What follows belongs to an exercise in optimizing a design on an open flow for small area, a short achievable clock period and few clock cycles per item; a production flow would make more cautious choices.
RTL that was checked went through simulation tests only; none was proved equivalent to the original.
The series may have gaps, and a smaller design here may also do less where the tests do not look.
For runs 2 to 4 and 7 to 9, only the layout was checked, not whether the RTL still works.

==> run_1/layers.png <==
(1.5 px per micron) Two of the layers only.
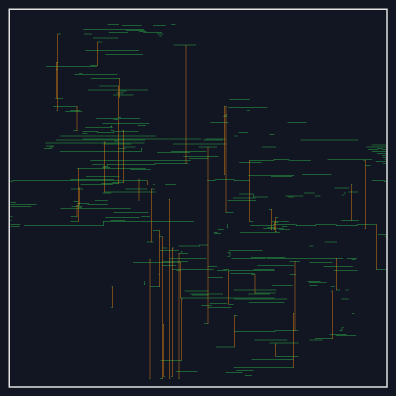
==> run_1/util_map.png <==
(1.5 px per micron) The die is cut into 25 by 25 equal tiles; white is low, dark blue is high, 0 to 100% covered.
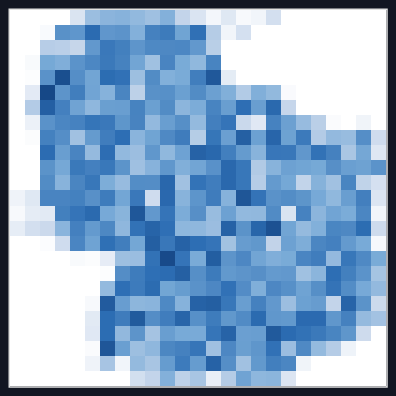
==> run_1/congestion_map.png <==
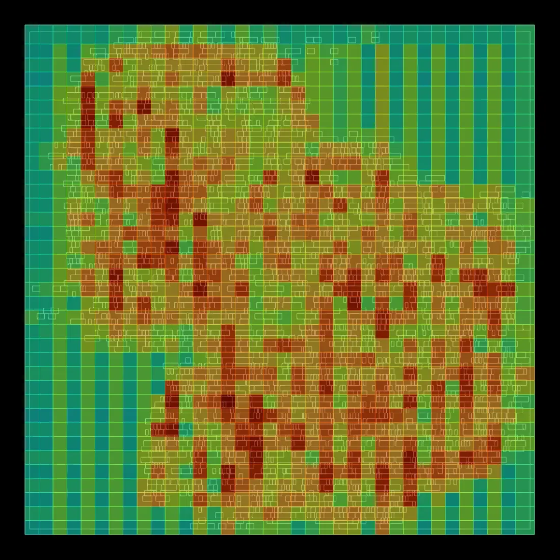
===== config.mk =====
export PLATFORM = sky130hd
export DESIGN_NAME = part_2_TOP
export DESIGN_NICKNAME = part_2_TOP
export VERILOG_FILES = /design/flow/design.v
export SDC_FILE = /design/flow/constraint.sdc
export NUM_CORES = 4
export LEC_CHECK = 0
export CAP_MARGIN = 20
export CORE_MARGIN = 2
export CORE_UTILIZATION = 40
export PLACE_DENSITY = 0.6
export SLEW_MARGIN = 20

===== constraint.sdc =====
create_clock -name core_clock -period 10.0 [get_ports {clk}]
set_input_delay 2.0000 -clock core_clock [delete_from_list [all_inputs] [get_ports {clk}]]
set_output_delay 2.0000 -clock core_clock [all_outputs]
set_load 0.01 [all_outputs]

===== design.v =====
module part_1 (input clk , rst , ldx , ldt , init_t , init_counter , counter_en , select , input[15:0] Xbus , output [15:0] out , output co , output reg [2:0] count  );
    reg [15:0] Mux_in , X_reg ,T_reg;
    wire[15:0] Mux_out ;
    wire[31:0] Mult_out;
    always @(posedge clk , posedge rst) begin     
        if(rst==1)
            X_reg <= 0;
        else begin
            if(ldx==1)
                X_reg <= Xbus;
        end
    end
    always @(posedge clk , posedge rst) begin     
        if(rst==1)
            T_reg <= 0;
        else begin
            if(init_t==1)
                T_reg <= 16'hFFFF;
            else begin
                if(ldt==1)
                    T_reg <= Mult_out[31:16];
            end
        end
    end
    always @(posedge clk , posedge rst ) begin     
        if(rst==1)
            count <= 0 ;
        else begin
            if(init_counter==1)
                count <= 0 ;
                else begin
                    if(counter_en==1)
                        count <= count+1;
                end
        end
    end
    assign co = (count==3'b111) ? 1 : 0 ;           
    always @(*) begin
         case (count)
            0: Mux_in = 16'hFFFF;
            1: Mux_in = 16'h8000;
            2: Mux_in = 16'h5555;
            3: Mux_in = 16'h4000;
            4: Mux_in = 16'h3333;
            5: Mux_in = 16'h2AAA;
            6: Mux_in = 16'h2492;
            7: Mux_in = 16'h2000;
        endcase
    end
    assign Mux_out = (select==1) ? Mux_in : X_reg ;
    assign Mult_out= Mux_out * T_reg ;
    assign out = T_reg ;
endmodule
module part_1CO (input clk , rst , start , co, output reg ldx , ldt , Init_t , counter_en , Init_counter , select , Done );   
    reg [2:0] ps , ns ;
    parameter IDLE = 0 , START = 1 , load = 2 , Mult1 = 3 , Mult2 = 4 , adding = 5 ;
    always @( posedge clk or posedge rst ) begin
        if(rst==1)
            ps <= IDLE ;
        else
            ps <= ns ;
    end
    always @(*) begin
         ns = IDLE ;
        {ldx , ldt , Init_t , counter_en , Init_counter , select , Done} = 0 ;
        case (ps)
            IDLE: begin
                ns = start ? START : IDLE ;
            end
            START: begin
                ns = start ? START : load ;
            end
            load: begin
                ldx = 1 ; Init_t = 1 ; Init_counter = 1 ;
                ns = Mult1;
            end
            Mult1: begin
                ns = Mult2 ;
                select = 1 ; ldt = 1 ;
            end
            Mult2: begin
                select = 0 ; ldt = 1 ;
                ns = adding ;
            end
            adding: begin
                counter_en = 1 ; Done = 1 ;
                ns = co ? IDLE : Mult1 ;
            end
            default: ns = IDLE ;
        endcase
    end
endmodule
module part_1_TOP (input clk , rst , start , input [15:0] Xbus , output [15:0] Tbus , output Done , co , output [2:0] count );        
    wire ldx , ldt , init_t , init_counter , counter_en , select ;
    part_1 par1(clk , rst , ldx , ldt , init_t , init_counter , counter_en , select , Xbus ,  Tbus ,  co , count );
    part_1CO par2( clk , rst , start , co,  ldx , ldt , init_t , counter_en , init_counter , select , Done );
endmodule
module part_2_DP (input clk , rst , start , ldE , init_E1,init_E2 , input [15:0] Xbus , input [1:0] MOD , output Done , co , output[2:0] count , output [17:0] RBUS );
    reg [17:0] add_out ;
    wire [15:0] Tbus ;
    reg [17:0] E_reg ;
    wire [17:0] add_in ;
    assign add_in = {2'b00,Tbus} ;    
    part_1_TOP ut( clk , rst , start , Xbus , Tbus , Done , co , count);
    always @(posedge clk , posedge rst) begin          
        if(rst==1)
            E_reg <= 0;
        else begin
            if(init_E1==1)
                E_reg <= 18'h10000 ;
            else begin
                if(init_E2==1)
                    E_reg <= 0 ;
                    else begin
                        if(ldE==1)
                            E_reg <= add_out ;
                    end
            end
        end
    end
    parameter e = 0 , sin = 1 , cos = 2 , ln = 3 ;
    always @(posedge clk , posedge rst) begin      
        if(rst==1)
            add_out <= 0;
        else if(Done==1) begin
        add_out <= 0 ;
        case (MOD)
            e:begin
                    add_out <= E_reg + add_in ;
            end
            sin:begin
                if(count==3'b000)
                    add_out <= E_reg + add_in;
                else begin
                    if(count==3'b100)
                        add_out <= E_reg + add_in;
                    else begin
                        if(count==3'b010)
                            add_out <= E_reg - add_in;
                        else begin
                            if(count==3'b110)
                                add_out <= E_reg - add_in;
                        end
                    end
                end
            end
            cos:begin
                if(count==3'b011)
                    add_out <= E_reg + add_in;
                else begin
                    if(count==3'b101)
                        add_out <= E_reg - add_in;
                    else begin
                        if(count==3'b001)
                            add_out <= E_reg - add_in;
                        else begin
                            if(count==3'b111)
                                add_out <= E_reg + add_in;
                        end
                    end
                end
            end
            default: ;
        endcase
        end
    end
    assign RBUS = E_reg ;                          
endmodule
module part_2_CO ( input clk , rst , start , Done , co , input [1:0] MOD , input [2:0] count , output reg Ready , ldE , init_E1 , init_E2 );   
    reg[1:0] ns , ps ;
    parameter IDLE = 0 , START = 1 , WAIT = 2 , ADD = 3 ;
    always @( posedge clk , posedge rst ) begin
        if(rst==1)
            ps <= IDLE ;
        else
            ps <= ns ;
    end
    always @(*) begin
         ns = 0 ;
        {ldE , init_E2,init_E1, Ready} = 0 ;
        case (ps)
            IDLE: begin
                ns = start ? START : IDLE ;
                Ready = 1 ;
            end
            START: begin
                ns = start ? START : WAIT ;
                if(MOD==1)
                    init_E2 = 1 ;
                else
                    init_E1 = 1 ;
            end
            WAIT: begin
                ns = Done ? ADD : WAIT ;
            end
            ADD: begin                          
                ns = co ? IDLE : WAIT ;
                if(MOD==0)
                    ldE = 1 ;
                else begin
                    if(MOD==1) begin
                        if(count[0]==1)
                            ldE=1;
                    end
                    else begin
                        if(MOD==2)
                            if(count[0]==0)
                            ldE=1;
                    end
                end
            end
        endcase
    end
endmodule
module part_Ln (input clk , rst , ldx , ldt , init_t , ldE , init_E , init_counter , counter_en , select , input[15:0] Xbus , output [17:0] out , output co );
    reg[2:0] count ;
    reg [15:0] Mux_in , X_reg , T_reg ;
    wire[15:0] Mux_out ;
    wire[31:0] Mult_out;
    wire [17:0] add_in ;
    reg [17:0] add_out ,E_reg ;
    assign add_in = {2'b00 , T_reg };
    always @(posedge clk , posedge rst) begin
        if(rst==1)
            X_reg <= 0;
        else begin
            if(ldx==1)
                X_reg <= Xbus;
        end
    end
    always @(posedge clk , posedge rst) begin
        if(rst==1)
            T_reg <= 0;
        else begin
            if(init_t==1)
                T_reg <= 16'hFFFF;
            else begin
                if(ldt==1)
                    T_reg <= Mult_out[31:16];
            end
        end
    end
    always @(posedge clk , posedge rst) begin
        if(rst==1)
            E_reg <= 0;
        else begin
            if(init_E==1)
                E_reg <= 18'h0000;
            else begin
                if(ldE==1)
                    E_reg <= add_out ;
            end
        end
    end
    always @(posedge clk , posedge rst ) begin
        if(rst==1)
            count <= 0 ;
        else begin
            if(init_counter==1)
                count <= 0 ;
            else begin
                if(counter_en==1)
                    count <= count+1;
            end
        end
    end
    assign co = (count==3'b111) ? 1 : 0 ;
    always @(*) begin
         case (count)
            0: Mux_in = 16'hFFFF;
            1: Mux_in = 16'h8000;
            2: Mux_in = 16'hAAAA;
            3: Mux_in = 16'hC000;
            4: Mux_in = 16'hCCCC;
            5: Mux_in = 16'hD555;
            6: Mux_in = 16'hD999;
            7: Mux_in = 16'hE000;
        endcase
    end
    assign Mux_out = (select==1) ? Mux_in : X_reg ;
    assign Mult_out= Mux_out * T_reg ;
    always @(*) begin
        case (count)
            0: add_out =  E_reg + add_in ;
            1: add_out =  E_reg - add_in ;
            2: add_out =  E_reg + add_in ;
            3: add_out =  E_reg - add_in ;
            4: add_out =  E_reg + add_in ;
            5: add_out =  E_reg - add_in ;
            6: add_out =  E_reg + add_in ;
            7: add_out =  E_reg - add_in ;
            default: add_out = 0;
        endcase
    end
    assign out = E_reg;
endmodule
module part_LnCO (input clk , rst , start , co, output reg ldx , ldt , init_t , ldE , init_E , counter_en , init_counter , select , Ready );
    reg [2:0] ps , ns ;
    parameter IDLE = 0 , START = 1 , load = 2 , Mult1 = 3 , Mult2 = 4 , adding = 5 ;
    always @( posedge clk or posedge rst ) begin
        if(rst==1)
            ps <= IDLE ;
        else
            ps <= ns ;
    end
    always @(*) begin
         ns = IDLE ;
        { ldx , ldt , init_t , counter_en , init_counter , select , ldE , init_E  , Ready } = 0 ;
        case (ps)
            IDLE: begin
                ns = start ? START : IDLE ;
                Ready = 1 ;
            end
            START: begin
                ns = start ? START : load ;
            end
            load: begin
                ldx = 1 ; init_t = 1 ; init_E = 1 ; init_counter = 1 ;
                ns = Mult1 ;
            end
            Mult1: begin
                ns = Mult2 ;
                select = 1 ; ldt = 1 ;
            end
            Mult2: begin
                select = 0 ; ldt = 1 ;
                ns = adding ;
            end
            adding: begin
                counter_en = 1 ; ldE = 1 ;
                ns = co ? IDLE : Mult1 ;
            end
            default: ns = IDLE ;
        endcase
    end
endmodule
module part_Ln_TOP (input clk , rst , start , input [15:0] Xbus , output Ready , output [17:0] RBUS);
    wire ldx , ldt , init_t , ldE , init_E , init_counter , counter_en , select , co ;
    part_Ln uut(clk , rst , ldx , ldt , init_t , ldE , init_E , init_counter , counter_en , select , Xbus , RBUS ,  co );
    part_LnCO ut( clk , rst , start , co, ldx , ldt , init_t , ldE , init_E , counter_en , init_counter , select , Ready );
endmodule
module part_2_TOP (input clk , rst , start , input [1:0] MOD , input [15:0] Xbus , output Ready , output [17:0] RBUS);
    wire ldE ,  init_E1,init_E2 , Done ,Done1 , Done2 , co ;
    wire [2:0] count ;
    wire [17:0] out1 , out2 ;
    reg [17:0] Final_output ;
    part_2_DP uut1( clk , rst , start , ldE , init_E1,init_E2 , Xbus , MOD , Done , co , count , out1 );      
    part_2_CO uut2(  clk , rst , start , Done , co , MOD , count , Done1 , ldE , init_E1,init_E2 );
    part_Ln_TOP uut3( clk , rst , start , Xbus , Done2 , out2 );                                            
    always @(*) begin
        case (MOD)
           3 : Final_output = out2 ;
           default : Final_output = out1 ;
        endcase
    end
    assign RBUS = Final_output ;
    assign Ready = Done1 & Done2 ;    
endmodule

===== run.sh =====
#!/bin/bash
# synth_recipe.tcl (not shown) runs the flow's synth.tcl, then flattens the netlist and writes it again
# the make line also repeats each setting of config.mk as NAME=value (left out here)
make -C /OpenROAD-flow-scripts/flow DESIGN_CONFIG=/design/flow/config.mk WORK_HOME=/design/flow/orfs CLKGATE_MAP_FILE= SYNTH_SCRIPT=/design/flow/synth_recipe.tcl finish

==> flow_summary.toml, run 1 <==
[clock_tree]
hold_buffers = 0
cts.path.max_buffers = 2
cts_max_level = 4
cts_tree = "yes"
clkSlewWorstSetupHoldPaths_ps = 70
cts_setup_buffers = 0
clock-sinks = 132

[outcome]
status = "no timing/DRC/antenna violations"

[global_route]
met3_usage = 0.03230
grt_use_total = 0.2135
grt_use_met1 = 0.2849
grt_pass1_vias = 20120
antenna_found_initial = 2

[detailed_routing]
drtAntennaViolNets = 0
dr.pass1.iters = 6
vias_per_cell = 5.342

[setup_path]
crit_type = "reg2reg"
worst_ep_arrival_time_ps = 8790
cpPeakStageDelay_ps = 850
critical-path-slowest-cell = "dfrtp_1"
cp-end-kind = "flip-flop"
crit_required_ps = 10370
start_kind = "flip-flop"

[yosys]
syn_area_per_cell_sq_um = 8.861
ys_types = 75
ys_ff_latch = 132
yosys.area_share.simple = 0.1687
synth-edff-count = 0
yosysWarnings = 7
syn_inst = 2751
synth_top_family_by_area = "adder cells"
dominantRegCellSynth = "dfrtp_1"

[placed_design]
hpwlAfterDp_microns = 51160
gp_congestion = 0.8673
place_ws_ps = 1641

[cells_and_area]
final_net_count = 3386
fin_area_sq_mm = 0.02619
diodes = 0
n_fill_cell = 5887

[floorplan]
initial_utilization = 0.4039
die_h_microns = 250.9
rows = 90
core_area_sq_mm = 0.06036
io_pins = 40

[sta]
finClkSkew_ps = 11.65
hold_slack_ps = 476.6
slew_violations = 0
hold_violations = 0
fin_crit_sh = 0.8421
setup_viol = 0
worst_pin_slew_ps = 1191
setup_ws_ps = 1579

[power_and_ir_drop]
Testbench counts for the RTL of run 1, summed over its fixed seeds: cycles 34,560, items 1,280.
Back to the opening pictures, layers.png:
legend:
  orange:
    layer: M4
    wire_length: 1650 microns
  green:
    layer: M3
    wire_length: 3640 microns

Back to the opening pictures, util_map.png:
nearly empty tiles: 24%
emptiest ninth of the die: north-east
mean over tiles: 40%
tiles over 75% full: 8.0%
fullest tile: 90%

Back to the opening pictures, congestion_map.png:
GRT busiest layer: met2
final core utilization: 0.4339

## run 1: cells in the final DEF (no fill, tap or decap), types with 8 or more instances in the layout
cell / n
o31ai_1: 11
mux2_2: 48
buf_4: 32
o21bai_1: 8
clkbuf_16: 17
nand2_1: 394
nand2b_1: 18
a21o_1: 28
nor2_1: 96
a221oi_1: 8
fa_1: 389
xnor2_1: 47
a31oi_1: 11
clkdlybuf4s50_1: 39
nand3_1: 28
nor2b_1: 10
or2_2: 9
a211oi_1: 8
o21ai_0: 82
ha_1: 262
xor2_1: 22
o21ai_1: 8
o22ai_1: 9
o21a_1: 18
a21oi_1: 90
and3_1: 9
inv_1: 504
nor3_1: 63
a221o_1: 8
and2_1: 191
dfrtp_1: 132
## run 1: per-layer routing
layer | wire length, microns | vias to the layer above | share of wire
li1 | - | 8568 | -
met1 | 28190 | 9582 | 0.44
met2 | 30900 | 488 | 0.48
met3 | 3641 | 106 | 0.057
met4 | 1649 | 2 | 0.026
met5 | 11 | - | 0.00017
## run 1: logic make-up after synthesis
| family | after synthesis |
|---|---|
| AOI/OAI and AO/OA | 349 |
| muxes | 57 |
| adders and majority gates | 651 |
| xor gates and xnor gates | 69 |
| and+or+nand+nor | 860 |
| DFF | 132 |
| buffers and inverters | 633 |
## run 1: worst max-delay path: cells and delay by family (launching register included)
| family | cells | cell delay, ps |
|---|---|---|
| compound gates | 8 | 2170 |
| fa+ha+maj | 8 | 3790 |
| buf+inv | 4 | 350 |
| flops | 1 | 850 |
| mux | 1 | 130 |
| simple gates | 5 | 1070 |
## run 1: cells in the mapped netlist (all sizes together) (6+ instances only)
master,number,area [sq um]
inv,505,1896
nand2,394,1479
fa,389,7787
ha,262,3278
and2,191,1195
dfrtp,132,3303
clkbuf,118,444.2
nor2,98,370.4
a21oi,94,478.0
o21ai,90,450.4
nor3,63,315.3
mux2,49,555.5
xnor2,47,411.6
a21o,28,210.2
nand3,28,140.1
xor2,22,192.7
nand2b,18,112.6
o21a,18,135.1
o31ai,13,97.59
a31oi,11,68.82
nor2b,10,62.56
or2,10,62.56
a211oi,9,72.57
and3,9,56.30
buf,9,50.05
o22ai,9,56.30
a221o,8,80.08
a221oi,8,70.07
mux2i,8,92.59
nor3b,8,65.06
o21bai,8,60.06
a211o,7,61.31
o221ai,7,61.31
or3,7,43.79
a22o,6,52.55
nand3b,6,57.56
nor4,6,52.55
## run 1: path summary, 6_finish.rpt
path | from | end | slack [ps] | cells past startpoint
setup / recovery | uut3.uut.count[0]$_DFFE_PP0P_ | uut3.uut.T_reg[13]$_DFFE_PP0P_ | 1580 | 26
hold / removal | uut1.add_out[13]$_DFFE_PP0P_ | uut1.add_out[13]$_DFFE_PP0P_ | 480 | 2
setup reg to reg | uut3.uut.count[0]$_DFFE_PP0P_ | uut3.uut.T_reg[13]$_DFFE_PP0P_ | 1580 | 26
hold reg to reg | uut1.add_out[13]$_DFFE_PP0P_ | uut1.add_out[13]$_DFFE_PP0P_ | 480 | 2
max in group asynchronous | rst | uut1.E_reg[9]$_DFFE_PP0P_ | 6630 | 3
min in group asynchronous | rst | uut1.ut.par1.T_reg[15]$_DFFE_PP0P_ | 2030 | 2
## run 1: per-stage QoR
step / cells / util
6_report: 3509 / 0.4339
5_1_grt: 3509 / 0.4339
4_1_cts: 3509 / 0.4339
3_5_place_dp: 3477 / 0.4231
3_3_place_gp: 3477 / 0.4229
2_1_floorplan: 2751 / -
## run 1: area by class of cell
cell class | count | share of cell area
clock buffers | 18 | 0.01677
clock inverters | 14 | 0.008121
inverters | 506 | 0.07271
multi-input cells | 1986 | 0.7149
flip-flops and latches | 132 | 0.1261
well taps | 782 | 0.03736
repair buffers | 71 | 0.02408
==> run_1/pinout.png <==
(2 px per micron) Pins as bars across the die edge, other pins in grey.
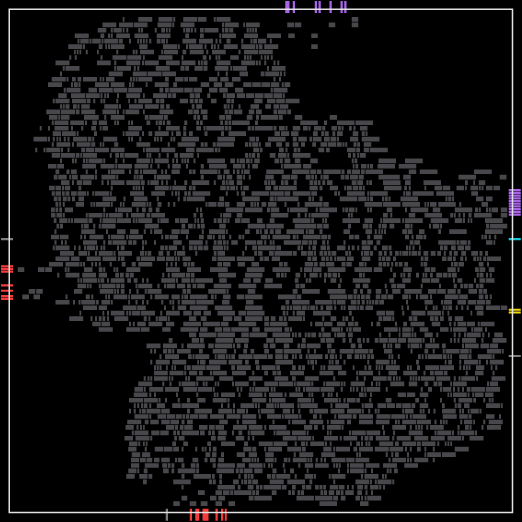

==> run 2: changes to the inputs <==
==> design.v (replaced) <==
module part_2_TOP (input clk, rst, start, input [1:0] MOD, input [15:0] Xbus,
                   output Ready, output [17:0] RBUS);
    reg        busy;       
    reg        ph;         
    reg        pend;       
    reg [1:0]  mr;         
    reg [2:0]  k;          
    reg [15:0] D;          
    reg [15:0] U;          
    reg [17:0] acc;        
    wire [15:0] t0 = Xbus - {15'd0, Xbus > 16'h8000} - {15'd0, Xbus != 16'd0};
    wire [15:0] pm;
    mul16hi mu (.a(U), .b(D), .y(pm));
    reg [2:0] last;
    always @(*) begin
        case (mr)
            2'd0: last = 3'd6;
            2'd1: last = 3'd6;
            2'd2: last = 3'd5;
            default: last = 3'd7;
        endcase
    end
    wire [2:0] kn = k + 3'd1;
    reg [15:0] cn;
    always @(*) begin
        case ({mr == 2'd3, kn})
            {1'b0, 3'd2}: cn = 16'h5555;
            {1'b0, 3'd3}: cn = 16'h4000;
            {1'b0, 3'd4}: cn = 16'h3333;
            {1'b0, 3'd5}: cn = 16'h2AAA;
            {1'b0, 3'd6}: cn = 16'h2492;
            {1'b0, 3'd7}: cn = 16'h2000;
            {1'b1, 3'd2}: cn = 16'hAAAA;
            {1'b1, 3'd3}: cn = 16'hC000;
            {1'b1, 3'd4}: cn = 16'hCCCC;
            {1'b1, 3'd5}: cn = 16'hD555;
            {1'b1, 3'd6}: cn = 16'hD999;
            {1'b1, 3'd7}: cn = 16'hE000;
            default:      cn = 16'h0000;
        endcase
    end
    reg inc, neg;
    always @(*) begin
        case (mr)
            2'd0: begin inc = (k != 3'd7); neg = 1'b0;  end    
            2'd1: begin inc = ~k[0];       neg = k[1];  end    
            2'd2: begin inc = k[0];        neg = ~k[1]; end    
            default: begin inc = 1'b1;     neg = k[0];  end    
        endcase
    end
    wire [17:0] addend = (pend & inc) ? (neg ? -{2'b00, U} : {2'b00, U}) : 18'd0;
    wire [17:0] sum = acc + addend;
    assign RBUS  = sum;
    assign Ready = ~busy;
    always @(posedge clk or posedge rst) begin
        if (rst) begin
            busy <= 1'b0;
            ph   <= 1'b0;
            pend <= 1'b0;
            mr   <= 2'd0;
            k    <= 3'd0;
        end else begin
            pend <= busy & ph;
            if (!busy) begin
                if (start) begin
                    busy <= 1'b1;
                    ph   <= 1'b1;
                    mr   <= MOD;
                    k    <= 3'd1;
                end
            end else if (ph) begin
                ph <= 1'b0;
                if (k == last)
                    busy <= 1'b0;
            end else begin
                ph <= 1'b1;
                k  <= kn;
            end
        end
    end
    always @(posedge clk) begin
        U <= busy ? pm : {1'b0, t0[15:1]};
        D <= (busy & ph) ? cn : Xbus;
        if (!busy & start) begin
            case (MOD)
                2'd0: acc <= {2'b01, t0};
                2'd2: acc <= 18'h10000;
                default: acc <= {2'b00, t0};
            endcase
        end else
            acc <= sum;
    end
endmodule
module mul16hi (input [15:0] a, input [15:0] b, output [15:0] y);
    wire [17:0] bb = {1'b0, b, 1'b0};
    wire [31:0] rows [0:8];
    genvar j;
    generate
        for (j = 0; j < 8; j = j + 1) begin : g
            wire [2:0] r = bb[2*j+2:2*j];
            wire one = r[0] ^ r[1];
            wire two = (r == 3'b011) | (r == 3'b100);
            wire neg = r[2];
            wire [16:0] m = ({17{one}} & {1'b0, a}) | ({17{two}} & {a, 1'b0});
            wire [16:0] p = m ^ {17{neg}};
            wire [31:0] pr = {14'd0, ~neg, p} << (2*j);
            if (j == 0) assign rows[0] = pr;
            else        assign rows[j] = pr | ({31'd0, g[j-1].neg} << (2*j-2));
        end
    endgenerate
    assign rows[8] = {b[15] ? a : 16'd0, 1'b0, g[7].neg, 14'd0};
    localparam [31:0] K = 32'h5556_0000;
    wire [31:0] s = rows[0] + rows[1] + rows[2] + rows[3] + rows[4] + rows[5]
                  + rows[6] + rows[7] + rows[8] + K;
    assign y = s[31:16];
endmodule
==> run_2/pinout.png <==
(3 px per micron) Pins as bars across the die edge, other pins in grey.
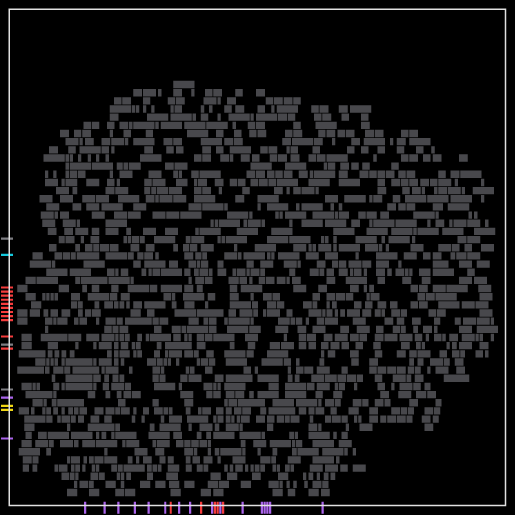
legend:
  red:
    port: `Xbus`
    pins: 16
    direction: input
    edge: 11 west, 5 south
  yellow:
    port: `MOD`
    pins: 2
    direction: input
    edge: west
  purple:
    port: `RBUS`
    pins: 18
    direction: output
    edge: 16 south, 2 west
  cyan:
    port: `Ready`
    pins: 1
    direction: output
    edge: west
all pins by edge: 21 south, 19 west

==> run_2/m1.png <==
(3 px per micron) Supply wires on this layer in grey.
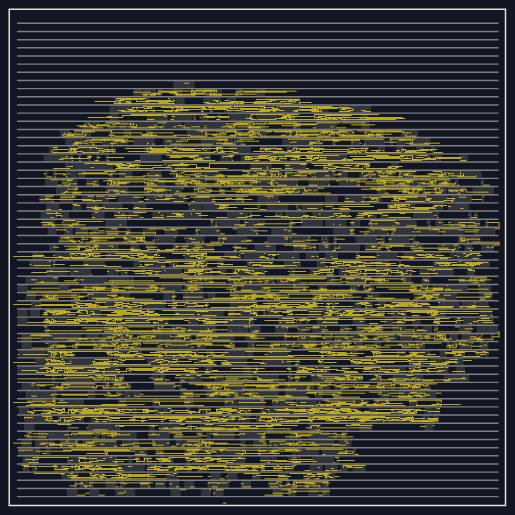
longest straight run: 51.5 microns
share of all routed wire: 45%

==> run_2/util_map.png <==
(2 px per micron) The die is cut into 16 by 16 equal tiles; white is low, dark blue is high, 0 to 100% covered.
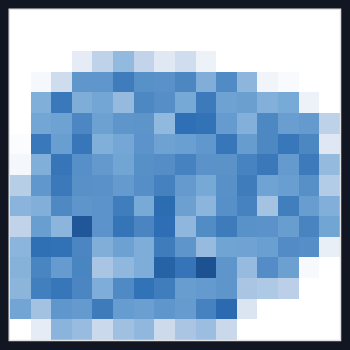
mean over tiles: 40%
fullest tile: 87%
tiles over 75% full: 2.0%
nearly empty tiles: 24%
emptiest ninth of the die: north-east

==> run_2/layers.png <==
(2 px per micron) Two of the layers only.
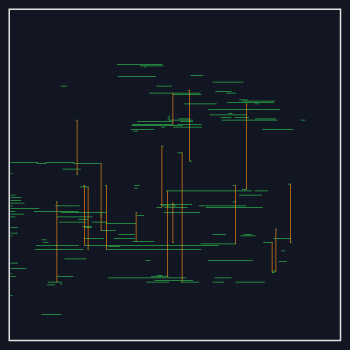
legend:
  green:
    layer: M3
    wire_length: 1340 microns
  orange:
    layer: M4
    wire_length: 554 microns

==> run 2 against run 1 <==
Against the previous run: design area decreased by 57%; global-route usage about the same; register-to-register slack got worse by 30 ps; flip-flop and latch count decreased by 74; synthesized cell count decreased by 56%; area after synthesis decreased by 58%; fmax decreased by 0.30%; critical endpoint is now U[15]$_SDFF_PN0_.
==> flow_summary.toml, run 2 <==
[yosys]
dominantRegCellSynth = "dfxtp_1"
yosysWarnings = 2
synthMostInstantiatedCell = "xnor2_1"
synthTopCellsByCount = "146 x xnor2_1, 126 x ha_1, 121 x inv_1"
ys_ff_latch = 58
synth-edff-count = 0
yosysTopAreaCell = "fa_1"
synth.area.top_cells = "fa_1 17%, ha_1 15%, xnor2_1 12%, dfxtp_1 9.7%, a22oi_1 7.6%"
ys_types = 66
syn_area_per_cell_sq_um = 8.512
netlist.area_leader.share = 0.1681

[detailed_routing]
drtAntennaViolNets = 0
wl_met1_microns = 12750
top_layer = "met4"
vias_per_cell = 5.614
dr_wl_met2_microns = 13540

[placed_design]
hpwlAfterDp_microns = 21490
gp_congestion = 0.8948

[setup_path]
r2r-start = "D[1]$_DFF_P_"
crit_required_ps = 10180
cp-end-kind = "flip-flop"
ff2ff_path_depth = 31
cpPeakStageDelay_ps = 600
worst_ep_arrival_time_ps = 8620
critical-path-slowest-cell = "ha_1"
crit_type = "reg2reg"
regToRegSetupSlack_ps = 1550
start_kind = "flip-flop"

[sta]
worst_pin_slew_ps = 1063
finClkSkew_ps = 8.085
hold_violations = 0
fin_crit_sh = 0.8446
slew_violations = 0

[clock_tree]
cts_setup_buffers = 0
hold_buffers = 0
cts_tree = "yes"
clkSlewWorstSetupHoldPaths_ps = 60
cts_max_level = 3
cts.path.max_buffers = 2

[outcome]
status = "no timing/DRC/antenna violations"

[floorplan]
initial_utilization = 0.4090
core_area_sq_mm = 0.02533
die_h_microns = 164.9

[global_route]
grt_use_total = 0.2131
grt_pass1_vias = 8496
antenna_found_initial = 0

[cells_and_area]
final_common_cell = "xnor2_1"
final_net_count = 1441
diodes = 0

[hold_path]
min_path_cells = 1
run 2: cell types whose count changed after synthesis, sizes merged, moves of 48 or more:
cell / before / now
inv: 505 / 123
nand2: 394 / 81
fa: 389 / 87
and2: 191 / 8
ha: 262 / 126
dfrtp: 132 / 8
a22oi: 2 / 105
xnor2: 47 / 146
clkbuf: 118 / 61
a21oi: 94 / 38
dfxtp: 0 / 50
nor3: 63 / 15
run 2: how the worst max path moves through the flow:
stage | startpoint | slack [ps] | endpoint
6_report | D[1]$_DFF_P_ | 1550 | U[15]$_SDFF_PN0_
3_5_place_dp | D[1]$_DFF_P_ | 1680 | U[15]$_SDFF_PN0_
4_1_cts | D[1]$_DFF_P_ | 1650 | U[15]$_SDFF_PN0_
5_1_grt | D[1]$_DFF_P_ | 900 | U[15]$_SDFF_PN0_
2_1_floorplan | D[1]$_DFF_P_ | 1730 | U[14]$_DFF_P_
3_3_place_gp | D[1]$_DFF_P_ | 1920 | U[14]$_DFF_P_
run 2: stage by stage:
stage               std cells  setup WS, ps  area [sq um]  hold slack [ps]
floorplan                1217          1733         10360            503.3
global placement         1526          1923         11020            545.8
detailed placement       1526          1681         11020            552.7
CTS                      1542          1647         11290            558.3
global route             1542         903.0         11290            596.5
finish                   1542          1554         11290            564.6
run 2: cell families after synthesis:
group                    Yosys count  synth area share
buffers and inverters            210           0.07767
AO/OA/AOI/OAI                    291            0.1942
XOR/XNOR                         198            0.1689
flip-flops                        58            0.1160
adder cells (fa/ha/maj)          213            0.3203
AND/OR/NAND/NOR                  229            0.1046
multiplexers                      18           0.01836
run 2: final cells by class:
class / count / area (sq um) / area share
repair buffers: 64 / 578.1 / 0.05120
multi-input cells: 949 / 8358 / 0.7403
well taps: 330 / 412.9 / 0.03657
clock inverters: 5 / 32.53 / 0.002882
clock buffers: 11 / 232.7 / 0.02061
inverters: 125 / 474.2 / 0.04200
flip-flops and latches: 58 / 1201 / 0.1064
run 2: layer usage:
layer / up-vias / GRT usage
li1: 4145 / -
met1: 4222 / 0.2907
met2: 251 / 0.3606
met3: 39 / 0.02361
met4: 0 / 0.05178
met5: - / 0
run 2: worst max-delay path, delay by kind of cell (launching register included):
kind / cells / cell delay, ps
AND/OR/NAND/NOR: 4 / 660
XOR/XNOR: 2 / 340
AO/OA/AOI/OAI: 15 / 3430
adder cells (fa/ha/maj): 7 / 3110
buffers and inverters: 3 / 450
flip-flops: 1 / 300
==> run_2/congestion_map.png <==
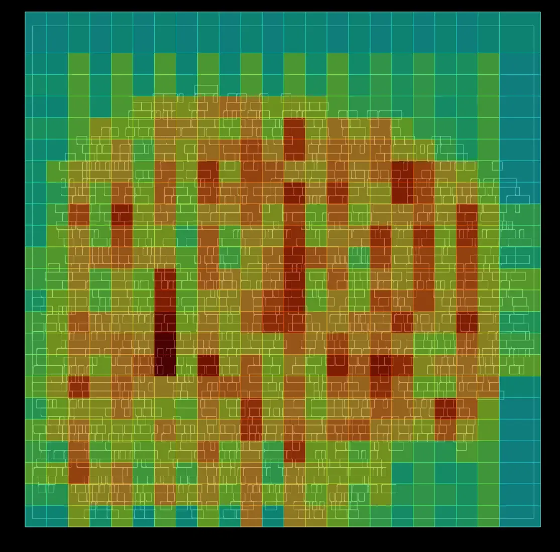

==> run 3: changes to the inputs <==
--- a/design.v
+++ b/design.v
@@ -2,15 +2,17 @@
                    output Ready, output [17:0] RBUS);
     reg        busy;       
     reg        ph;         
+    reg        dl;         
     reg        pend;       
     reg [1:0]  mr;         
     reg [2:0]  k;          
-    reg [15:0] D;          
+    reg [7:0]  D;          
     reg [15:0] U;          
+    reg [15:0] P;          
     reg [17:0] acc;        
     wire [15:0] t0 = Xbus - {15'd0, Xbus > 16'h8000} - {15'd0, Xbus != 16'd0};
-    wire [15:0] pm;
-    mul16hi mu (.a(U), .b(D), .y(pm));
+    wire [23:0] s  = {8'd0, P} + U * D;
+    wire [15:0] pn = s[23:8];
     reg [2:0] last;
     always @(*) begin
         case (mr)
@@ -39,6 +41,7 @@
             default:      cn = 16'h0000;
         endcase
     end
+    wire cshort = (cn[7:0] == 8'd0);    
     reg inc, neg;
     always @(*) begin
         case (mr)
@@ -56,31 +59,49 @@
         if (rst) begin
             busy <= 1'b0;
             ph   <= 1'b0;
+            dl   <= 1'b0;
             pend <= 1'b0;
             mr   <= 2'd0;
             k    <= 3'd0;
         end else begin
-            pend <= busy & ph;
+            pend <= busy & ph & dl;
             if (!busy) begin
                 if (start) begin
                     busy <= 1'b1;
                     ph   <= 1'b1;
+                    dl   <= 1'b0;
                     mr   <= MOD;
                     k    <= 3'd1;
                 end
+            end else if (!dl) begin
+                dl <= 1'b1;
             end else if (ph) begin
                 ph <= 1'b0;
+                dl <= cshort;
                 if (k == last)
                     busy <= 1'b0;
             end else begin
                 ph <= 1'b1;
+                dl <= 1'b0;
                 k  <= kn;
             end
         end
     end
     always @(posedge clk) begin
-        U <= busy ? pm : {1'b0, t0[15:1]};
-        D <= (busy & ph) ? cn : Xbus;
+        if (!busy) begin
+            U <= {1'b0, t0[15:1]};
+            P <= 16'd0;
+            D <= Xbus[7:0];
+        end else begin
+            U <= dl ? pn : U;
+            P <= dl ? 16'd0 : pn;
+            if (!dl)
+                D <= ph ? Xbus[15:8] : cn[15:8];
+            else if (ph)
+                D <= cshort ? cn[15:8] : cn[7:0];
+            else
+                D <= Xbus[7:0];
+        end
         if (!busy & start) begin
             case (MOD)
                 2'd0: acc <= {2'b01, t0};
@@ -91,26 +112,3 @@
             acc <= sum;
     end
 endmodule
-module mul16hi (input [15:0] a, input [15:0] b, output [15:0] y);
-    wire [17:0] bb = {1'b0, b, 1'b0};
-    wire [31:0] rows [0:8];
-    genvar j;
-    generate
-        for (j = 0; j < 8; j = j + 1) begin : g
-            wire [2:0] r = bb[2*j+2:2*j];
-            wire one = r[0] ^ r[1];
-            wire two = (r == 3'b011) | (r == 3'b100);
-            wire neg = r[2];
-            wire [16:0] m = ({17{one}} & {1'b0, a}) | ({17{two}} & {a, 1'b0});
-            wire [16:0] p = m ^ {17{neg}};
-            wire [31:0] pr = {14'd0, ~neg, p} << (2*j);
-            if (j == 0) assign rows[0] = pr;
-            else        assign rows[j] = pr | ({31'd0, g[j-1].neg} << (2*j-2));
-        end
-    endgenerate
-    assign rows[8] = {b[15] ? a : 16'd0, 1'b0, g[7].neg, 14'd0};
-    localparam [31:0] K = 32'h5556_0000;
-    wire [31:0] s = rows[0] + rows[1] + rows[2] + rows[3] + rows[4] + rows[5]
-                  + rows[6] + rows[7] + rows[8] + K;
-    assign y = s[31:16];
-endmodule
==> run_3/congestion_map.png <==
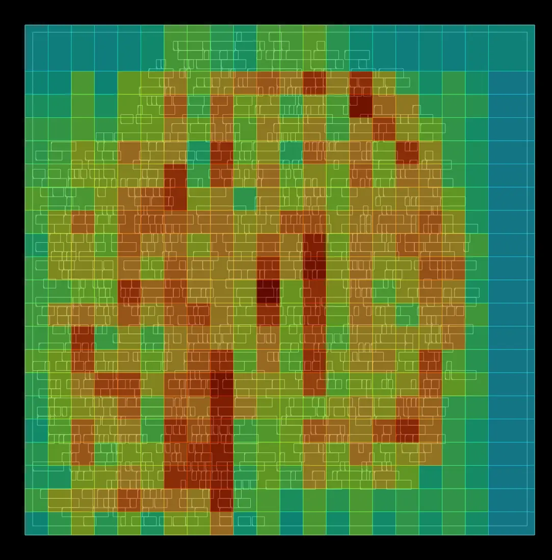
Total GRT Usage: 0.2112
final core utilization: 0.4453
met1 Usage GRT: 0.2932
Wirelength per Cell: 17.27 microns

==> run_3/layers.png <==
(2 px per micron) Two of the layers only.
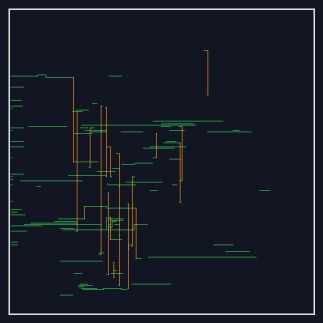
legend:
  green:
    layer: M3
    wire_length: 950 microns
  orange:
    layer: M4
    wire_length: 571 microns

==> run 3 against run 2 <==
Against the previous run: die area down 15%; critical path type is now reg2out; register-to-register slack better by 2900 ps; clock skew rose by 1.4 ps; critical path depth decreased by 18; still clean; worst setup slack improved by 1900 ps; clock-buffer cell count is 2 higher; global-route usage down 0.19 points; critical endpoint is now RBUS[16]; largest cell class unchanged; area after synthesis down 16%.
==> flow_summary.toml, run 3 <==
[global_route]
grt_pass1_vias = 7069
antenna_found_initial = 0

[yosys]
netlist.area_leader.share = 0.2316
synthMostInstantiatedCell = "inv_1"
synthTopCellsByCount = "150 x inv_1, 101 x fa_1, 84 x nand2_1"
ys_ff_latch = 67
yosysTopAreaCell = "fa_1"
syn_area_per_cell_sq_um = 8.493
dominantRegCellSynth = "dfxtp_1"
yosysWarnings = 1

[cells_and_area]
final_common_cell = "inv_1"
fin_area_sq_mm = 0.009627
diodes = 0
final_cell_mix = "150 x inv_1, 101 x fa_1, 84 x nand2_1, 78 x and2_1, 76 x nor2_1"
n_fill_cell = 2150
final_net_count = 1222

[setup_path]
ff2ff_path_depth = 15
r2r-start = "D[6]$_DFF_P_"
worst_ep_arrival_time_ps = 4590
regToRegSetupSlack_ps = 4460
crit_type = "reg2out"
crit_required_ps = 8000

[clock_tree]
cts_tree = "yes"
hold_buffers = 0
cts_max_level = 3
cts.path.max_buffers = 2
cts_setup_buffers = 0

[hold_path]
holdPathEnd = "busy$_DFF_PP0_"
holdCritStartpoint = "k[2]$_DFFE_PP0P_"
min_path_cells = 1

[sta]
setup_viol = 0
hold_violations = 0
hold_slack_ps = 592.4
fin_crit_sh = 0.6588

[placed_design]
hpwlAfterDp_microns = 17900
post_dp_cell_area_sq_mm = 0.009311

[floorplan]
io_pins = 40
initial_utilization = 0.4038
die_h_microns = 151.7

[outcome]
status = "no timing/DRC/antenna violations"

[detailed_routing]
dr.pass1.iters = 5
==> run_3/m1.png <==
(3 px per micron) Supply wires on this layer in grey.
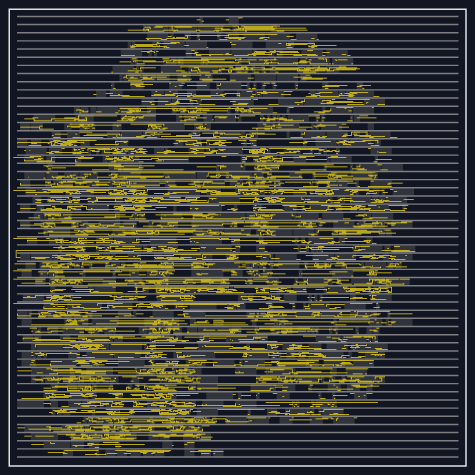
longest straight run: 55.7 microns
wire length on this layer: 10600 microns
share of all routed wire: 47%
main direction: horizontal

==> run_3/pinout.png <==
(3 px per micron) Pins as bars across the die edge, other pins in grey.
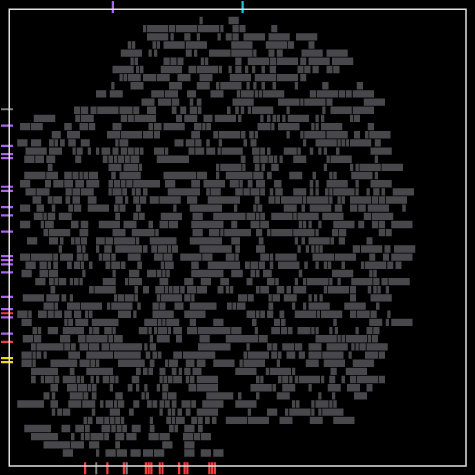
legend:
  purple:
    port: `RBUS`
    pins: 18
    direction: output
    edge: 17 west, 1 north
  yellow:
    port: `MOD`
    pins: 2
    direction: input
    edge: west
  cyan:
    port: `Ready`
    pins: 1
    direction: output
    edge: north
  red:
    port: `Xbus`
    pins: 16
    direction: input
    edge: 14 south, 2 west
all pins by edge: 22 west, 16 south, 2 north

[run 3: cell types whose count changed after synthesis, sizes merged, moves of 10 or more]
cell	before	now
ha	126	67
nor2	52	76
inv	123	151
xnor2	146	35
and2	8	84
a22oi	105	0
nor2b	14	4
buf	24	5
xor2	51	17
edfxtp	0	15
clkbuf	61	45
fa	87	101
[run 3: cell type report]
class	count	area [sq um]	area share
multi-input cells	760	6430	0.6679
clock inverters	3	43.79	0.004549
clock buffers	13	271.5	0.02820
inverters	151	566.8	0.05888
well taps	280	350.3	0.03639
repair buffers	44	427.9	0.04445
flip-flops and latches	67	1536	0.1596
[run 3: cell families (layout without fill, tap and decap cells)]
family	after synthesis	after routing	share of synthesized area
AO/OA/AOI/OAI	185	185	0.1347
AND/OR/NAND/NOR	334	334	0.1976
buffers and inverters	201	211	0.08756
flip-flops	67	67	0.1760
multiplexers	21	21	0.02436
XOR/XNOR	52	52	0.05216
adder cells (fa/ha/maj)	168	168	0.3276
[run 3: through the flow]
step                      setup WS, ps  instances
after floorplan                   4486       1028
after global placement            3735       1302
after detailed placement          3581       1302
after CTS                         3399       1318
after global routing              3034       1318
final                             3412       1318
[run 3: worst max-delay path by stage]
stage	slack (ps)	from	to	depth (start not counted)
2_1_floorplan	4490	Xbus[7]	U[12]$_DFFE_PN_	13
3_3_place_gp	3740	Xbus[6]	U[12]$_DFFE_PN_	14
3_5_place_dp	3580	Xbus[6]	U[12]$_DFFE_PN_	14
4_1_cts	3400	U[5]$_DFFE_PN_	RBUS[17]	13
5_1_grt	3030	U[5]$_DFFE_PN_	RBUS[17]	13
6_report	3410	U[5]$_DFFE_PN_	RBUS[16]	13
[run 3: critical path, cell delays in order (launching register included)]
cell and delay, ps:
edfxtp_1 560, or4_4 640, nor3_1 310, nand2b_1 130, nor4_1 390, o21ai_0 140
a21oi_1 170, ha_1 290, a21o_1 190, a2111o_1 400, o21ai_1 190, o21ai_1 110
xor2_1 180, clkdlybuf4s50_1 560
[run 3: metal layers]
metal,GRT usage,part of all wire
met1,0.2932,0.47
met2,0.3453,0.47
met3,0.02605,0.042
met4,0.06389,0.025
met5,0,0
==> run_3/util_map.png <==
(2 px per micron) The die is cut into 15 by 15 equal tiles; white is low, dark blue is high, 0 to 100% covered.
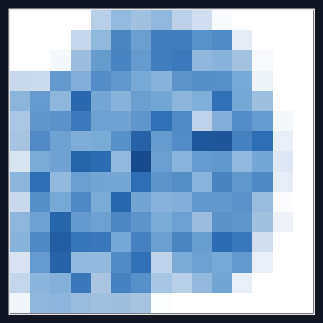

==> run 4: changes to the inputs <==
--- a/config.mk
+++ b/config.mk
@@ -5,8 +5,10 @@
 export SDC_FILE = /design/flow/constraint.sdc
 export NUM_CORES = 4
 export LEC_CHECK = 0
+export ABC_CLOCK_PERIOD_IN_PS = 4000
 export CAP_MARGIN = 20
 export CORE_MARGIN = 2
 export CORE_UTILIZATION = 40
 export PLACE_DENSITY = 0.6
+export SETUP_SLACK_MARGIN = 5
 export SLEW_MARGIN = 20
==> run_4/util_map.png <==
(2 px per micron) The die is cut into 15 by 15 equal tiles; white is low, dark blue is high, 0 to 100% covered.
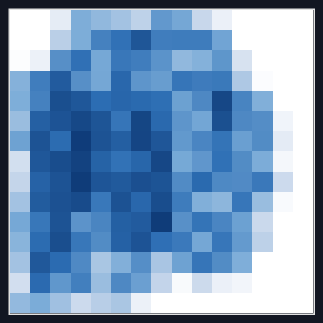
nearly empty tiles: 20%
fullest tile: 95%
tiles over 75% full: 24%

==> run_4/congestion_map.png <==
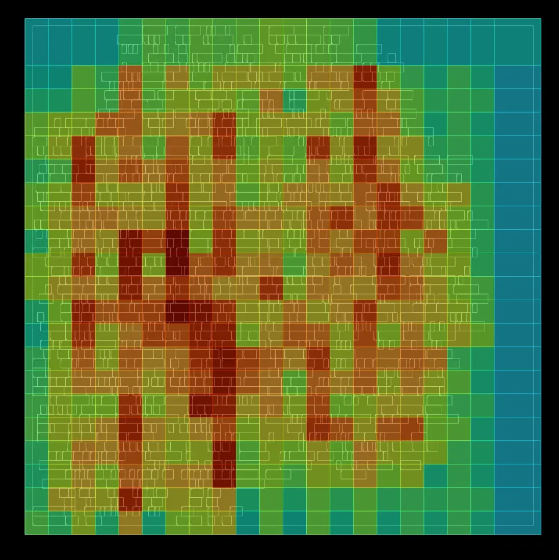
Wirelength per Cell: 18.38 microns
final core utilization: 0.5316
M3 GR Usage: 0.02605
Total GRT Usage: 0.2285

==> run_4/layers.png <==
(2 px per micron) Two of the layers only.
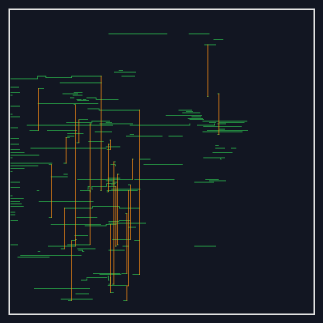
legend:
  green:
    layer: M3
    wire_length: 1400 microns
  orange:
    layer: M4
    wire_length: 752 microns

==> run_4/pinout.png <==
(3 px per micron) Pins as bars across the die edge, other pins in grey.
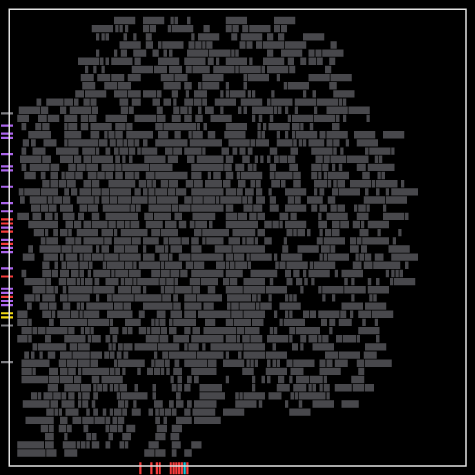
legend:
  cyan:
    port: `Ready`
    pins: 1
    direction: output
    edge: south
  purple:
    port: `RBUS`
    pins: 18
    direction: output
    edge: west
  red:
    port: `Xbus`
    pins: 16
    direction: input
    edge: 10 south, 6 west
  yellow:
    port: `MOD`
    pins: 2
    direction: input
    edge: west
all pins by edge: 29 west, 11 south

==> run 4 against run 3 <==
Against the previous run: core utilization increased by 8.6 points; highest routed layer unchanged; clock skew increased by 1.5 ps; non-clock buffer count increased by 118; routed wire length increased by 16%; clock-buffer cell count decreased by 1; first-iteration DRC count increased by 38%.
==> flow_summary.toml, run 4 <==
[clock_tree]
cts.path.max_buffers = 2
root_buffer = "clkbuf_16"
clock_latency_ps = 340
clkSlewWorstSetupHoldPaths_ps = 50
cts_tree = "yes"
cts_max_level = 3

[outcome]
status = "no timing/DRC/antenna violations"

[detailed_routing]
dr.pass1.iters = 5
vias_per_cell = 5.418
drtAntennaViolNets = 0

[global_route]
grt_pass1_vias = 7525
overflow = 0
antenna_found_initial = 0
grt_pass1_wl_microns = 40540

[yosys]
syn_inst = 1028
netlist.area_leader.share = 0.2316
synthTopCellsByCount = "150 x inv_1, 101 x fa_1, 84 x nand2_1"
syn_area_per_cell_sq_um = 8.493
ys_types = 67
dominantRegCellSynth = "dfxtp_1"
yosysTopAreaCell = "fa_1"
ys_ff_latch = 67
synthMostInstantiatedCell = "inv_1"
synth-edff-count = 15
synth.area.top_cells = "fa_1 23%, dfxtp_1 9.9%, ha_1 9.6%, inv_1 6.4%, and2_1 5.6%"
yosysWarnings = 1

[floorplan]
core_area_sq_mm = 0.02162
io_pins = 40
rows = 54
initial_utilization = 0.4038
die_h_microns = 151.7
die_width_microns = 151.7

[cells_and_area]
diodes = 0
final_cell_mix = "146 x inv_1, 106 x buf_4, 99 x fa_1, 82 x nand2_1, 77 x and2_1"
final_common_cell = "inv_1"
final_net_count = 1340

[placed_design]
hpwlAfterDp_microns = 18100
gp_congestion = 0.9079
place_ws_ps = 3874

[sta]
setup_viol = 0
fin_crit_sh = 0.5671
setup_ws_ps = 4329
worst_pin_slew_ps = 889.7
hold_violations = 0

[setup_path]
critical_path.top_delay_family = "buffers and inverters"
start_kind = "flip-flop"
crit_chain = "buf_6 -> nor2_2 -> nor2_1 -> o21ai_2 -> buf_6 -> buf_12 -> buf_8 -> buf_6 -> nor2_4 -> xnor2_2 -> nor2_1 -> ha_1 -> and3_4 -> a221oi_2 -> buf_4 -> o21a_1 -> a31oi_4 -> nor4_2 -> nor4_4 -> buf_2"
critical-path-slowest-cell = "dfrtp_2"
worst_ep_arrival_time_ps = 3670
cp_common_cell = "buf_6"
cpPeakStageDelay_ps = 420
crit_required_ps = 8000

[job]
cap_viol_max_count = 0
[run 4: cell counts after synthesis]
No cell type changed its count.
[run 4: timing repair]
action / in CTS / in global routing
resized for setup: 211 / 98
gates cloned: 1 / 0
endpoints found under the setup margin: 55 / 44
buffers inserted: 89 / 29
pin swaps: 69 / 75
[run 4: routing by layer]
metal	up-vias	share of wire	wire [microns]	track usage
met3	49	0.053	1400	0.02605
met2	281	0.48	12610	0.3736
met4	0	0.028	751	0.07037
met5	-	0	0	0
li1	3611	-	-	-
met1	3839	0.44	11640	0.3181
[run 4: tightest hold or removal path: cells and delay by family, from the launching register on]
kind / cells / cell delay, ps
DFF: 1 / 420
and+or+nand+nor: 1 / 60
AOI/OAI and AO/OA: 1 / 60
[run 4: area by class of cell]
cell class / count / area [sq um]
fill: 1967 / 10130
multi-input combinational: 760 / 7401
sequential: 67 / 1559
timing repair buffer: 162 / 1338
inverter: 151 / 566.8
tap: 280 / 350.3
clock buffer: 12 / 236.5
clock inverter: 4 / 42.54
[run 4: metrics by stage]
step	hold WS, ps	std cells	util	instance area, sq um
after floorplan	516.7	1028	-	8810
after CTS	575.0	1407	0.4997	10800
final	579.9	1436	0.5316	11490
after detailed placement	593.0	1301	0.4338	9379
after global placement	598.4	1301	0.4338	9379
after global routing	593.4	1436	0.5316	11490
[run 4: kinds of logic after synthesis]
| kind of cell | count (synthesis) | synth area share |
|---|---|---|
| mux | 21 | 0.02436 |
| flops | 67 | 0.1760 |
| xor+xnor | 52 | 0.05216 |
| compound gates | 185 | 0.1347 |
| fa+ha+maj | 168 | 0.3276 |
| simple gates | 334 | 0.1976 |
| buf+inv | 201 | 0.08756 |
[run 4: final timing paths]
path / cells past startpoint / start / endpoint / slack (ps)
max: 20 / mr[1]$_DFFE_PP0P_ / RBUS[17] / 4330
min: 2 / mr[1]$_DFFE_PP0P_ / mr[1]$_DFFE_PP0P_ / 580
max reg2reg: 16 / U[3]$_DFFE_PN_ / U[7]$_DFFE_PN_ / 5040
min reg2reg: 2 / mr[1]$_DFFE_PP0P_ / mr[1]$_DFFE_PP0P_ / 580
max in group asynchronous: 2 / rst / k[1]$_DFFE_PP0P_ / 7760
min in group asynchronous: 2 / rst / pend$_DFF_PP0_ / 1940
==> run_4/m1.png <==
(3 px per micron) Supply wires on this layer in grey.
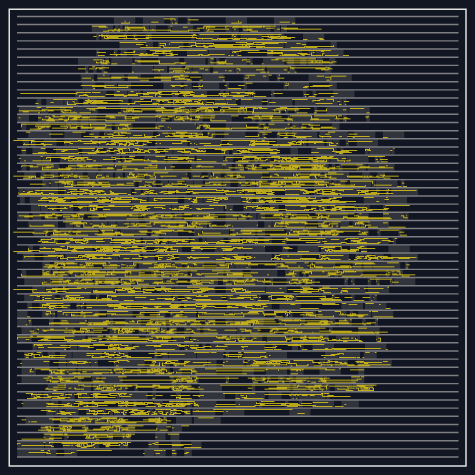

==> run 5: changes to the inputs <==
==> design.v (replaced) <==
module part_2_TOP (input clk, rst, start, input [1:0] MOD, input [15:0] Xbus,
                   output Ready, output [17:0] RBUS);
    reg        busy;       
    reg        ph;         
    reg        pend;       
    reg [1:0]  mr;         
    reg [2:0]  k;          
    reg [15:0] D;          
    reg [15:0] U;          
    reg [17:0] acc;        
    wire [15:0] t0 = Xbus - {15'd0, Xbus > 16'h8000} - {15'd0, Xbus != 16'd0};
    wire [31:0] prod = D * U;
    wire [15:0] pm = prod[31:16];
    reg [2:0] last;
    always @(*) begin
        case (mr)
            2'd0: last = 3'd6;
            2'd1: last = 3'd6;
            2'd2: last = 3'd5;
            default: last = 3'd7;
        endcase
    end
    wire [2:0] kn = k + 3'd1;
    reg [15:0] cn;
    always @(*) begin
        case ({mr == 2'd3, kn})
            {1'b0, 3'd2}: cn = 16'h5555;
            {1'b0, 3'd3}: cn = 16'h4000;
            {1'b0, 3'd4}: cn = 16'h3333;
            {1'b0, 3'd5}: cn = 16'h2AAA;
            {1'b0, 3'd6}: cn = 16'h2492;
            {1'b0, 3'd7}: cn = 16'h2000;
            {1'b1, 3'd2}: cn = 16'hAAAA;
            {1'b1, 3'd3}: cn = 16'hC000;
            {1'b1, 3'd4}: cn = 16'hCCCC;
            {1'b1, 3'd5}: cn = 16'hD555;
            {1'b1, 3'd6}: cn = 16'hD999;
            {1'b1, 3'd7}: cn = 16'hE000;
            default:      cn = 16'h0000;
        endcase
    end
    reg inc, neg;
    always @(*) begin
        case (mr)
            2'd0: begin inc = (k != 3'd7); neg = 1'b0;  end    
            2'd1: begin inc = ~k[0];       neg = k[1];  end    
            2'd2: begin inc = k[0];        neg = ~k[1]; end    
            default: begin inc = 1'b1;     neg = k[0];  end    
        endcase
    end
    wire [17:0] addend = (pend & inc) ? (neg ? -{2'b00, U} : {2'b00, U}) : 18'd0;
    wire [17:0] sum = acc + addend;
    assign RBUS  = sum;
    assign Ready = ~busy;
    always @(posedge clk or posedge rst) begin
        if (rst) begin
            busy <= 1'b0;
            ph   <= 1'b0;
            pend <= 1'b0;
            mr   <= 2'd0;
            k    <= 3'd0;
        end else if (!busy) begin
            if (start) begin
                busy <= 1'b1;
                ph   <= 1'b1;
                pend <= 1'b0;
                mr   <= MOD;
                k    <= 3'd1;
            end else
                pend <= 1'b0;
        end else if (ph) begin
            ph   <= 1'b0;
            pend <= 1'b1;
            if (k == last)
                busy <= 1'b0;
        end else begin
            ph   <= 1'b1;
            pend <= 1'b0;
            k    <= kn;
        end
    end
    always @(posedge clk) begin
        if (!busy) begin
            if (start) begin
                U <= {1'b0, t0[15:1]};
                D <= Xbus;
                case (MOD)
                    2'd0: acc <= {2'b01, t0};
                    2'd2: acc <= 18'h10000;
                    default: acc <= {2'b00, t0};
                endcase
            end else
                acc <= sum;
        end else begin
            U <= pm;
            if (ph) begin
                D <= cn;
            end else begin
                D <= Xbus;
                acc <= sum;
            end
        end
    end
endmodule
--- a/config.mk
+++ b/config.mk
@@ -5,10 +5,10 @@
 export SDC_FILE = /design/flow/constraint.sdc
 export NUM_CORES = 4
 export LEC_CHECK = 0
-export ABC_CLOCK_PERIOD_IN_PS = 4000
+export ABC_CLOCK_PERIOD_IN_PS = 5000
 export CAP_MARGIN = 20
 export CORE_MARGIN = 2
 export CORE_UTILIZATION = 40
 export PLACE_DENSITY = 0.6
-export SETUP_SLACK_MARGIN = 5
+export SETUP_SLACK_MARGIN = 4
 export SLEW_MARGIN = 20
==> run_5/m1.png <==
(2 px per micron) Supply wires on this layer in grey.
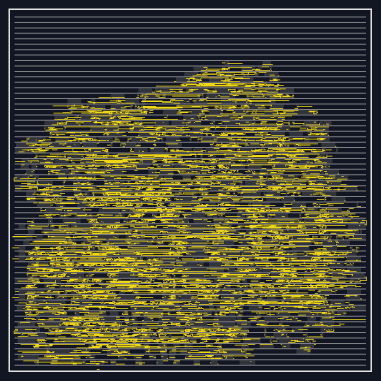
nets with wire on the layer: 1728
share of all routed wire: 44%
main direction: horizontal
longest straight run: 57.0 microns

==> run_5/layers.png <==
(2 px per micron) Two of the layers only.
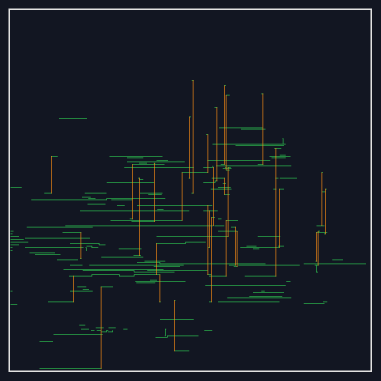
legend:
  orange:
    layer: M4
    wire_length: 919 microns
  green:
    layer: M3
    wire_length: 1940 microns

==> run_5/util_map.png <==
(2 px per micron) The die is cut into 18 by 18 equal tiles; white is low, dark blue is high, 0 to 100% covered.
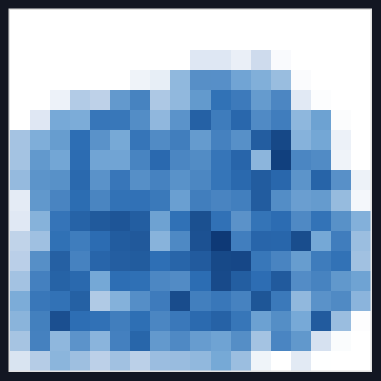
mean over tiles: 45%
emptiest ninth of the die: north-west
nearly empty tiles: 23%
tiles over 75% full: 17%
fullest tile: 96%

==> run_5/congestion_map.png <==
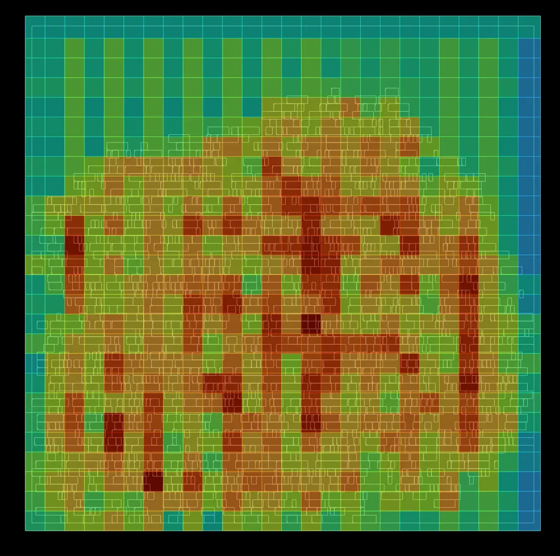
Total GRT Usage: 0.2123
met1 Usage GRT: 0.2854
M2 GR Usage: 0.3571

==> run 5 against run 4 <==
Against the previous run: critical path depth up 2; cell count is 34% higher; area after synthesis grew 42%; largest cell class unchanged; register-to-register slack lost 1200 ps; clock-buffer cell count decreased by 2; critical endpoint is now U[13]$_DFFE_PP_; clock skew shrank 3.4 ps; routed wire length rose by 33%; fmax shrank 7.9%; first-iteration DRC count rose by 36%.
==> flow_summary.toml, run 5 <==
[setup_path]
cp_max_fo = 6
crit_start = "U[4]$_DFFE_PP_"
worst_ep_arrival_time_ps = 6210
critical-path-slowest-cell = "fa_1"
critical_path.top_delay_family = "adder cells"
regToRegSetupSlack_ps = 3850
ff2ff_path_depth = 22
rr_endpoint = "U[13]$_DFFE_PP_"
cp_common_cell = "fa_1"
crit_required_ps = 10060
cp-end-kind = "flip-flop"
cpPeakStageDelay_ps = 550
crit_chain = "buf_6 -> clkbuf_16 -> and2_4 -> fa_1 -> inv_2 -> fa_2 -> fa_1 -> fa_1 -> inv_2 -> fa_1 -> inv_2 -> fa_1 -> inv_2 -> ha_4 -> nand3_4 -> o21a_1 -> a32o_2 -> a21oi_4 -> a31oi_4 -> o31ai_2 -> xnor2_1 -> mux2i_1"
crit_buf_inv = 6
crit_type = "reg2reg"
r2r-start = "U[4]$_DFFE_PP_"
start_kind = "flip-flop"

[sta]
fmax_ghz = 0.1625
worst_pin_slew_ps = 774.7
setup_viol = 0
fin_tns_setup_ps = 0
rsz0062_at_grt = "yes"
slew_violations = 0
hold_slack_ps = 511.0
fin_crit_sh = 0.6154
finClkSkew_ps = 7.543
hold_violations = 0
finalCriticalPeriod_ps = 6154
slew_headroom = 0.4823

[yosys]
syn_inst = 1409
syn_nets = 1753
synth-edff-count = 50
synthMostInstantiatedCell = "inv_1"
ys_ff_latch = 58
synth_area_sq_mm = 0.01243
ys_types = 58
syn_area_per_cell_sq_um = 8.824
synth.area.top_cells = "fa_1 31%, ha_1 13%, edfxtp_1 12%, inv_1 7.7%, nand2_1 6.0%"
yosysWarnings = 1
dominantRegCellSynth = "edfxtp_1"
synthTopCellsByCount = "256 x inv_1, 198 x nand2_1, 195 x fa_1"
yosysTopAreaCell = "fa_1"
synthArstFlopShare = 0.1379
synth-seq-area-share = 0.1369
netlist.area_leader.share = 0.3140

[clock_tree]
root_buffer = "clkbuf_16"
clock-sinks = 58
cts.path.max_buffers = 2
clkSlewWorstSetupHoldPaths_ps = 50
hold_buffers = 0
cts_tree = "yes"
clock_latency_ps = 340
cts_max_level = 3
cts_buffers = 9

[cells_and_area]
final_net_count = 1871
n_fill_cell = 2865
final_cell_mix = "242 x inv_1, 197 x nand2_1, 193 x fa_1, 111 x ha_1, 107 x and2_1"
diodes = 0
final_common_cell = "inv_1"
syn_to_final_growth_pct = 21.82
largest-register = "acc"
drive_gt1_frac = 0.1638
largest_reg_flops = 18

[placed_design]
gp_congestion = 0.8602
numPortBuffers = 39
hpwlAfterDp_microns = 24920

[detailed_routing]
vias_per_cell = 5.345
route.detailed.wl_per_inst_microns = 18.24
drtIter0Drc = 687
drtAntennaViolNets = 0
drc = 0
routed_wl_microns = 35160
dr.pass1.iters = 5
vias = 10310

[hold_path]
holdPathEnd = "busy$_DFF_PP0_"
min_path_cells = 1
hp-class = "reg2reg"
holdCritStartpoint = "k[2]$_DFFE_PP0P_"

[floorplan]
dieArea_sq_mm = 0.03251
rows = 64
die_width_microns = 180.3
initial_utilization = 0.4065
io_pins = 40
die_h_microns = 180.3
core_area_sq_mm = 0.03059

[global_route]
grt_max_degree = 36
grt_pass1_vias = 10500
antenna_found_initial = 0
grt_pass1_wl_microns = 55140
met3_usage = 0.03678
overflow = 0
gr-max-usage-layer = "met2"

[outcome]
status = "no timing/DRC/antenna violations"

[job]
cap_viol_max_count = 0
Testbench counts for the RTL of run 5, summed over its fixed seeds: cycles 15,422, items 1,280.
run 5: kinds of logic after synthesis:
group | count (synthesis) | synth area share
xor gates and xnor gates | 58 | 0.04086
AOI/OAI and AO/OA | 191 | 0.1003
buffers and inverters | 322 | 0.09741
adders and majority gates | 323 | 0.4428
DFF | 58 | 0.1369
muxes | 11 | 0.008856
and+or+nand+nor | 446 | 0.1729
run 5: how the worst max path moves through the flow:
stage / endpoint / slack, ps / depth (start not counted)
after global placement: U[11]$_DFFE_PP_ / 3380 / 21
final: U[13]$_DFFE_PP_ / 3850 / 22
after CTS: U[13]$_DFFE_PP_ / 3890 / 21
after global routing: U[13]$_DFFE_PP_ / 3690 / 22
after detailed placement: U[11]$_DFFE_PP_ / 3230 / 21
after floorplan: U[13]$_DFFE_PP_ / 4010 / 22
run 5: metrics by stage:
step                setup slack, ps  std cells  utilization  area, sq um
floorplan                      4009       1409            -        12440
detailed placement             3229       1786       0.4293        13130
finish                         3846       1928       0.4951        15150
global placement               3376       1786       0.4292        13130
CTS                            3887       1901       0.4768        14580
global route                   3695       1928       0.4951        15150
run 5: metal layers:
layer | share of wire | vias up
met5 | 0 | -
met3 | 0.055 | 70
met1 | 0.44 | 5253
met2 | 0.48 | 297
met4 | 0.026 | 0
li1 | - | 4685
run 5: timing repair:
item	in CTS	in global routing
buffers inserted	99	25
pin swaps	33	57
endpoints found under the hold margin	0	0
setup endpoints to repair	27	25
cloned	0	2
resized for setup	56	79
run 5: layout make-up:
| type | count | area (sq um) | share of cell area |
|---|---|---|---|
| Multi-Input combinational cell | 1029 | 10020 | 0.6613 |
| Sequential cell | 58 | 1707 | 0.1127 |
| Timing Repair Buffer | 173 | 1657 | 0.1094 |
| Inverter | 256 | 960.9 | 0.06344 |
| Tap cell | 396 | 495.5 | 0.03271 |
| Clock buffer | 10 | 229.0 | 0.01512 |
| Clock inverter | 6 | 81.33 | 0.005370 |
==> run_5/pinout.png <==
(2 px per micron) Pins as bars across the die edge, other pins in grey.
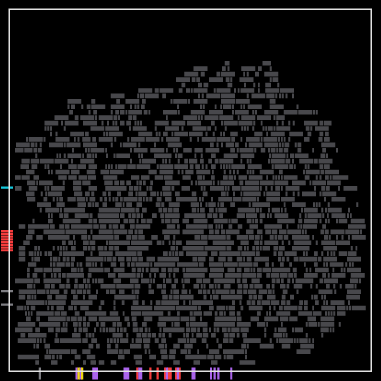

==> run 6: changes to the inputs <==
--- a/config.mk
+++ b/config.mk
@@ -5,10 +5,8 @@
 export SDC_FILE = /design/flow/constraint.sdc
 export NUM_CORES = 4
 export LEC_CHECK = 0
-export ABC_CLOCK_PERIOD_IN_PS = 5000
 export CAP_MARGIN = 20
 export CORE_MARGIN = 2
 export CORE_UTILIZATION = 40
 export PLACE_DENSITY = 0.6
-export SETUP_SLACK_MARGIN = 4
 export SLEW_MARGIN = 20
==> run_6/pinout.png <==
(2 px per micron) Pins as bars across the die edge, other pins in grey.
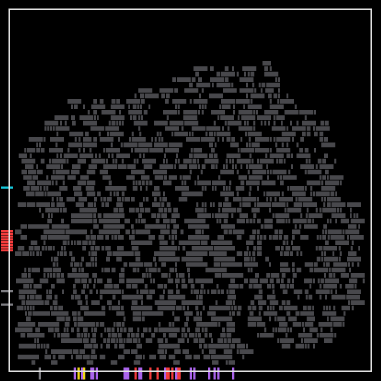
legend:
  cyan:
    port: `Ready`
    pins: 1
    direction: output
    edge: west
  yellow:
    port: `MOD`
    pins: 2
    direction: input
    edge: south
  red:
    port: `Xbus`
    pins: 16
    direction: input
    edge: 8 south, 8 west
  purple:
    port: `RBUS`
    pins: 18
    direction: output
    edge: south
all pins by edge: 29 south, 11 west

==> run_6/congestion_map.png <==
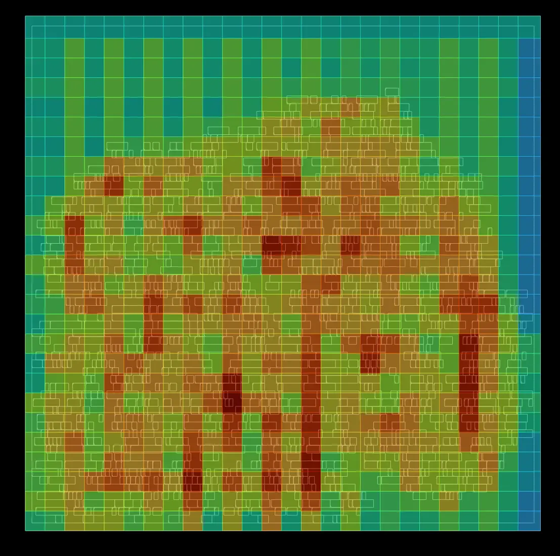
Wirelength per Cell: 17.79 microns
met1 Usage GRT: 0.2896
Total GRT Usage: 0.2016
M2 GR Usage: 0.3330

==> run 6 against run 5 <==
Against the previous run: via count is 8.2% lower; first-iteration DRC count up 1.0%; flip-flop and latch count did not move; global-route usage shrank 1.1 points; register-to-register slack lost 630 ps; highest routed layer unchanged.
==> flow_summary.toml, run 6 <==
[sta]
fin_tns_setup_ps = 0
fmax_ghz = 0.1474
slew_headroom = 0.3337

[placed_design]
post_dp_cell_area_sq_mm = 0.01314
place_inst = 1787
gp_congestion = 0.8647
hpwlAfterDp_microns = 24800
numPortBuffers = 39

[yosys]
syn_area_per_cell_sq_um = 8.824
ys_types = 58
netlist.area_leader.share = 0.3140
synth-edff-count = 50
synth.area.top_cells = "fa_1 31%, ha_1 13%, edfxtp_1 12%, inv_1 7.7%, nand2_1 6.0%"
synthArstFlopShare = 0.1379
syn_nets = 1753
syn_inst = 1409

[detailed_routing]
drtIter0Drc = 694
routed_wl_microns = 32070

[clock_tree]
cts_tree = "yes"
cts.path.max_buffers = 2
clkSlewWorstSetupHoldPaths_ps = 50
cts_max_level = 3
clock-sinks = 58

[setup_path]
crit_type = "reg2out"
cp_max_fo = 18
critical-path-slowest-cell = "edfxtp_1"
start_kind = "flip-flop"

[outcome]
status = "no timing/DRC/antenna violations"

[floorplan]
die_width_microns = 180.3
core_area_sq_mm = 0.03059
dieArea_sq_mm = 0.03251
rows = 64
die_h_microns = 180.3

[hold_path]
hp-class = "reg2reg"

[cells_and_area]
instances_no_fill = 1803
drive_gt1_frac = 0.03056
final_cell_mix = "256 x inv_1, 198 x nand2_1, 195 x fa_1, 128 x ha_1, 113 x and2_1"
final_net_count = 1746
utilization = 0.4390
diodes = 0

[job]
cap_viol_max_count = 0

[global_route]
met3_usage = 0.01880
antenna_found_initial = 0
grt_pass1_wl_microns = 52100
==> run_6/m1.png <==
(2 px per micron) Supply wires on this layer in grey.
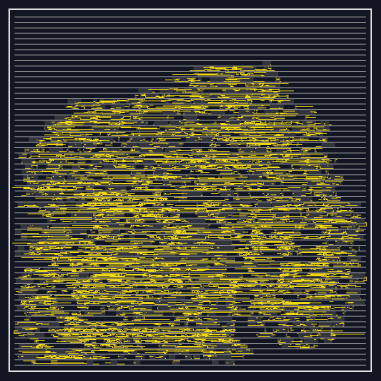
longest straight run: 69.5 microns
wire length on this layer: 14900 microns

==> run_6/util_map.png <==
(2 px per micron) The die is cut into 18 by 18 equal tiles; white is low, dark blue is high, 0 to 100% covered.
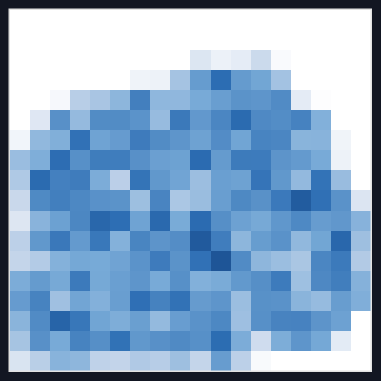
fullest tile: 85%
nearly empty tiles: 24%
mean over tiles: 40%
emptiest ninth of the die: north-west

==> run 6: layer usage <==
layer | vias to the layer above | part of all wire
met1 | 4780 | 0.46
met4 | 0 | 0.016
met5 | - | 0
met2 | 211 | 0.48
li1 | 4435 | -
met3 | 32 | 0.038
==> run 6: worst reg2reg max path, delay by kind of cell, from the launching register on <==
family	cells	cell delay, ps
adder cells (fa/ha/maj)	7	3520
AO/OA/AOI/OAI	5	1150
flip-flops	1	950
AND/OR/NAND/NOR	3	540
buffers and inverters	5	240
XOR/XNOR	1	140
==> run 6: final timing paths <==
path,start,endpoint,slack [ps],cells past startpoint
setup / recovery,U[10]$_DFFE_PP_,RBUS[17],3210,13
hold / removal,k[2]$_DFFE_PP0P_,busy$_DFF_PP0_,510,1
setup reg to reg,U[7]$_DFFE_PP_,U[11]$_DFFE_PP_,3220,21
hold reg to reg,k[2]$_DFFE_PP0P_,busy$_DFF_PP0_,510,1
max in group asynchronous,rst,pend$_DFF_PP0_,7870,2
min in group asynchronous,rst,k[1]$_DFFE_PP0P_,1900,2
==> run 6: logic make-up (layout without fill, tap and decap cells) <==
family / after synthesis / in the layout / synth area share
fa+ha+maj: 323 / 323 / 0.4428
simple gates: 446 / 446 / 0.1729
compound gates: 191 / 191 / 0.1003
xor+xnor: 58 / 58 / 0.04086
buf+inv: 322 / 320 / 0.09741
flops: 58 / 58 / 0.1369
mux: 11 / 11 / 0.008856
==> run 6: area by class of cell <==
type | count | area (sq um)
Sequential cell | 58 | 1702
Clock buffer | 12 | 267.8
Multi-Input combinational cell | 1029 | 9520
Clock inverter | 4 | 23.77
Fill cell | 3033 | 17160
Tap cell | 396 | 495.5
Timing Repair Buffer | 48 | 457.9
Inverter | 256 | 960.9
==> run 6: metrics by stage <==
stage | hold slack (ps) | setup slack (ps)
detailed placement | 507.1 | 3267
global route | 554.1 | 2801
floorplan | 459.6 | 3831
CTS | 515.5 | 3217
global placement | 509.1 | 3378
finish | 512.4 | 3214
==> run_6/layers.png <==
(2 px per micron) Two of the layers only.
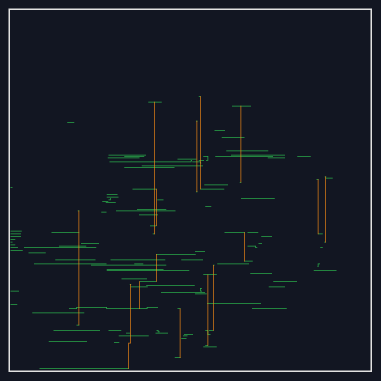

## Run 7: large edit since run 6, in outline
design.v: 104 -> 541 lines; modules unchanged: 0
  part_2_TOP: edited, 104 -> 108 lines
  mul16hi: new, 433 lines
==> module part_2_TOP as of run 7 <==
module part_2_TOP (input clk, rst, start, input [1:0] MOD, input [15:0] Xbus,
                   output Ready, output [17:0] RBUS);
    reg        busy;       
    reg        ph;         
    reg        pend;       
    reg [1:0]  mr;         
    reg [2:0]  k;          
    reg [7:0]  Bone, Btwo, Bneg;   
    reg        Bb15;               
    reg [15:0] U;          
    reg [17:0] acc;        
    wire [15:0] t0 = Xbus - {15'd0, Xbus > 16'h8000} - {15'd0, Xbus != 16'd0};
    wire [15:0] pm;
    mul16hi mu (.a(U), .one(Bone), .two(Btwo), .neg(Bneg), .b15(Bb15), .y(pm));
    reg [2:0] last;
    always @(*) begin
        case (mr)
            2'd0: last = 3'd6;
            2'd1: last = 3'd6;
            2'd2: last = 3'd5;
            default: last = 3'd7;
        endcase
    end
    wire [2:0] kn = k + 3'd1;
    reg [15:0] cn;
    always @(*) begin
        case ({mr == 2'd3, kn})
            {1'b0, 3'd2}: cn = 16'h5555;
            {1'b0, 3'd3}: cn = 16'h4000;
            {1'b0, 3'd4}: cn = 16'h3333;
            {1'b0, 3'd5}: cn = 16'h2AAA;
            {1'b0, 3'd6}: cn = 16'h2492;
            {1'b0, 3'd7}: cn = 16'h2000;
            {1'b1, 3'd2}: cn = 16'hAAAA;
            {1'b1, 3'd3}: cn = 16'hC000;
            {1'b1, 3'd4}: cn = 16'hCCCC;
            {1'b1, 3'd5}: cn = 16'hD555;
            {1'b1, 3'd6}: cn = 16'hD999;
            {1'b1, 3'd7}: cn = 16'hE000;
            default:      cn = 16'h0000;
        endcase
    end
    reg inc, neg;
    always @(*) begin
        case (mr)
            2'd0: begin inc = (k != 3'd7); neg = 1'b0;  end    
            2'd1: begin inc = ~k[0];       neg = k[1];  end    
            2'd2: begin inc = k[0];        neg = ~k[1]; end    
            default: begin inc = 1'b1;     neg = k[0];  end    
        endcase
    end
    wire [17:0] addend = (pend & inc) ? (neg ? -{2'b00, U} : {2'b00, U}) : 18'd0;
    wire [17:0] sum = acc + addend;
    assign RBUS  = sum;
    wire [15:0] dn = (busy & ph) ? cn : Xbus;
    wire [16:0] db = {dn, 1'b0};
    reg [7:0] one_n, two_n, neg_n;
    integer j;
    always @(*) begin
        for (j = 0; j < 8; j = j + 1) begin
            one_n[j] = db[2*j] ^ db[2*j+1];
            two_n[j] = (db[2*j+2] & ~db[2*j+1] & ~db[2*j]) | (~db[2*j+2] & db[2*j+1] & db[2*j]);
            neg_n[j] = db[2*j+2];
        end
    end
    assign Ready = ~busy;
    always @(posedge clk or posedge rst) begin
        if (rst) begin
            busy <= 1'b0;
            ph   <= 1'b0;
            pend <= 1'b0;
            mr   <= 2'd0;
            k    <= 3'd0;
        end else begin
            pend <= busy & ph;
            if (!busy) begin
                if (start) begin
                    busy <= 1'b1;
                    ph   <= 1'b1;
                    mr   <= MOD;
                    k    <= 3'd1;
                end
            end else if (ph) begin
                ph <= 1'b0;
                if (k == last)
                    busy <= 1'b0;
            end else begin
                ph <= 1'b1;
                k  <= kn;
            end
        end
    end
    always @(posedge clk) begin
        U <= busy ? pm : {1'b0, t0[15:1]};
        Bone <= one_n;
        Btwo <= two_n;
        Bneg <= neg_n;
        Bb15 <= dn[15];
        if (!busy & start) begin
            case (MOD)
                2'd0: acc <= {2'b01, t0};
                2'd2: acc <= 18'h10000;
                default: acc <= {2'b00, t0};
            endcase
        end else
            acc <= sum;
    end
endmodule
==> run_7/layers.png <==
(2 px per micron) Two of the layers only.
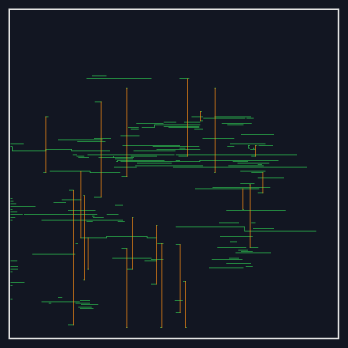
legend:
  orange:
    layer: M4
    wire_length: 615 microns
  green:
    layer: M3
    wire_length: 1670 microns

==> run_7/congestion_map.png <==
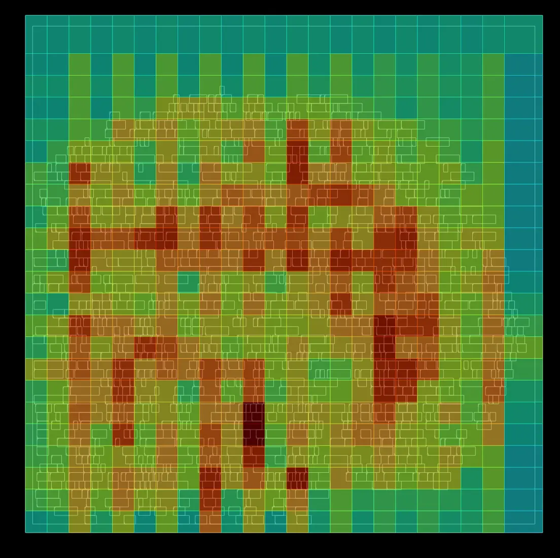
Wirelength per Cell: 18.47 microns
M3 GR Usage: 0.03030

==> run 7 against run 6 <==
Against the previous run: still clean; non-clock buffer count rose by 5; die area fell by 17%; via count fell by 12%; global-route usage rose by 1.0 points; worst hold slack improved by 16 ps; critical path depth rose by 3; flip-flop and latch count rose by 8; largest cell class unchanged.
==> flow_summary.toml, run 7 <==
[yosys]
ys_types = 64
synth_area_sq_mm = 0.01023
yosysWarnings = 1
synthTopCellsByCount = "159 x xnor2_1, 122 x inv_1, 119 x a22oi_1"
synthMostInstantiatedCell = "xnor2_1"
syn_nets = 1390
syn_area_per_cell_sq_um = 8.638
ys_ff_latch = 66
dominantRegCellSynth = "dfxtp_1"
synth-edff-count = 0

[placed_design]
post_dp_cell_area_sq_mm = 0.01080
place_inst = 1479

[setup_path]
critical-path-slowest-cell = "or4b_1"
cpPeakStageDelay_ps = 600
crit_type = "reg2out"
rr_endpoint = "U[7]$_DFF_P_"
cp-end-kind = "primary output"
regToRegSetupSlack_ps = 4010
worst_ep_arrival_time_ps = 4740
crit_chain = "inv_1 -> ha_1 -> nand2_1 -> or4b_1 -> o31ai_1 -> xor2_1 -> nor2_1 -> ha_1 -> nor2_1 -> o31ai_1 -> a21o_1 -> a41o_1 -> a311o_1 -> a21oi_1 -> xnor2_1 -> clkdlybuf4s50_1"
crit_required_ps = 8000

[clock_tree]
root_buffer = "clkbuf_16"
cts_max_level = 3
cts_resized = 0
clock_latency_ps = 340
cts_setup_buffers = 0
clkSlewWorstSetupHoldPaths_ps = 60
cts_buffers = 9

[job]
cap_viol_max_count = 0

[sta]
fmax_ghz = 0.1484
hold_slack_ps = 528.8
setup_viol = 0
rsz0062_at_grt = "no"
fin_tns_setup_ps = 0
finalCriticalPeriod_ps = 6740
finClkSkew_ps = 6.420
fin_crit_sh = 0.6740

[hold_path]
min_path_cells = 1
hp-class = "reg2reg"
holdCritStartpoint = "k[2]$_DFFE_PP0P_"

[global_route]
grt_use_total = 0.2116
grt_pass1_wl_microns = 44480
grt_pass1_vias = 8167

[cells_and_area]
final_cell_mix = "159 x xnor2_1, 122 x inv_1, 119 x a22oi_1, 103 x fa_1, 82 x ha_1"
syn_to_final_growth_pct = 8.796
final_common_cell = "xnor2_1"
drive_gt1_frac = 0.05236
largest-register = "acc"
instances_no_fill = 1495
fin_area_sq_mm = 0.01113

[floorplan]
die_width_microns = 163.9
die_h_microns = 163.9
core_area_sq_mm = 0.02511
dieArea_sq_mm = 0.02686
initial_utilization = 0.4073

[outcome]
status = "no timing/DRC/antenna violations"
==> run_7/m1.png <==
(3 px per micron) Supply wires on this layer in grey.
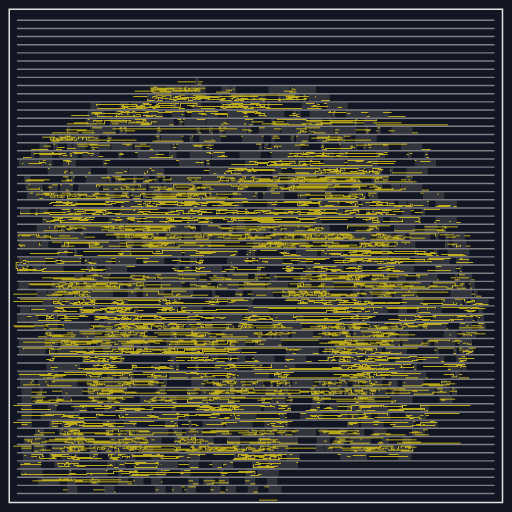
longest straight run: 46.0 microns
wire length on this layer: 12200 microns
nets with wire on the layer: 1271
share of all routed wire: 44%
main direction: horizontal

==> run_7/util_map.png <==
(2 px per micron) The die is cut into 16 by 16 equal tiles; white is low, dark blue is high, 0 to 100% covered.
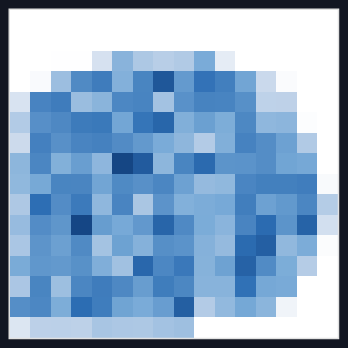
fullest tile: 91%
tiles over 75% full: 5.9%
emptiest ninth of the die: north-east
nearly empty tiles: 25%
mean over tiles: 40%

[run 7: layout make-up]
cell class	count	area (sq um)	share of cell area
multi-input cells	903	8054	0.7238
well taps	330	412.9	0.03711
repair buffers	53	495.5	0.04453
clock buffers	9	225.2	0.02024
inverters	127	476.7	0.04284
flip-flops and latches	66	1361	0.1223
clock inverters	7	101.3	0.009108
[run 7: routing by layer]
metal  wire length, microns  GRT usage  part of all wire  vias up
met5                      0          0                 0        -
met3                   1665    0.03030             0.060       42
met1                  12190     0.2945              0.44     4070
met4                    614    0.05861             0.022        0
met2                  13140     0.3430              0.48      290
li1                       -          -                 -     3961
[run 7: critical path, delay by kind of cell (launching register included)]
kind,cells,cell delay [ps]
fa+ha+maj,2,510
flops,1,520
simple gates,4,1010
compound gates,6,1310
buf+inv,2,720
xor+xnor,2,320
[run 7: through the flow]
step                  util  setup slack (ps)
detailed placement  0.4301              3676
finish              0.4431              3260
global placement    0.4301              3739
global route        0.4431              2890
floorplan                -              4336
CTS                 0.4431              3265
[run 7: how the worst max path moves through the flow]
stage | depth (start not counted) | slack, ps | from | end
floorplan | 17 | 4340 | U[1]$_DFF_P_ | RBUS[17]
global placement | 16 | 3740 | U[0]$_DFF_P_ | RBUS[17]
detailed placement | 16 | 3680 | U[0]$_DFF_P_ | RBUS[17]
CTS | 16 | 3270 | U[0]$_DFF_P_ | RBUS[17]
global route | 16 | 2890 | U[0]$_DFF_P_ | RBUS[17]
finish | 16 | 3260 | U[0]$_DFF_P_ | RBUS[17]
[run 7: cells by family (layout without fill, tap and decap cells)]
logic type	Yosys count	after routing	share of synthesized area
adders and majority gates	185	185	0.3019
muxes	16	16	0.01639
xor gates and xnor gates	197	197	0.1687
DFF	66	66	0.1331
buffers and inverters	215	196	0.07989
and+or+nand+nor	213	213	0.09848
AOI/OAI and AO/OA	292	292	0.2015
==> run_7/pinout.png <==
(3 px per micron) Pins as bars across the die edge, other pins in grey.
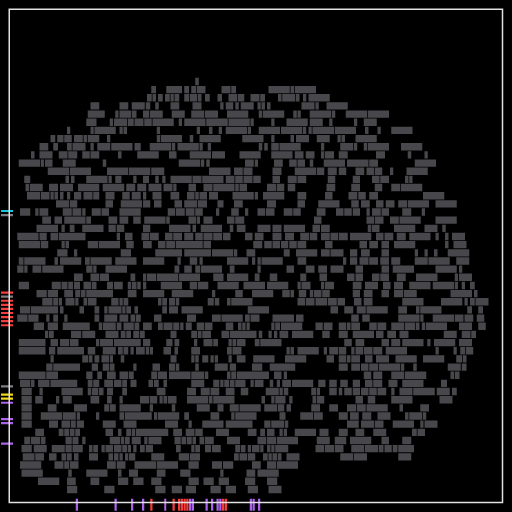

==> run 8: changes to the inputs <==
--- a/design.v
+++ b/design.v
@@ -2,14 +2,23 @@
                    output Ready, output [17:0] RBUS);
     reg        busy;       
     reg        ph;         
-    reg        pend;       
     reg [1:0]  mr;         
     reg [2:0]  k;          
     reg [7:0]  Bone, Btwo, Bneg;   
     reg        Bb15;               
     reg [15:0] U;          
     reg [17:0] acc;        
-    wire [15:0] t0 = Xbus - {15'd0, Xbus > 16'h8000} - {15'd0, Xbus != 16'd0};
+    wire        nz = |Xbus;
+    wire        gt = Xbus[15] & (|Xbus[14:0]);
+    wire        c0 = nz & (~Xbus[0] | gt);
+    wire [14:0] y  = Xbus[15:1];
+    reg  [14:0] h;                     
+    integer i;
+    always @(*) begin
+        for (i = 0; i < 15; i = i + 1)
+            h[i] = y[i] ^ (c0 & ~|(y & ((15'd1 << i) - 15'd1)));
+    end
+    wire [15:0] t0 = {h, Xbus[0] ^ (nz & ~gt)};
     wire [15:0] pm;
     mul16hi mu (.a(U), .one(Bone), .two(Btwo), .neg(Bneg), .b15(Bb15), .y(pm));
     reg [2:0] last;
@@ -49,8 +58,10 @@
             default: begin inc = 1'b1;     neg = k[0];  end    
         endcase
     end
-    wire [17:0] addend = (pend & inc) ? (neg ? -{2'b00, U} : {2'b00, U}) : 18'd0;
-    wire [17:0] sum = acc + addend;
+    reg aen, aneg;    
+    wire [17:0] addend = {18{aen}} & ({18{aneg}} ^ {2'b00, U});
+    wire [18:0] sum1 = {acc, 1'b1} + {addend, aen & aneg};
+    wire [17:0] sum = sum1[18:1];
     assign RBUS  = sum;
     wire [15:0] dn = (busy & ph) ? cn : Xbus;
     wire [16:0] db = {dn, 1'b0};
@@ -68,11 +79,13 @@
         if (rst) begin
             busy <= 1'b0;
             ph   <= 1'b0;
-            pend <= 1'b0;
+            aen  <= 1'b0;
+            aneg <= 1'b0;
             mr   <= 2'd0;
             k    <= 3'd0;
         end else begin
-            pend <= busy & ph;
+            aen  <= busy & ph & inc;
+            aneg <= neg;
             if (!busy) begin
                 if (start) begin
                     busy <= 1'b1;
==> run_8/pinout.png <==
(3 px per micron) Pins as bars across the die edge, other pins in grey.
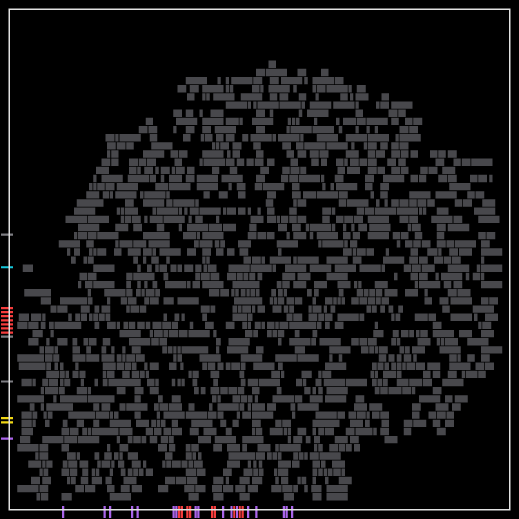
legend:
  red:
    port: `Xbus`
    pins: 16
    direction: input
    edge: 9 south, 7 west
  purple:
    port: `RBUS`
    pins: 18
    direction: output
    edge: 17 south, 1 west
  cyan:
    port: `Ready`
    pins: 1
    direction: output
    edge: west
  yellow:
    port: `MOD`
    pins: 2
    direction: input
    edge: west

==> run_8/congestion_map.png <==
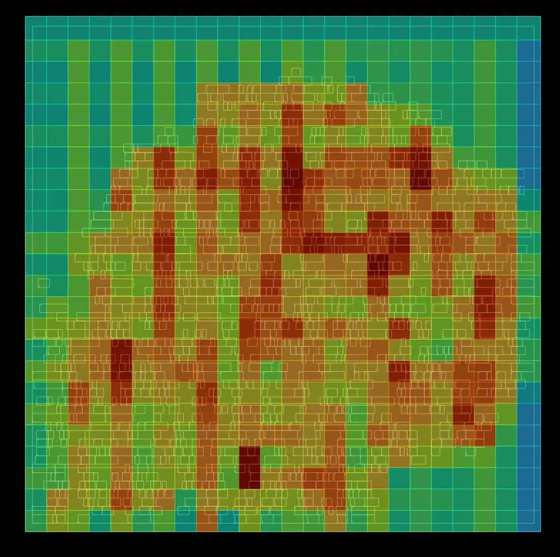
met1 Usage GRT: 0.3049
Wirelength per Cell: 20.04 microns
M3 GR Usage: 0.04147
final core utilization: 0.4373

==> run_8/util_map.png <==
(2 px per micron) The die is cut into 17 by 17 equal tiles; white is low, dark blue is high, 0 to 100% covered.
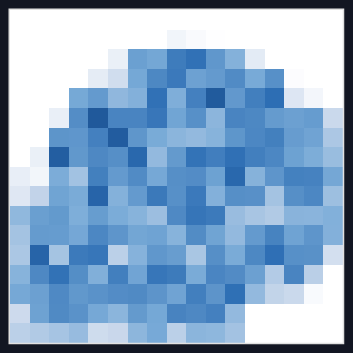
fullest tile: 84%
nearly empty tiles: 24%
tiles over 75% full: 2.8%

==> run_8/m1.png <==
(3 px per micron) Supply wires on this layer in grey.
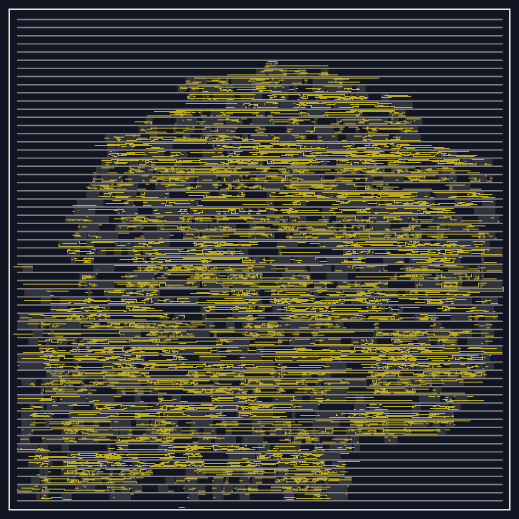
wire length on this layer: 13500 microns
nets with wire on the layer: 1333

==> run 8 against run 7 <==
Against the previous run: largest cell class unchanged; clock-buffer cell count up 5; routed wire length up 13%; critical path type unchanged; worst setup slack better by 370 ps; die area up 3.0%; register-to-register slack about the same; via count up 8.2%; fmax up 5.9%; non-clock buffer count down 3; core utilization down 0.59 points; first-iteration DRC count up 32%.
==> flow_summary.toml, run 8 <==
[yosys]
synthMostInstantiatedCell = "xnor2_1"
syn_inst = 1256
syn_nets = 1458
synth-edff-count = 0
syn_area_per_cell_sq_um = 8.393
ys_types = 62
synthArstFlopShare = 0.1343
netlist.area_leader.share = 0.1937
synth-seq-area-share = 0.1315
synth_area_sq_mm = 0.01054
synthTopCellsByCount = "152 x xnor2_1, 125 x inv_1, 120 x a22oi_1"
yosysTopAreaCell = "fa_1"
ys_ff_latch = 67

[placed_design]
place_ws_ps = 4013
post_dp_cell_area_sq_mm = 0.01107
hpwlAfterDp_microns = 23070
gp_congestion = 0.8944

[sta]
finalCriticalPeriod_ps = 6366
setup_viol = 0
slew_violations = 0
finClkSkew_ps = 8.757
fmax_ghz = 0.1571
slew_headroom = 0.3344
fin_tns_setup_ps = 0
setup_ws_ps = 3634
rsz0062_at_grt = "no"
fin_crit_sh = 0.6366

[floorplan]
io_pins = 40
rows = 59
die_width_microns = 166.3
initial_utilization = 0.4057
die_h_microns = 166.3
dieArea_sq_mm = 0.02767
core_area_sq_mm = 0.02598

[setup_path]
crit_start = "aneg$_DFF_PP0_"
start_kind = "flip-flop"
ff2ff_path_depth = 15
r2r-start = "Btwo[3]$_DFF_P_"
worst_ep_arrival_time_ps = 4370
cp-end-kind = "primary output"
cp_max_fo = 18
regToRegSetupSlack_ps = 4020
crit_required_ps = 8000
crit_type = "reg2out"

[detailed_routing]
routed_wl_microns = 31310
vias = 9046
dr.pass1.iters = 6
drc = 0
drtAntennaViolNets = 0

[clock_tree]
cts_max_level = 3
clkSlewWorstSetupHoldPaths_ps = 50
cts_setup_buffers = 0
cts_resized = 0
root_buffer = "clkbuf_16"
cts_tree = "yes"
clock_latency_ps = 350
hold_buffers = 0

[global_route]
grt_pass1_wl_microns = 49870
antenna_found_initial = 0
overflow = 0
grt_pass1_vias = 9053
grt_max_degree = 28

[cells_and_area]
fin_area_sq_mm = 0.01136
diodes = 0
final_net_count = 1424
largest-register = "acc"
drive_gt1_frac = 0.03097
final_cell_mix = "152 x xnor2_1, 125 x inv_1, 120 x a22oi_1, 102 x fa_1, 88 x nand2_1"
final_common_cell = "xnor2_1"
syn_to_final_growth_pct = 7.786

[outcome]
status = "no timing/DRC/antenna violations"

[hold_path]
hp-class = "reg2reg"

[job]
cap_viol_max_count = 0
[run 8: final cells by class]
type,instances,area (sq um)
clock buffers,14,254.0
multi-input cells,963,8303
well taps,335,419.2
flip-flops and latches,67,1386
inverters,131,491.7
repair buffers,50,473.0
fillers,2602,14620
clock inverters,2,35.03
[run 8: cell families (layout without fill, tap and decap cells)]
logic type | after synthesis | after routing | synth area share
DFF | 67 | 67 | 0.1315
adders and majority gates | 181 | 181 | 0.2875
and+or+nand+nor | 239 | 239 | 0.1087
muxes | 13 | 13 | 0.01282
xor gates and xnor gates | 197 | 197 | 0.1637
AOI/OAI and AO/OA | 333 | 333 | 0.2150
buffers and inverters | 226 | 197 | 0.08083
[run 8: per-layer routing]
metal	up-vias	track usage	part of all wire
met5	-	0	0
li1	4216	-	-
met3	56	0.04147	0.068
met4	0	0.07496	0.028
met2	334	0.3713	0.47
met1	4440	0.3049	0.43
[run 8: through the flow]
stage          hold slack, ps  instances    util
5_1_grt                 539.8       1562  0.4373
6_report                512.1       1562  0.4373
3_5_place_dp            512.3       1546  0.4261
3_3_place_gp            509.8       1546  0.4261
2_1_floorplan           455.9       1256       -
4_1_cts                 517.9       1562  0.4373
[run 8: worst max-delay path: stages (launching register included)]
cell	delay, ps
dfrtp_1	990
nand2_1	390
fa_1	510
nor2b_1	120
o21ai_1	80
a21boi_1	250
or4b_1	230
nand3_1	160
a31o_2	290
o2111ai_1	210
nor3b_1	210
clkdlybuf4s50_1	560
[run 8: worst min path at each step]
| stage | start | endpoint | slack (ps) | cells past startpoint |
|---|---|---|---|---|
| after global placement | k[2]$_DFFE_PP0P_ | busy$_DFF_PP0_ | 510 | 1 |
| after global routing | k[2]$_DFFE_PP0P_ | busy$_DFF_PP0_ | 540 | 1 |
| after detailed placement | k[2]$_DFFE_PP0P_ | busy$_DFF_PP0_ | 510 | 1 |
| after floorplan | k[2]$_DFFE_PP0P_ | busy$_DFF_PP0_ | 460 | 1 |
| after CTS | k[2]$_DFFE_PP0P_ | busy$_DFF_PP0_ | 520 | 1 |
| final | k[2]$_DFFE_PP0P_ | busy$_DFF_PP0_ | 510 | 1 |
==> run_8/layers.png <==
(2 px per micron) Two of the layers only.
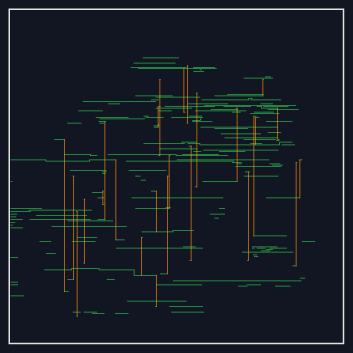

==> run 9: changes to the inputs <==
--- a/config.mk
+++ b/config.mk
@@ -9,4 +9,5 @@
 export CORE_MARGIN = 2
 export CORE_UTILIZATION = 40
 export PLACE_DENSITY = 0.6
+export SETUP_SLACK_MARGIN = 4
 export SLEW_MARGIN = 20
==> run_9/layers.png <==
(2 px per micron) Two of the layers only.
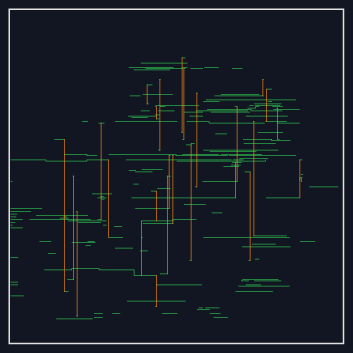
legend:
  orange:
    layer: M4
    wire_length: 879 microns
  green:
    layer: M3
    wire_length: 1840 microns

==> run_9/congestion_map.png <==
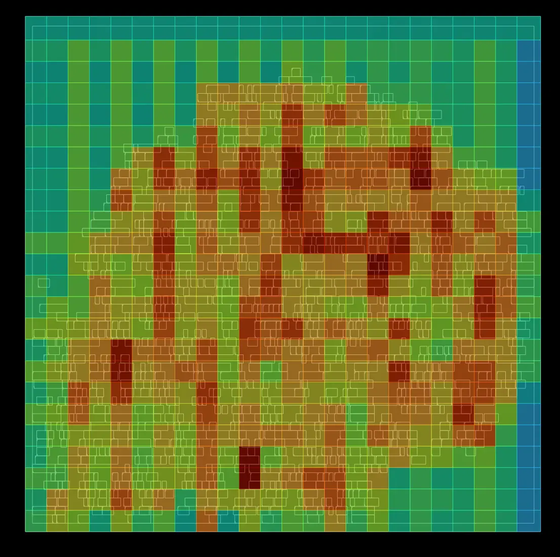
M2 GR Usage: 0.3713
final core utilization: 0.4405
Wirelength per Cell: 19.90 microns
Total GRT Usage: 0.2273

==> run 9 against run 8 <==
Against the previous run: area after synthesis stayed put; non-clock buffer count is 5 higher; die area stayed put; critical path depth stayed put; still clean on timing, DRC and antenna; first-iteration DRC count is 4.4% lower; worst hold slack worse by 0.81 ps; design area is 0.74% higher; worst setup slack better by 590 ps.
==> flow_summary.toml, run 9 <==
[floorplan]
core_area_sq_mm = 0.02598
io_pins = 40
initial_utilization = 0.4057
die_width_microns = 166.3

[job]
cap_viol_max_count = 0

[outcome]
status = "no timing/DRC/antenna violations"

[hold_path]
hp-class = "reg2reg"
holdCritStartpoint = "k[2]$_DFFE_PP0P_"

[placed_design]
post_dp_cell_area_sq_mm = 0.01107
numPortBuffers = 39
hpwlAfterDp_microns = 23070
place_ws_ps = 4013

[clock_tree]
cts_max_level = 3
cts_buffers = 9
clkSlewWorstSetupHoldPaths_ps = 50
root_buffer = "clkbuf_16"
hold_buffers = 0
clock_latency_ps = 350
cts_tree = "yes"
cts.path.max_buffers = 2

[yosys]
synth-seq-area-share = 0.1315
ys_ff_latch = 67
ys_types = 62
syn_nets = 1458
syn_area_per_cell_sq_um = 8.393
synthTopCellsByCount = "152 x xnor2_1, 125 x inv_1, 120 x a22oi_1"
synth.area.top_cells = "fa_1 19%, xnor2_1 13%, dfxtp_1 11%, ha_1 9.4%, a22oi_1 8.5%"
synthArstFlopShare = 0.1343
netlist.area_leader.share = 0.1937
yosysWarnings = 1
syn_inst = 1256
dominantRegCellSynth = "dfxtp_1"
yosysTopAreaCell = "fa_1"
synth_area_sq_mm = 0.01054

[sta]
setup_ws_ps = 4221
worst_pin_slew_ps = 900.1
slew_violations = 0
hold_violations = 0
rsz0062_at_grt = "no"
finalCriticalPeriod_ps = 5779
finClkSkew_ps = 7.830
fin_crit_sh = 0.5779

[detailed_routing]
dr.pass1.iters = 5
drc = 0
vias = 9020
routed_wl_microns = 31180

[setup_path]
crit_required_ps = 8000
r2r-start = "Btwo[0]$_DFF_P_"
worst_ep_arrival_time_ps = 3780
rr_endpoint = "U[13]$_DFF_P_"
ff2ff_path_depth = 18
start_kind = "flip-flop"

[cells_and_area]
diodes = 0
fin_area_sq_mm = 0.01145
syn_to_final_growth_pct = 8.582
final_common_cell = "xnor2_1"

[global_route]
overflow = 0
grt_max_degree = 28
antenna_found_initial = 0
==> run_9/util_map.png <==
(2 px per micron) The die is cut into 17 by 17 equal tiles; white is low, dark blue is high, 0 to 100% covered.
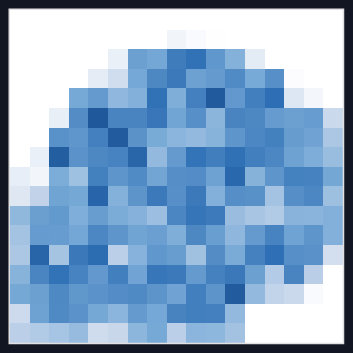
fullest tile: 84%
tiles over 75% full: 3.5%
mean over tiles: 40%
nearly empty tiles: 24%
emptiest ninth of the die: north-west

==> run_9/pinout.png <==
(3 px per micron) Pins as bars across the die edge, other pins in grey.
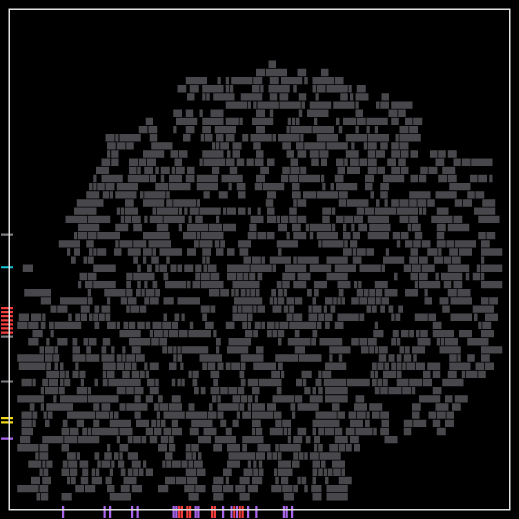
legend:
  yellow:
    port: `MOD`
    pins: 2
    direction: input
    edge: west
  purple:
    port: `RBUS`
    pins: 18
    direction: output
    edge: 17 south, 1 west
  red:
    port: `Xbus`
    pins: 16
    direction: input
    edge: 9 south, 7 west
  cyan:
    port: `Ready`
    pins: 1
    direction: output
    edge: west
all pins by edge: 26 south, 14 west

-- run 9: critical path, stage by stage (launching register included) --
cell and delay [ps]:
dfrtp_4 550, buf_4 210, xor2_1 150, and2_1 180
ha_1 320, a21oi_1 250, or4b_4 530, nand3_1 150
a31o_2 240, nor3_1 80, nor3b_1 200, clkdlybuf4s50_1 560
-- run 9: cell type report --
class                           instances  area (sq um)
Fill cell                            2599         14540
Multi-Input combinational cell        963          8308
Sequential cell                        67          1424
Timing Repair Buffer                   55         514.2
Inverter                              131         491.7
Tap cell                              335         419.2
Clock buffer                           14         254.0
Clock inverter                          2         35.03
-- run 9: layer usage --
layer | wire length [microns] | track usage
met5 | 0 | 0
met4 | 878 | 0.07496
met3 | 1839 | 0.04147
met2 | 14660 | 0.3713
met1 | 13800 | 0.3049
-- run 9: cells by family (layout without fill, tap and decap cells) --
group | count (synthesis) | after routing | synth area share
flops | 67 | 67 | 0.1315
xor+xnor | 197 | 197 | 0.1637
compound gates | 333 | 333 | 0.2150
mux | 13 | 13 | 0.01282
simple gates | 239 | 239 | 0.1087
fa+ha+maj | 181 | 181 | 0.2875
buf+inv | 226 | 202 | 0.08083
-- run 9: how the worst max path moves through the flow --
stage | start | end | slack [ps]
final | aneg$_DFF_PP0_ | RBUS[17] | 4220
after global routing | aneg$_DFF_PP0_ | RBUS[17] | 4000
after CTS | aneg$_DFF_PP0_ | RBUS[17] | 4020
after detailed placement | aneg$_DFF_PP0_ | RBUS[17] | 4010
after global placement | aneg$_DFF_PP0_ | RBUS[17] | 4020
after floorplan | Bneg[4]$_DFF_P_ | U[13]$_DFF_P_ | 4460
-- run 9: metrics by stage --
stage / hold WS [ps] / std cells
6_report: 511.3 / 1567
3_3_place_gp: 509.8 / 1546
4_1_cts: 517.9 / 1562
5_1_grt: 539.8 / 1567
3_5_place_dp: 512.3 / 1546
2_1_floorplan: 455.9 / 1256
-- run 9: repair_timing --
action,CTS,global route
setup buffers,0,5
setup endpoints to repair,9,12
resized for setup,2,30
hold endpoints to repair,0,0
==> run_9/m1.png <==
(3 px per micron) Supply wires on this layer in grey.
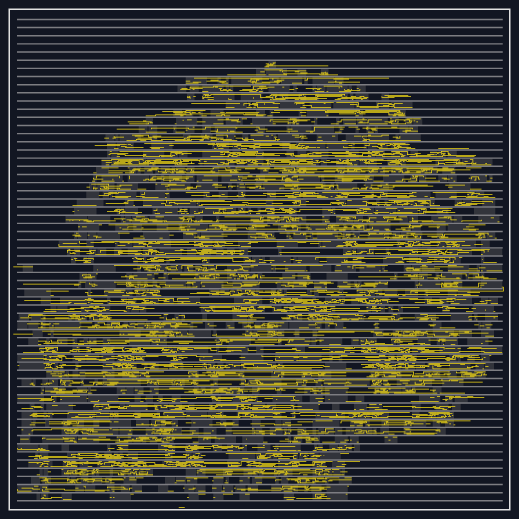

==> run 10: changes to the inputs <==
--- a/design.v
+++ b/design.v
@@ -8,6 +8,8 @@
     reg        Bb15;               
     reg [15:0] U;          
     reg [17:0] acc;        
+    reg        sh;         
+    reg [1:0]  lo2;
     wire        nz = |Xbus;
     wire        gt = Xbus[15] & (|Xbus[14:0]);
     wire        c0 = nz & (~Xbus[0] | gt);
@@ -59,11 +61,13 @@
         endcase
     end
     reg aen, aneg;    
-    wire [17:0] addend = {18{aen}} & ({18{aneg}} ^ {2'b00, U});
+    wire [15:0] ua = sh ? {U[13:0], lo2} : U;
+    wire [17:0] addend = {18{aen}} & ({18{aneg}} ^ {2'b00, ua});
     wire [18:0] sum1 = {acc, 1'b1} + {addend, aen & aneg};
     wire [17:0] sum = sum1[18:1];
     assign RBUS  = sum;
-    wire [15:0] dn = (busy & ph) ? cn : Xbus;
+    wire skip = busy & ph & (k == 3'd2) & (mr != 2'd3);
+    wire [15:0] dn = (busy & ph & ~skip) ? cn : Xbus;
     wire [16:0] db = {dn, 1'b0};
     reg [7:0] one_n, two_n, neg_n;
     integer j;
@@ -93,6 +97,8 @@
                     mr   <= MOD;
                     k    <= 3'd1;
                 end
+            end else if (skip) begin
+                k <= 3'd3;
             end else if (ph) begin
                 ph <= 1'b0;
                 if (k == last)
@@ -104,7 +110,9 @@
         end
     end
     always @(posedge clk) begin
-        U <= busy ? pm : {1'b0, t0[15:1]};
+        U <= !busy ? {1'b0, t0[15:1]} : skip ? {2'b00, pm[15:2]} : pm;
+        sh <= skip;
+        lo2 <= pm[1:0];
         Bone <= one_n;
         Btwo <= two_n;
         Bneg <= neg_n;
--- a/config.mk
+++ b/config.mk
@@ -9,5 +9,5 @@
 export CORE_MARGIN = 2
 export CORE_UTILIZATION = 40
 export PLACE_DENSITY = 0.6
-export SETUP_SLACK_MARGIN = 4
+export SETUP_SLACK_MARGIN = 5
 export SLEW_MARGIN = 20
==> run_10/m1.png <==
(3 px per micron) Supply wires on this layer in grey.
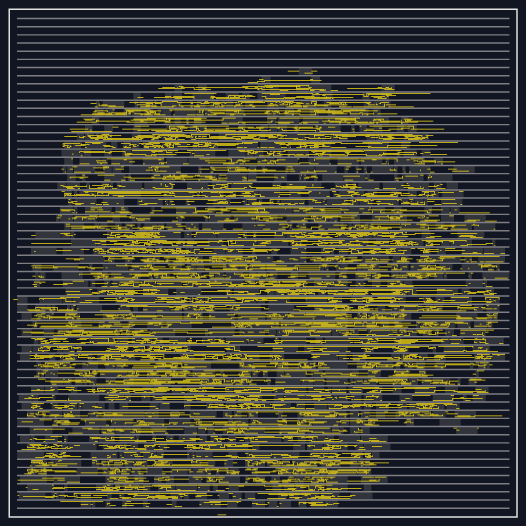
nets with wire on the layer: 1420
main direction: horizontal
share of all routed wire: 44%
wire length on this layer: 14800 microns

==> run_10/util_map.png <==
(2 px per micron) The die is cut into 17 by 17 equal tiles; white is low, dark blue is high, 0 to 100% covered.
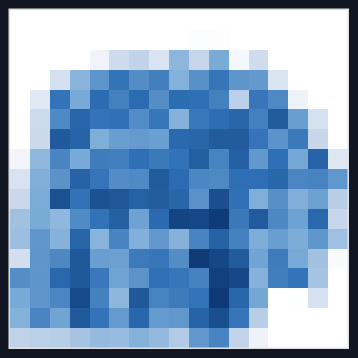
emptiest ninth of the die: north-east
nearly empty tiles: 23%
fullest tile: 96%
mean over tiles: 46%

==> run_10/layers.png <==
(2 px per micron) Two of the layers only.
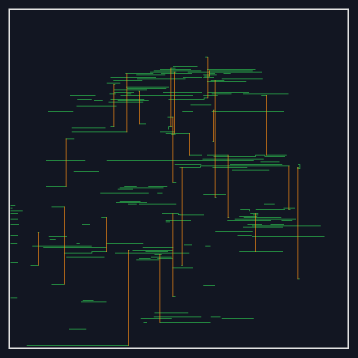
legend:
  orange:
    layer: M4
    wire_length: 693 microns
  green:
    layer: M3
    wire_length: 2080 microns

==> run_10/pinout.png <==
(3 px per micron) Pins as bars across the die edge, other pins in grey.
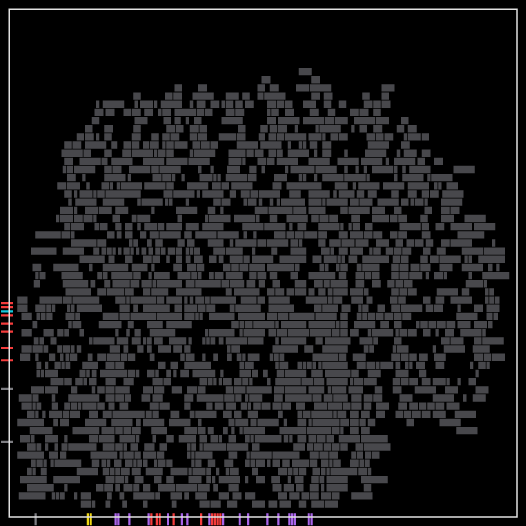
legend:
  purple:
    port: `RBUS`
    pins: 18
    direction: output
    edge: south
  red:
    port: `Xbus`
    pins: 16
    direction: input
    edge: 9 south, 7 west
  yellow:
    port: `MOD`
    pins: 2
    direction: input
    edge: south
  cyan:
    port: `Ready`
    pins: 1
    direction: output
    edge: west
all pins by edge: 30 south, 10 west

==> run 10 against run 9 <==
Against the previous run: core utilization rose by 6.1 points; flip-flop and latch count rose by 3; non-clock buffer count rose by 101; design area rose by 17%; clock skew fell by 1.3 ps; critical path depth rose by 8; worst setup slack improved by 600 ps.
==> flow_summary.toml, run 10 <==
[outcome]
status = "no timing/DRC/antenna violations"

[setup_path]
timing.critical_path.to = "U[5]$_DFF_P_"
rr_endpoint = "U[5]$_DFF_P_"
crit_type = "reg2reg"
worst_ep_arrival_time_ps = 5380
regToRegSetupSlack_ps = 4820
cp_max_fo = 5
r2r-start = "U[5]$_DFF_P_"
crit_start = "U[5]$_DFF_P_"
ff2ff_path_depth = 19
start_kind = "flip-flop"
cp-end-kind = "flip-flop"
crit_required_ps = 10200

[detailed_routing]
vias_per_cell = 5.765
routed_wl_microns = 34000
drtIter0Drc = 712
vias = 9622
drc = 0
route.detailed.wl_per_inst_microns = 20.37
drtAntennaViolNets = 0
dr.pass1.iters = 6

[sta]
setup_viol = 0
rsz0062_at_grt = "yes"
worst_pin_slew_ps = 802.1
hold_slack_ps = 570.2
fin_crit_sh = 0.5180
slew_headroom = 0.4583
hold_violations = 0
fmax_ghz = 0.1931
finalCriticalPeriod_ps = 5180
finClkSkew_ps = 6.574
slew_violations = 0
setup_ws_ps = 4820
fin_tns_setup_ps = 0

[floorplan]
rows = 60
dieArea_sq_mm = 0.02849
die_width_microns = 168.8
core_area_sq_mm = 0.02680
die_h_microns = 168.8
io_pins = 40
initial_utilization = 0.4052

[placed_design]
place_ws_ps = 3900
numPortBuffers = 39
gp_congestion = 0.9069
place_inst = 1548
hpwlAfterDp_microns = 23600
post_dp_cell_area_sq_mm = 0.01138

[yosys]
synth_area_sq_mm = 0.01086
netlist.area_leader.share = 0.1880
ys_types = 75
synth.area.top_cells = "fa_1 19%, xnor2_1 14%, dfxtp_1 11%, ha_1 9.2%, a22oi_1 8.4%"
synthMostInstantiatedCell = "xnor2_1"
syn_area_per_cell_sq_um = 8.647
synth-edff-count = 0
ys_ff_latch = 70
yosysWarnings = 1
dominantRegCellSynth = "dfxtp_1"
syn_inst = 1256
syn_nets = 1459
synth-seq-area-share = 0.1332
synthTopCellsByCount = "177 x xnor2_1, 121 x a22oi_1, 115 x inv_1"
yosysTopAreaCell = "fa_1"
synthArstFlopShare = 0.1286

[cells_and_area]
largest_reg_flops = 18
n_fill_cell = 2442
final_cell_mix = "170 x xnor2_1, 113 x inv_1, 102 x a22oi_1, 98 x fa_1, 92 x buf_4"
instances_no_fill = 1669
final_common_cell = "xnor2_1"
largest-register = "acc"
drive_gt1_frac = 0.2402
utilization = 0.5015
fin_area_sq_mm = 0.01344
final_net_count = 1527
syn_to_final_growth_pct = 23.76
diodes = 0

[job]
cap_viol_max_count = 0

[clock_tree]
cts_max_level = 3
clock_latency_ps = 340
cts_tree = "yes"
root_buffer = "clkbuf_16"
clock-sinks = 70
cts.path.max_buffers = 2
cts_buffers = 9
clkSlewWorstSetupHoldPaths_ps = 60

[hold_path]
hp-class = "reg2reg"

[global_route]
grt_use_total = 0.2378
antenna_found_initial = 0
grt_pass1_vias = 9523
overflow = 0
grt_pass1_wl_microns = 53070
grt_max_degree = 22
Testbench counts for the RTL of run 10, summed over its fixed seeds: cycles 14,484, items 1,280.
-- run 10: cell types whose count changed after synthesis, sizes merged, moves of 9 or more --
cell / delta
o21ai: -10
xor2: -27
buf: +11
a21oi: -9
inv: -10
mux2i: +11
xnor2: +26
-- run 10: worst min-delay path by stage --
stage | from | to | slack [ps] | cells past startpoint
2_1_floorplan | k[2]$_DFFE_PP0P_ | busy$_DFF_PP0_ | 500 | 1
3_3_place_gp | k[2]$_DFFE_PP0P_ | busy$_DFF_PP0_ | 560 | 1
3_5_place_dp | k[2]$_DFFE_PP0P_ | busy$_DFF_PP0_ | 550 | 1
4_1_cts | k[2]$_DFFE_PP0P_ | busy$_DFF_PP0_ | 570 | 1
5_1_grt | k[2]$_DFFE_PP0P_ | busy$_DFF_PP0_ | 600 | 1
6_report | k[2]$_DFFE_PP0P_ | busy$_DFF_PP0_ | 570 | 1
-- run 10: final cells by class --
type,count,area (sq um),share of cell area
Inverter,121,464.2,0.03454
Timing Repair Buffer,156,1464,0.1089
Multi-Input combinational cell,966,9214,0.6855
Sequential cell,70,1582,0.1177
Clock buffer,11,242.7,0.01806
Clock inverter,4,47.55,0.003538
Tap cell,341,426.7,0.03174
-- run 10: cell families (layout without fill, tap and decap cells) --
group / count (synthesis) / count (layout) / synth area share
DFF: 70 / 70 / 0.1332
and+or+nand+nor: 234 / 234 / 0.1111
muxes: 24 / 24 / 0.02258
adders and majority gates: 182 / 182 / 0.2802
buffers and inverters: 220 / 292 / 0.07719
AOI/OAI and AO/OA: 330 / 330 / 0.2171
xor gates and xnor gates: 196 / 196 / 0.1588
-- run 10: per-layer routing --
| metal | GRT usage | wire length, microns |
|---|---|---|
| met2 | 0.3943 | 16390 |
| met1 | 0.3261 | 14850 |
| met5 | 0 | 0 |
| met3 | 0.03203 | 2075 |
| met4 | 0.06484 | 692 |
-- run 10: repair_timing --
item                       4_1_cts  5_1_grt
hold buffers                     0        0
pin swaps                       61       42
gates cloned                     2        0
setup endpoints to repair       35       28
resized for setup              219       56
buffers inserted                63       41
-- run 10: worst max-delay path, cell delays in order (launching register included) --
cell	delay (ps)
dfxtp_4	360
buf_8	140
a22oi_2	230
xnor2_2	100
fa_1	570
inv_2	50
fa_1	470
fa_1	540
fa_1	460
ha_4	260
a21o_1	210
nand2b_4	150
or3_4	340
a211oi_4	310
buf_4	190
nor3_4	50
buf_4	170
xor2_2	180
nand2b_4	150
o2bb2ai_2	110

-- separate check: timing with driven ports --
No port has a modelled driver above. Below, the same layouts with a new extraction and two added sets of constraints.
Step 1: set_driving_cell puts a clkbuf_16 on clk and a buf_2 on each other input, an assumption about the parent block.
Step 2 adds t to the input delays and takes it off the output delays; t is the mean of the earliest and latest rising clock arrival at the registers after step 1. Input paths then give back, and output paths get back, about the clock's delay inside the block.
a / b / c = ideal / step 1 / step 2; a / b = the first two.
| run | t, ns | setup slack, ns | latest minus earliest clock arrival (ns) |
|---|---|---|---|
| run 1 | 0.482 | 1.579 / 1.579 / 1.579 | 0.012 / 0.011 |
| run 2 | 0.362 | 1.554 / 1.554 / 1.554 | 0.008 / 0.009 |
| run 3 | 0.369 | 3.412 / 3.376 / 3.540 | 0.010 / 0.010 |
| run 4 | 0.379 | 4.329 / 4.286 / 4.374 | 0.012 / 0.012 |
| run 5 | 0.368 | 3.846 / 3.846 / 3.846 | 0.008 / 0.008 |
| run 6 | 0.369 | 3.214 / 3.178 / 3.221 | 0.007 / 0.008 |
| run 7 | 0.367 | 3.260 / 3.227 / 3.594 | 0.007 / 0.006 |
| run 8 | 0.383 | 3.634 / 3.595 / 3.977 | 0.008 / 0.009 |
| run 9 | 0.384 | 4.221 / 4.181 / 4.372 | 0.008 / 0.008 |
| run 10 | 0.372 | 4.820 / 4.820 / 4.820 | 0.006 / 0.007 |
After both steps every run listed still meets setup and hold.
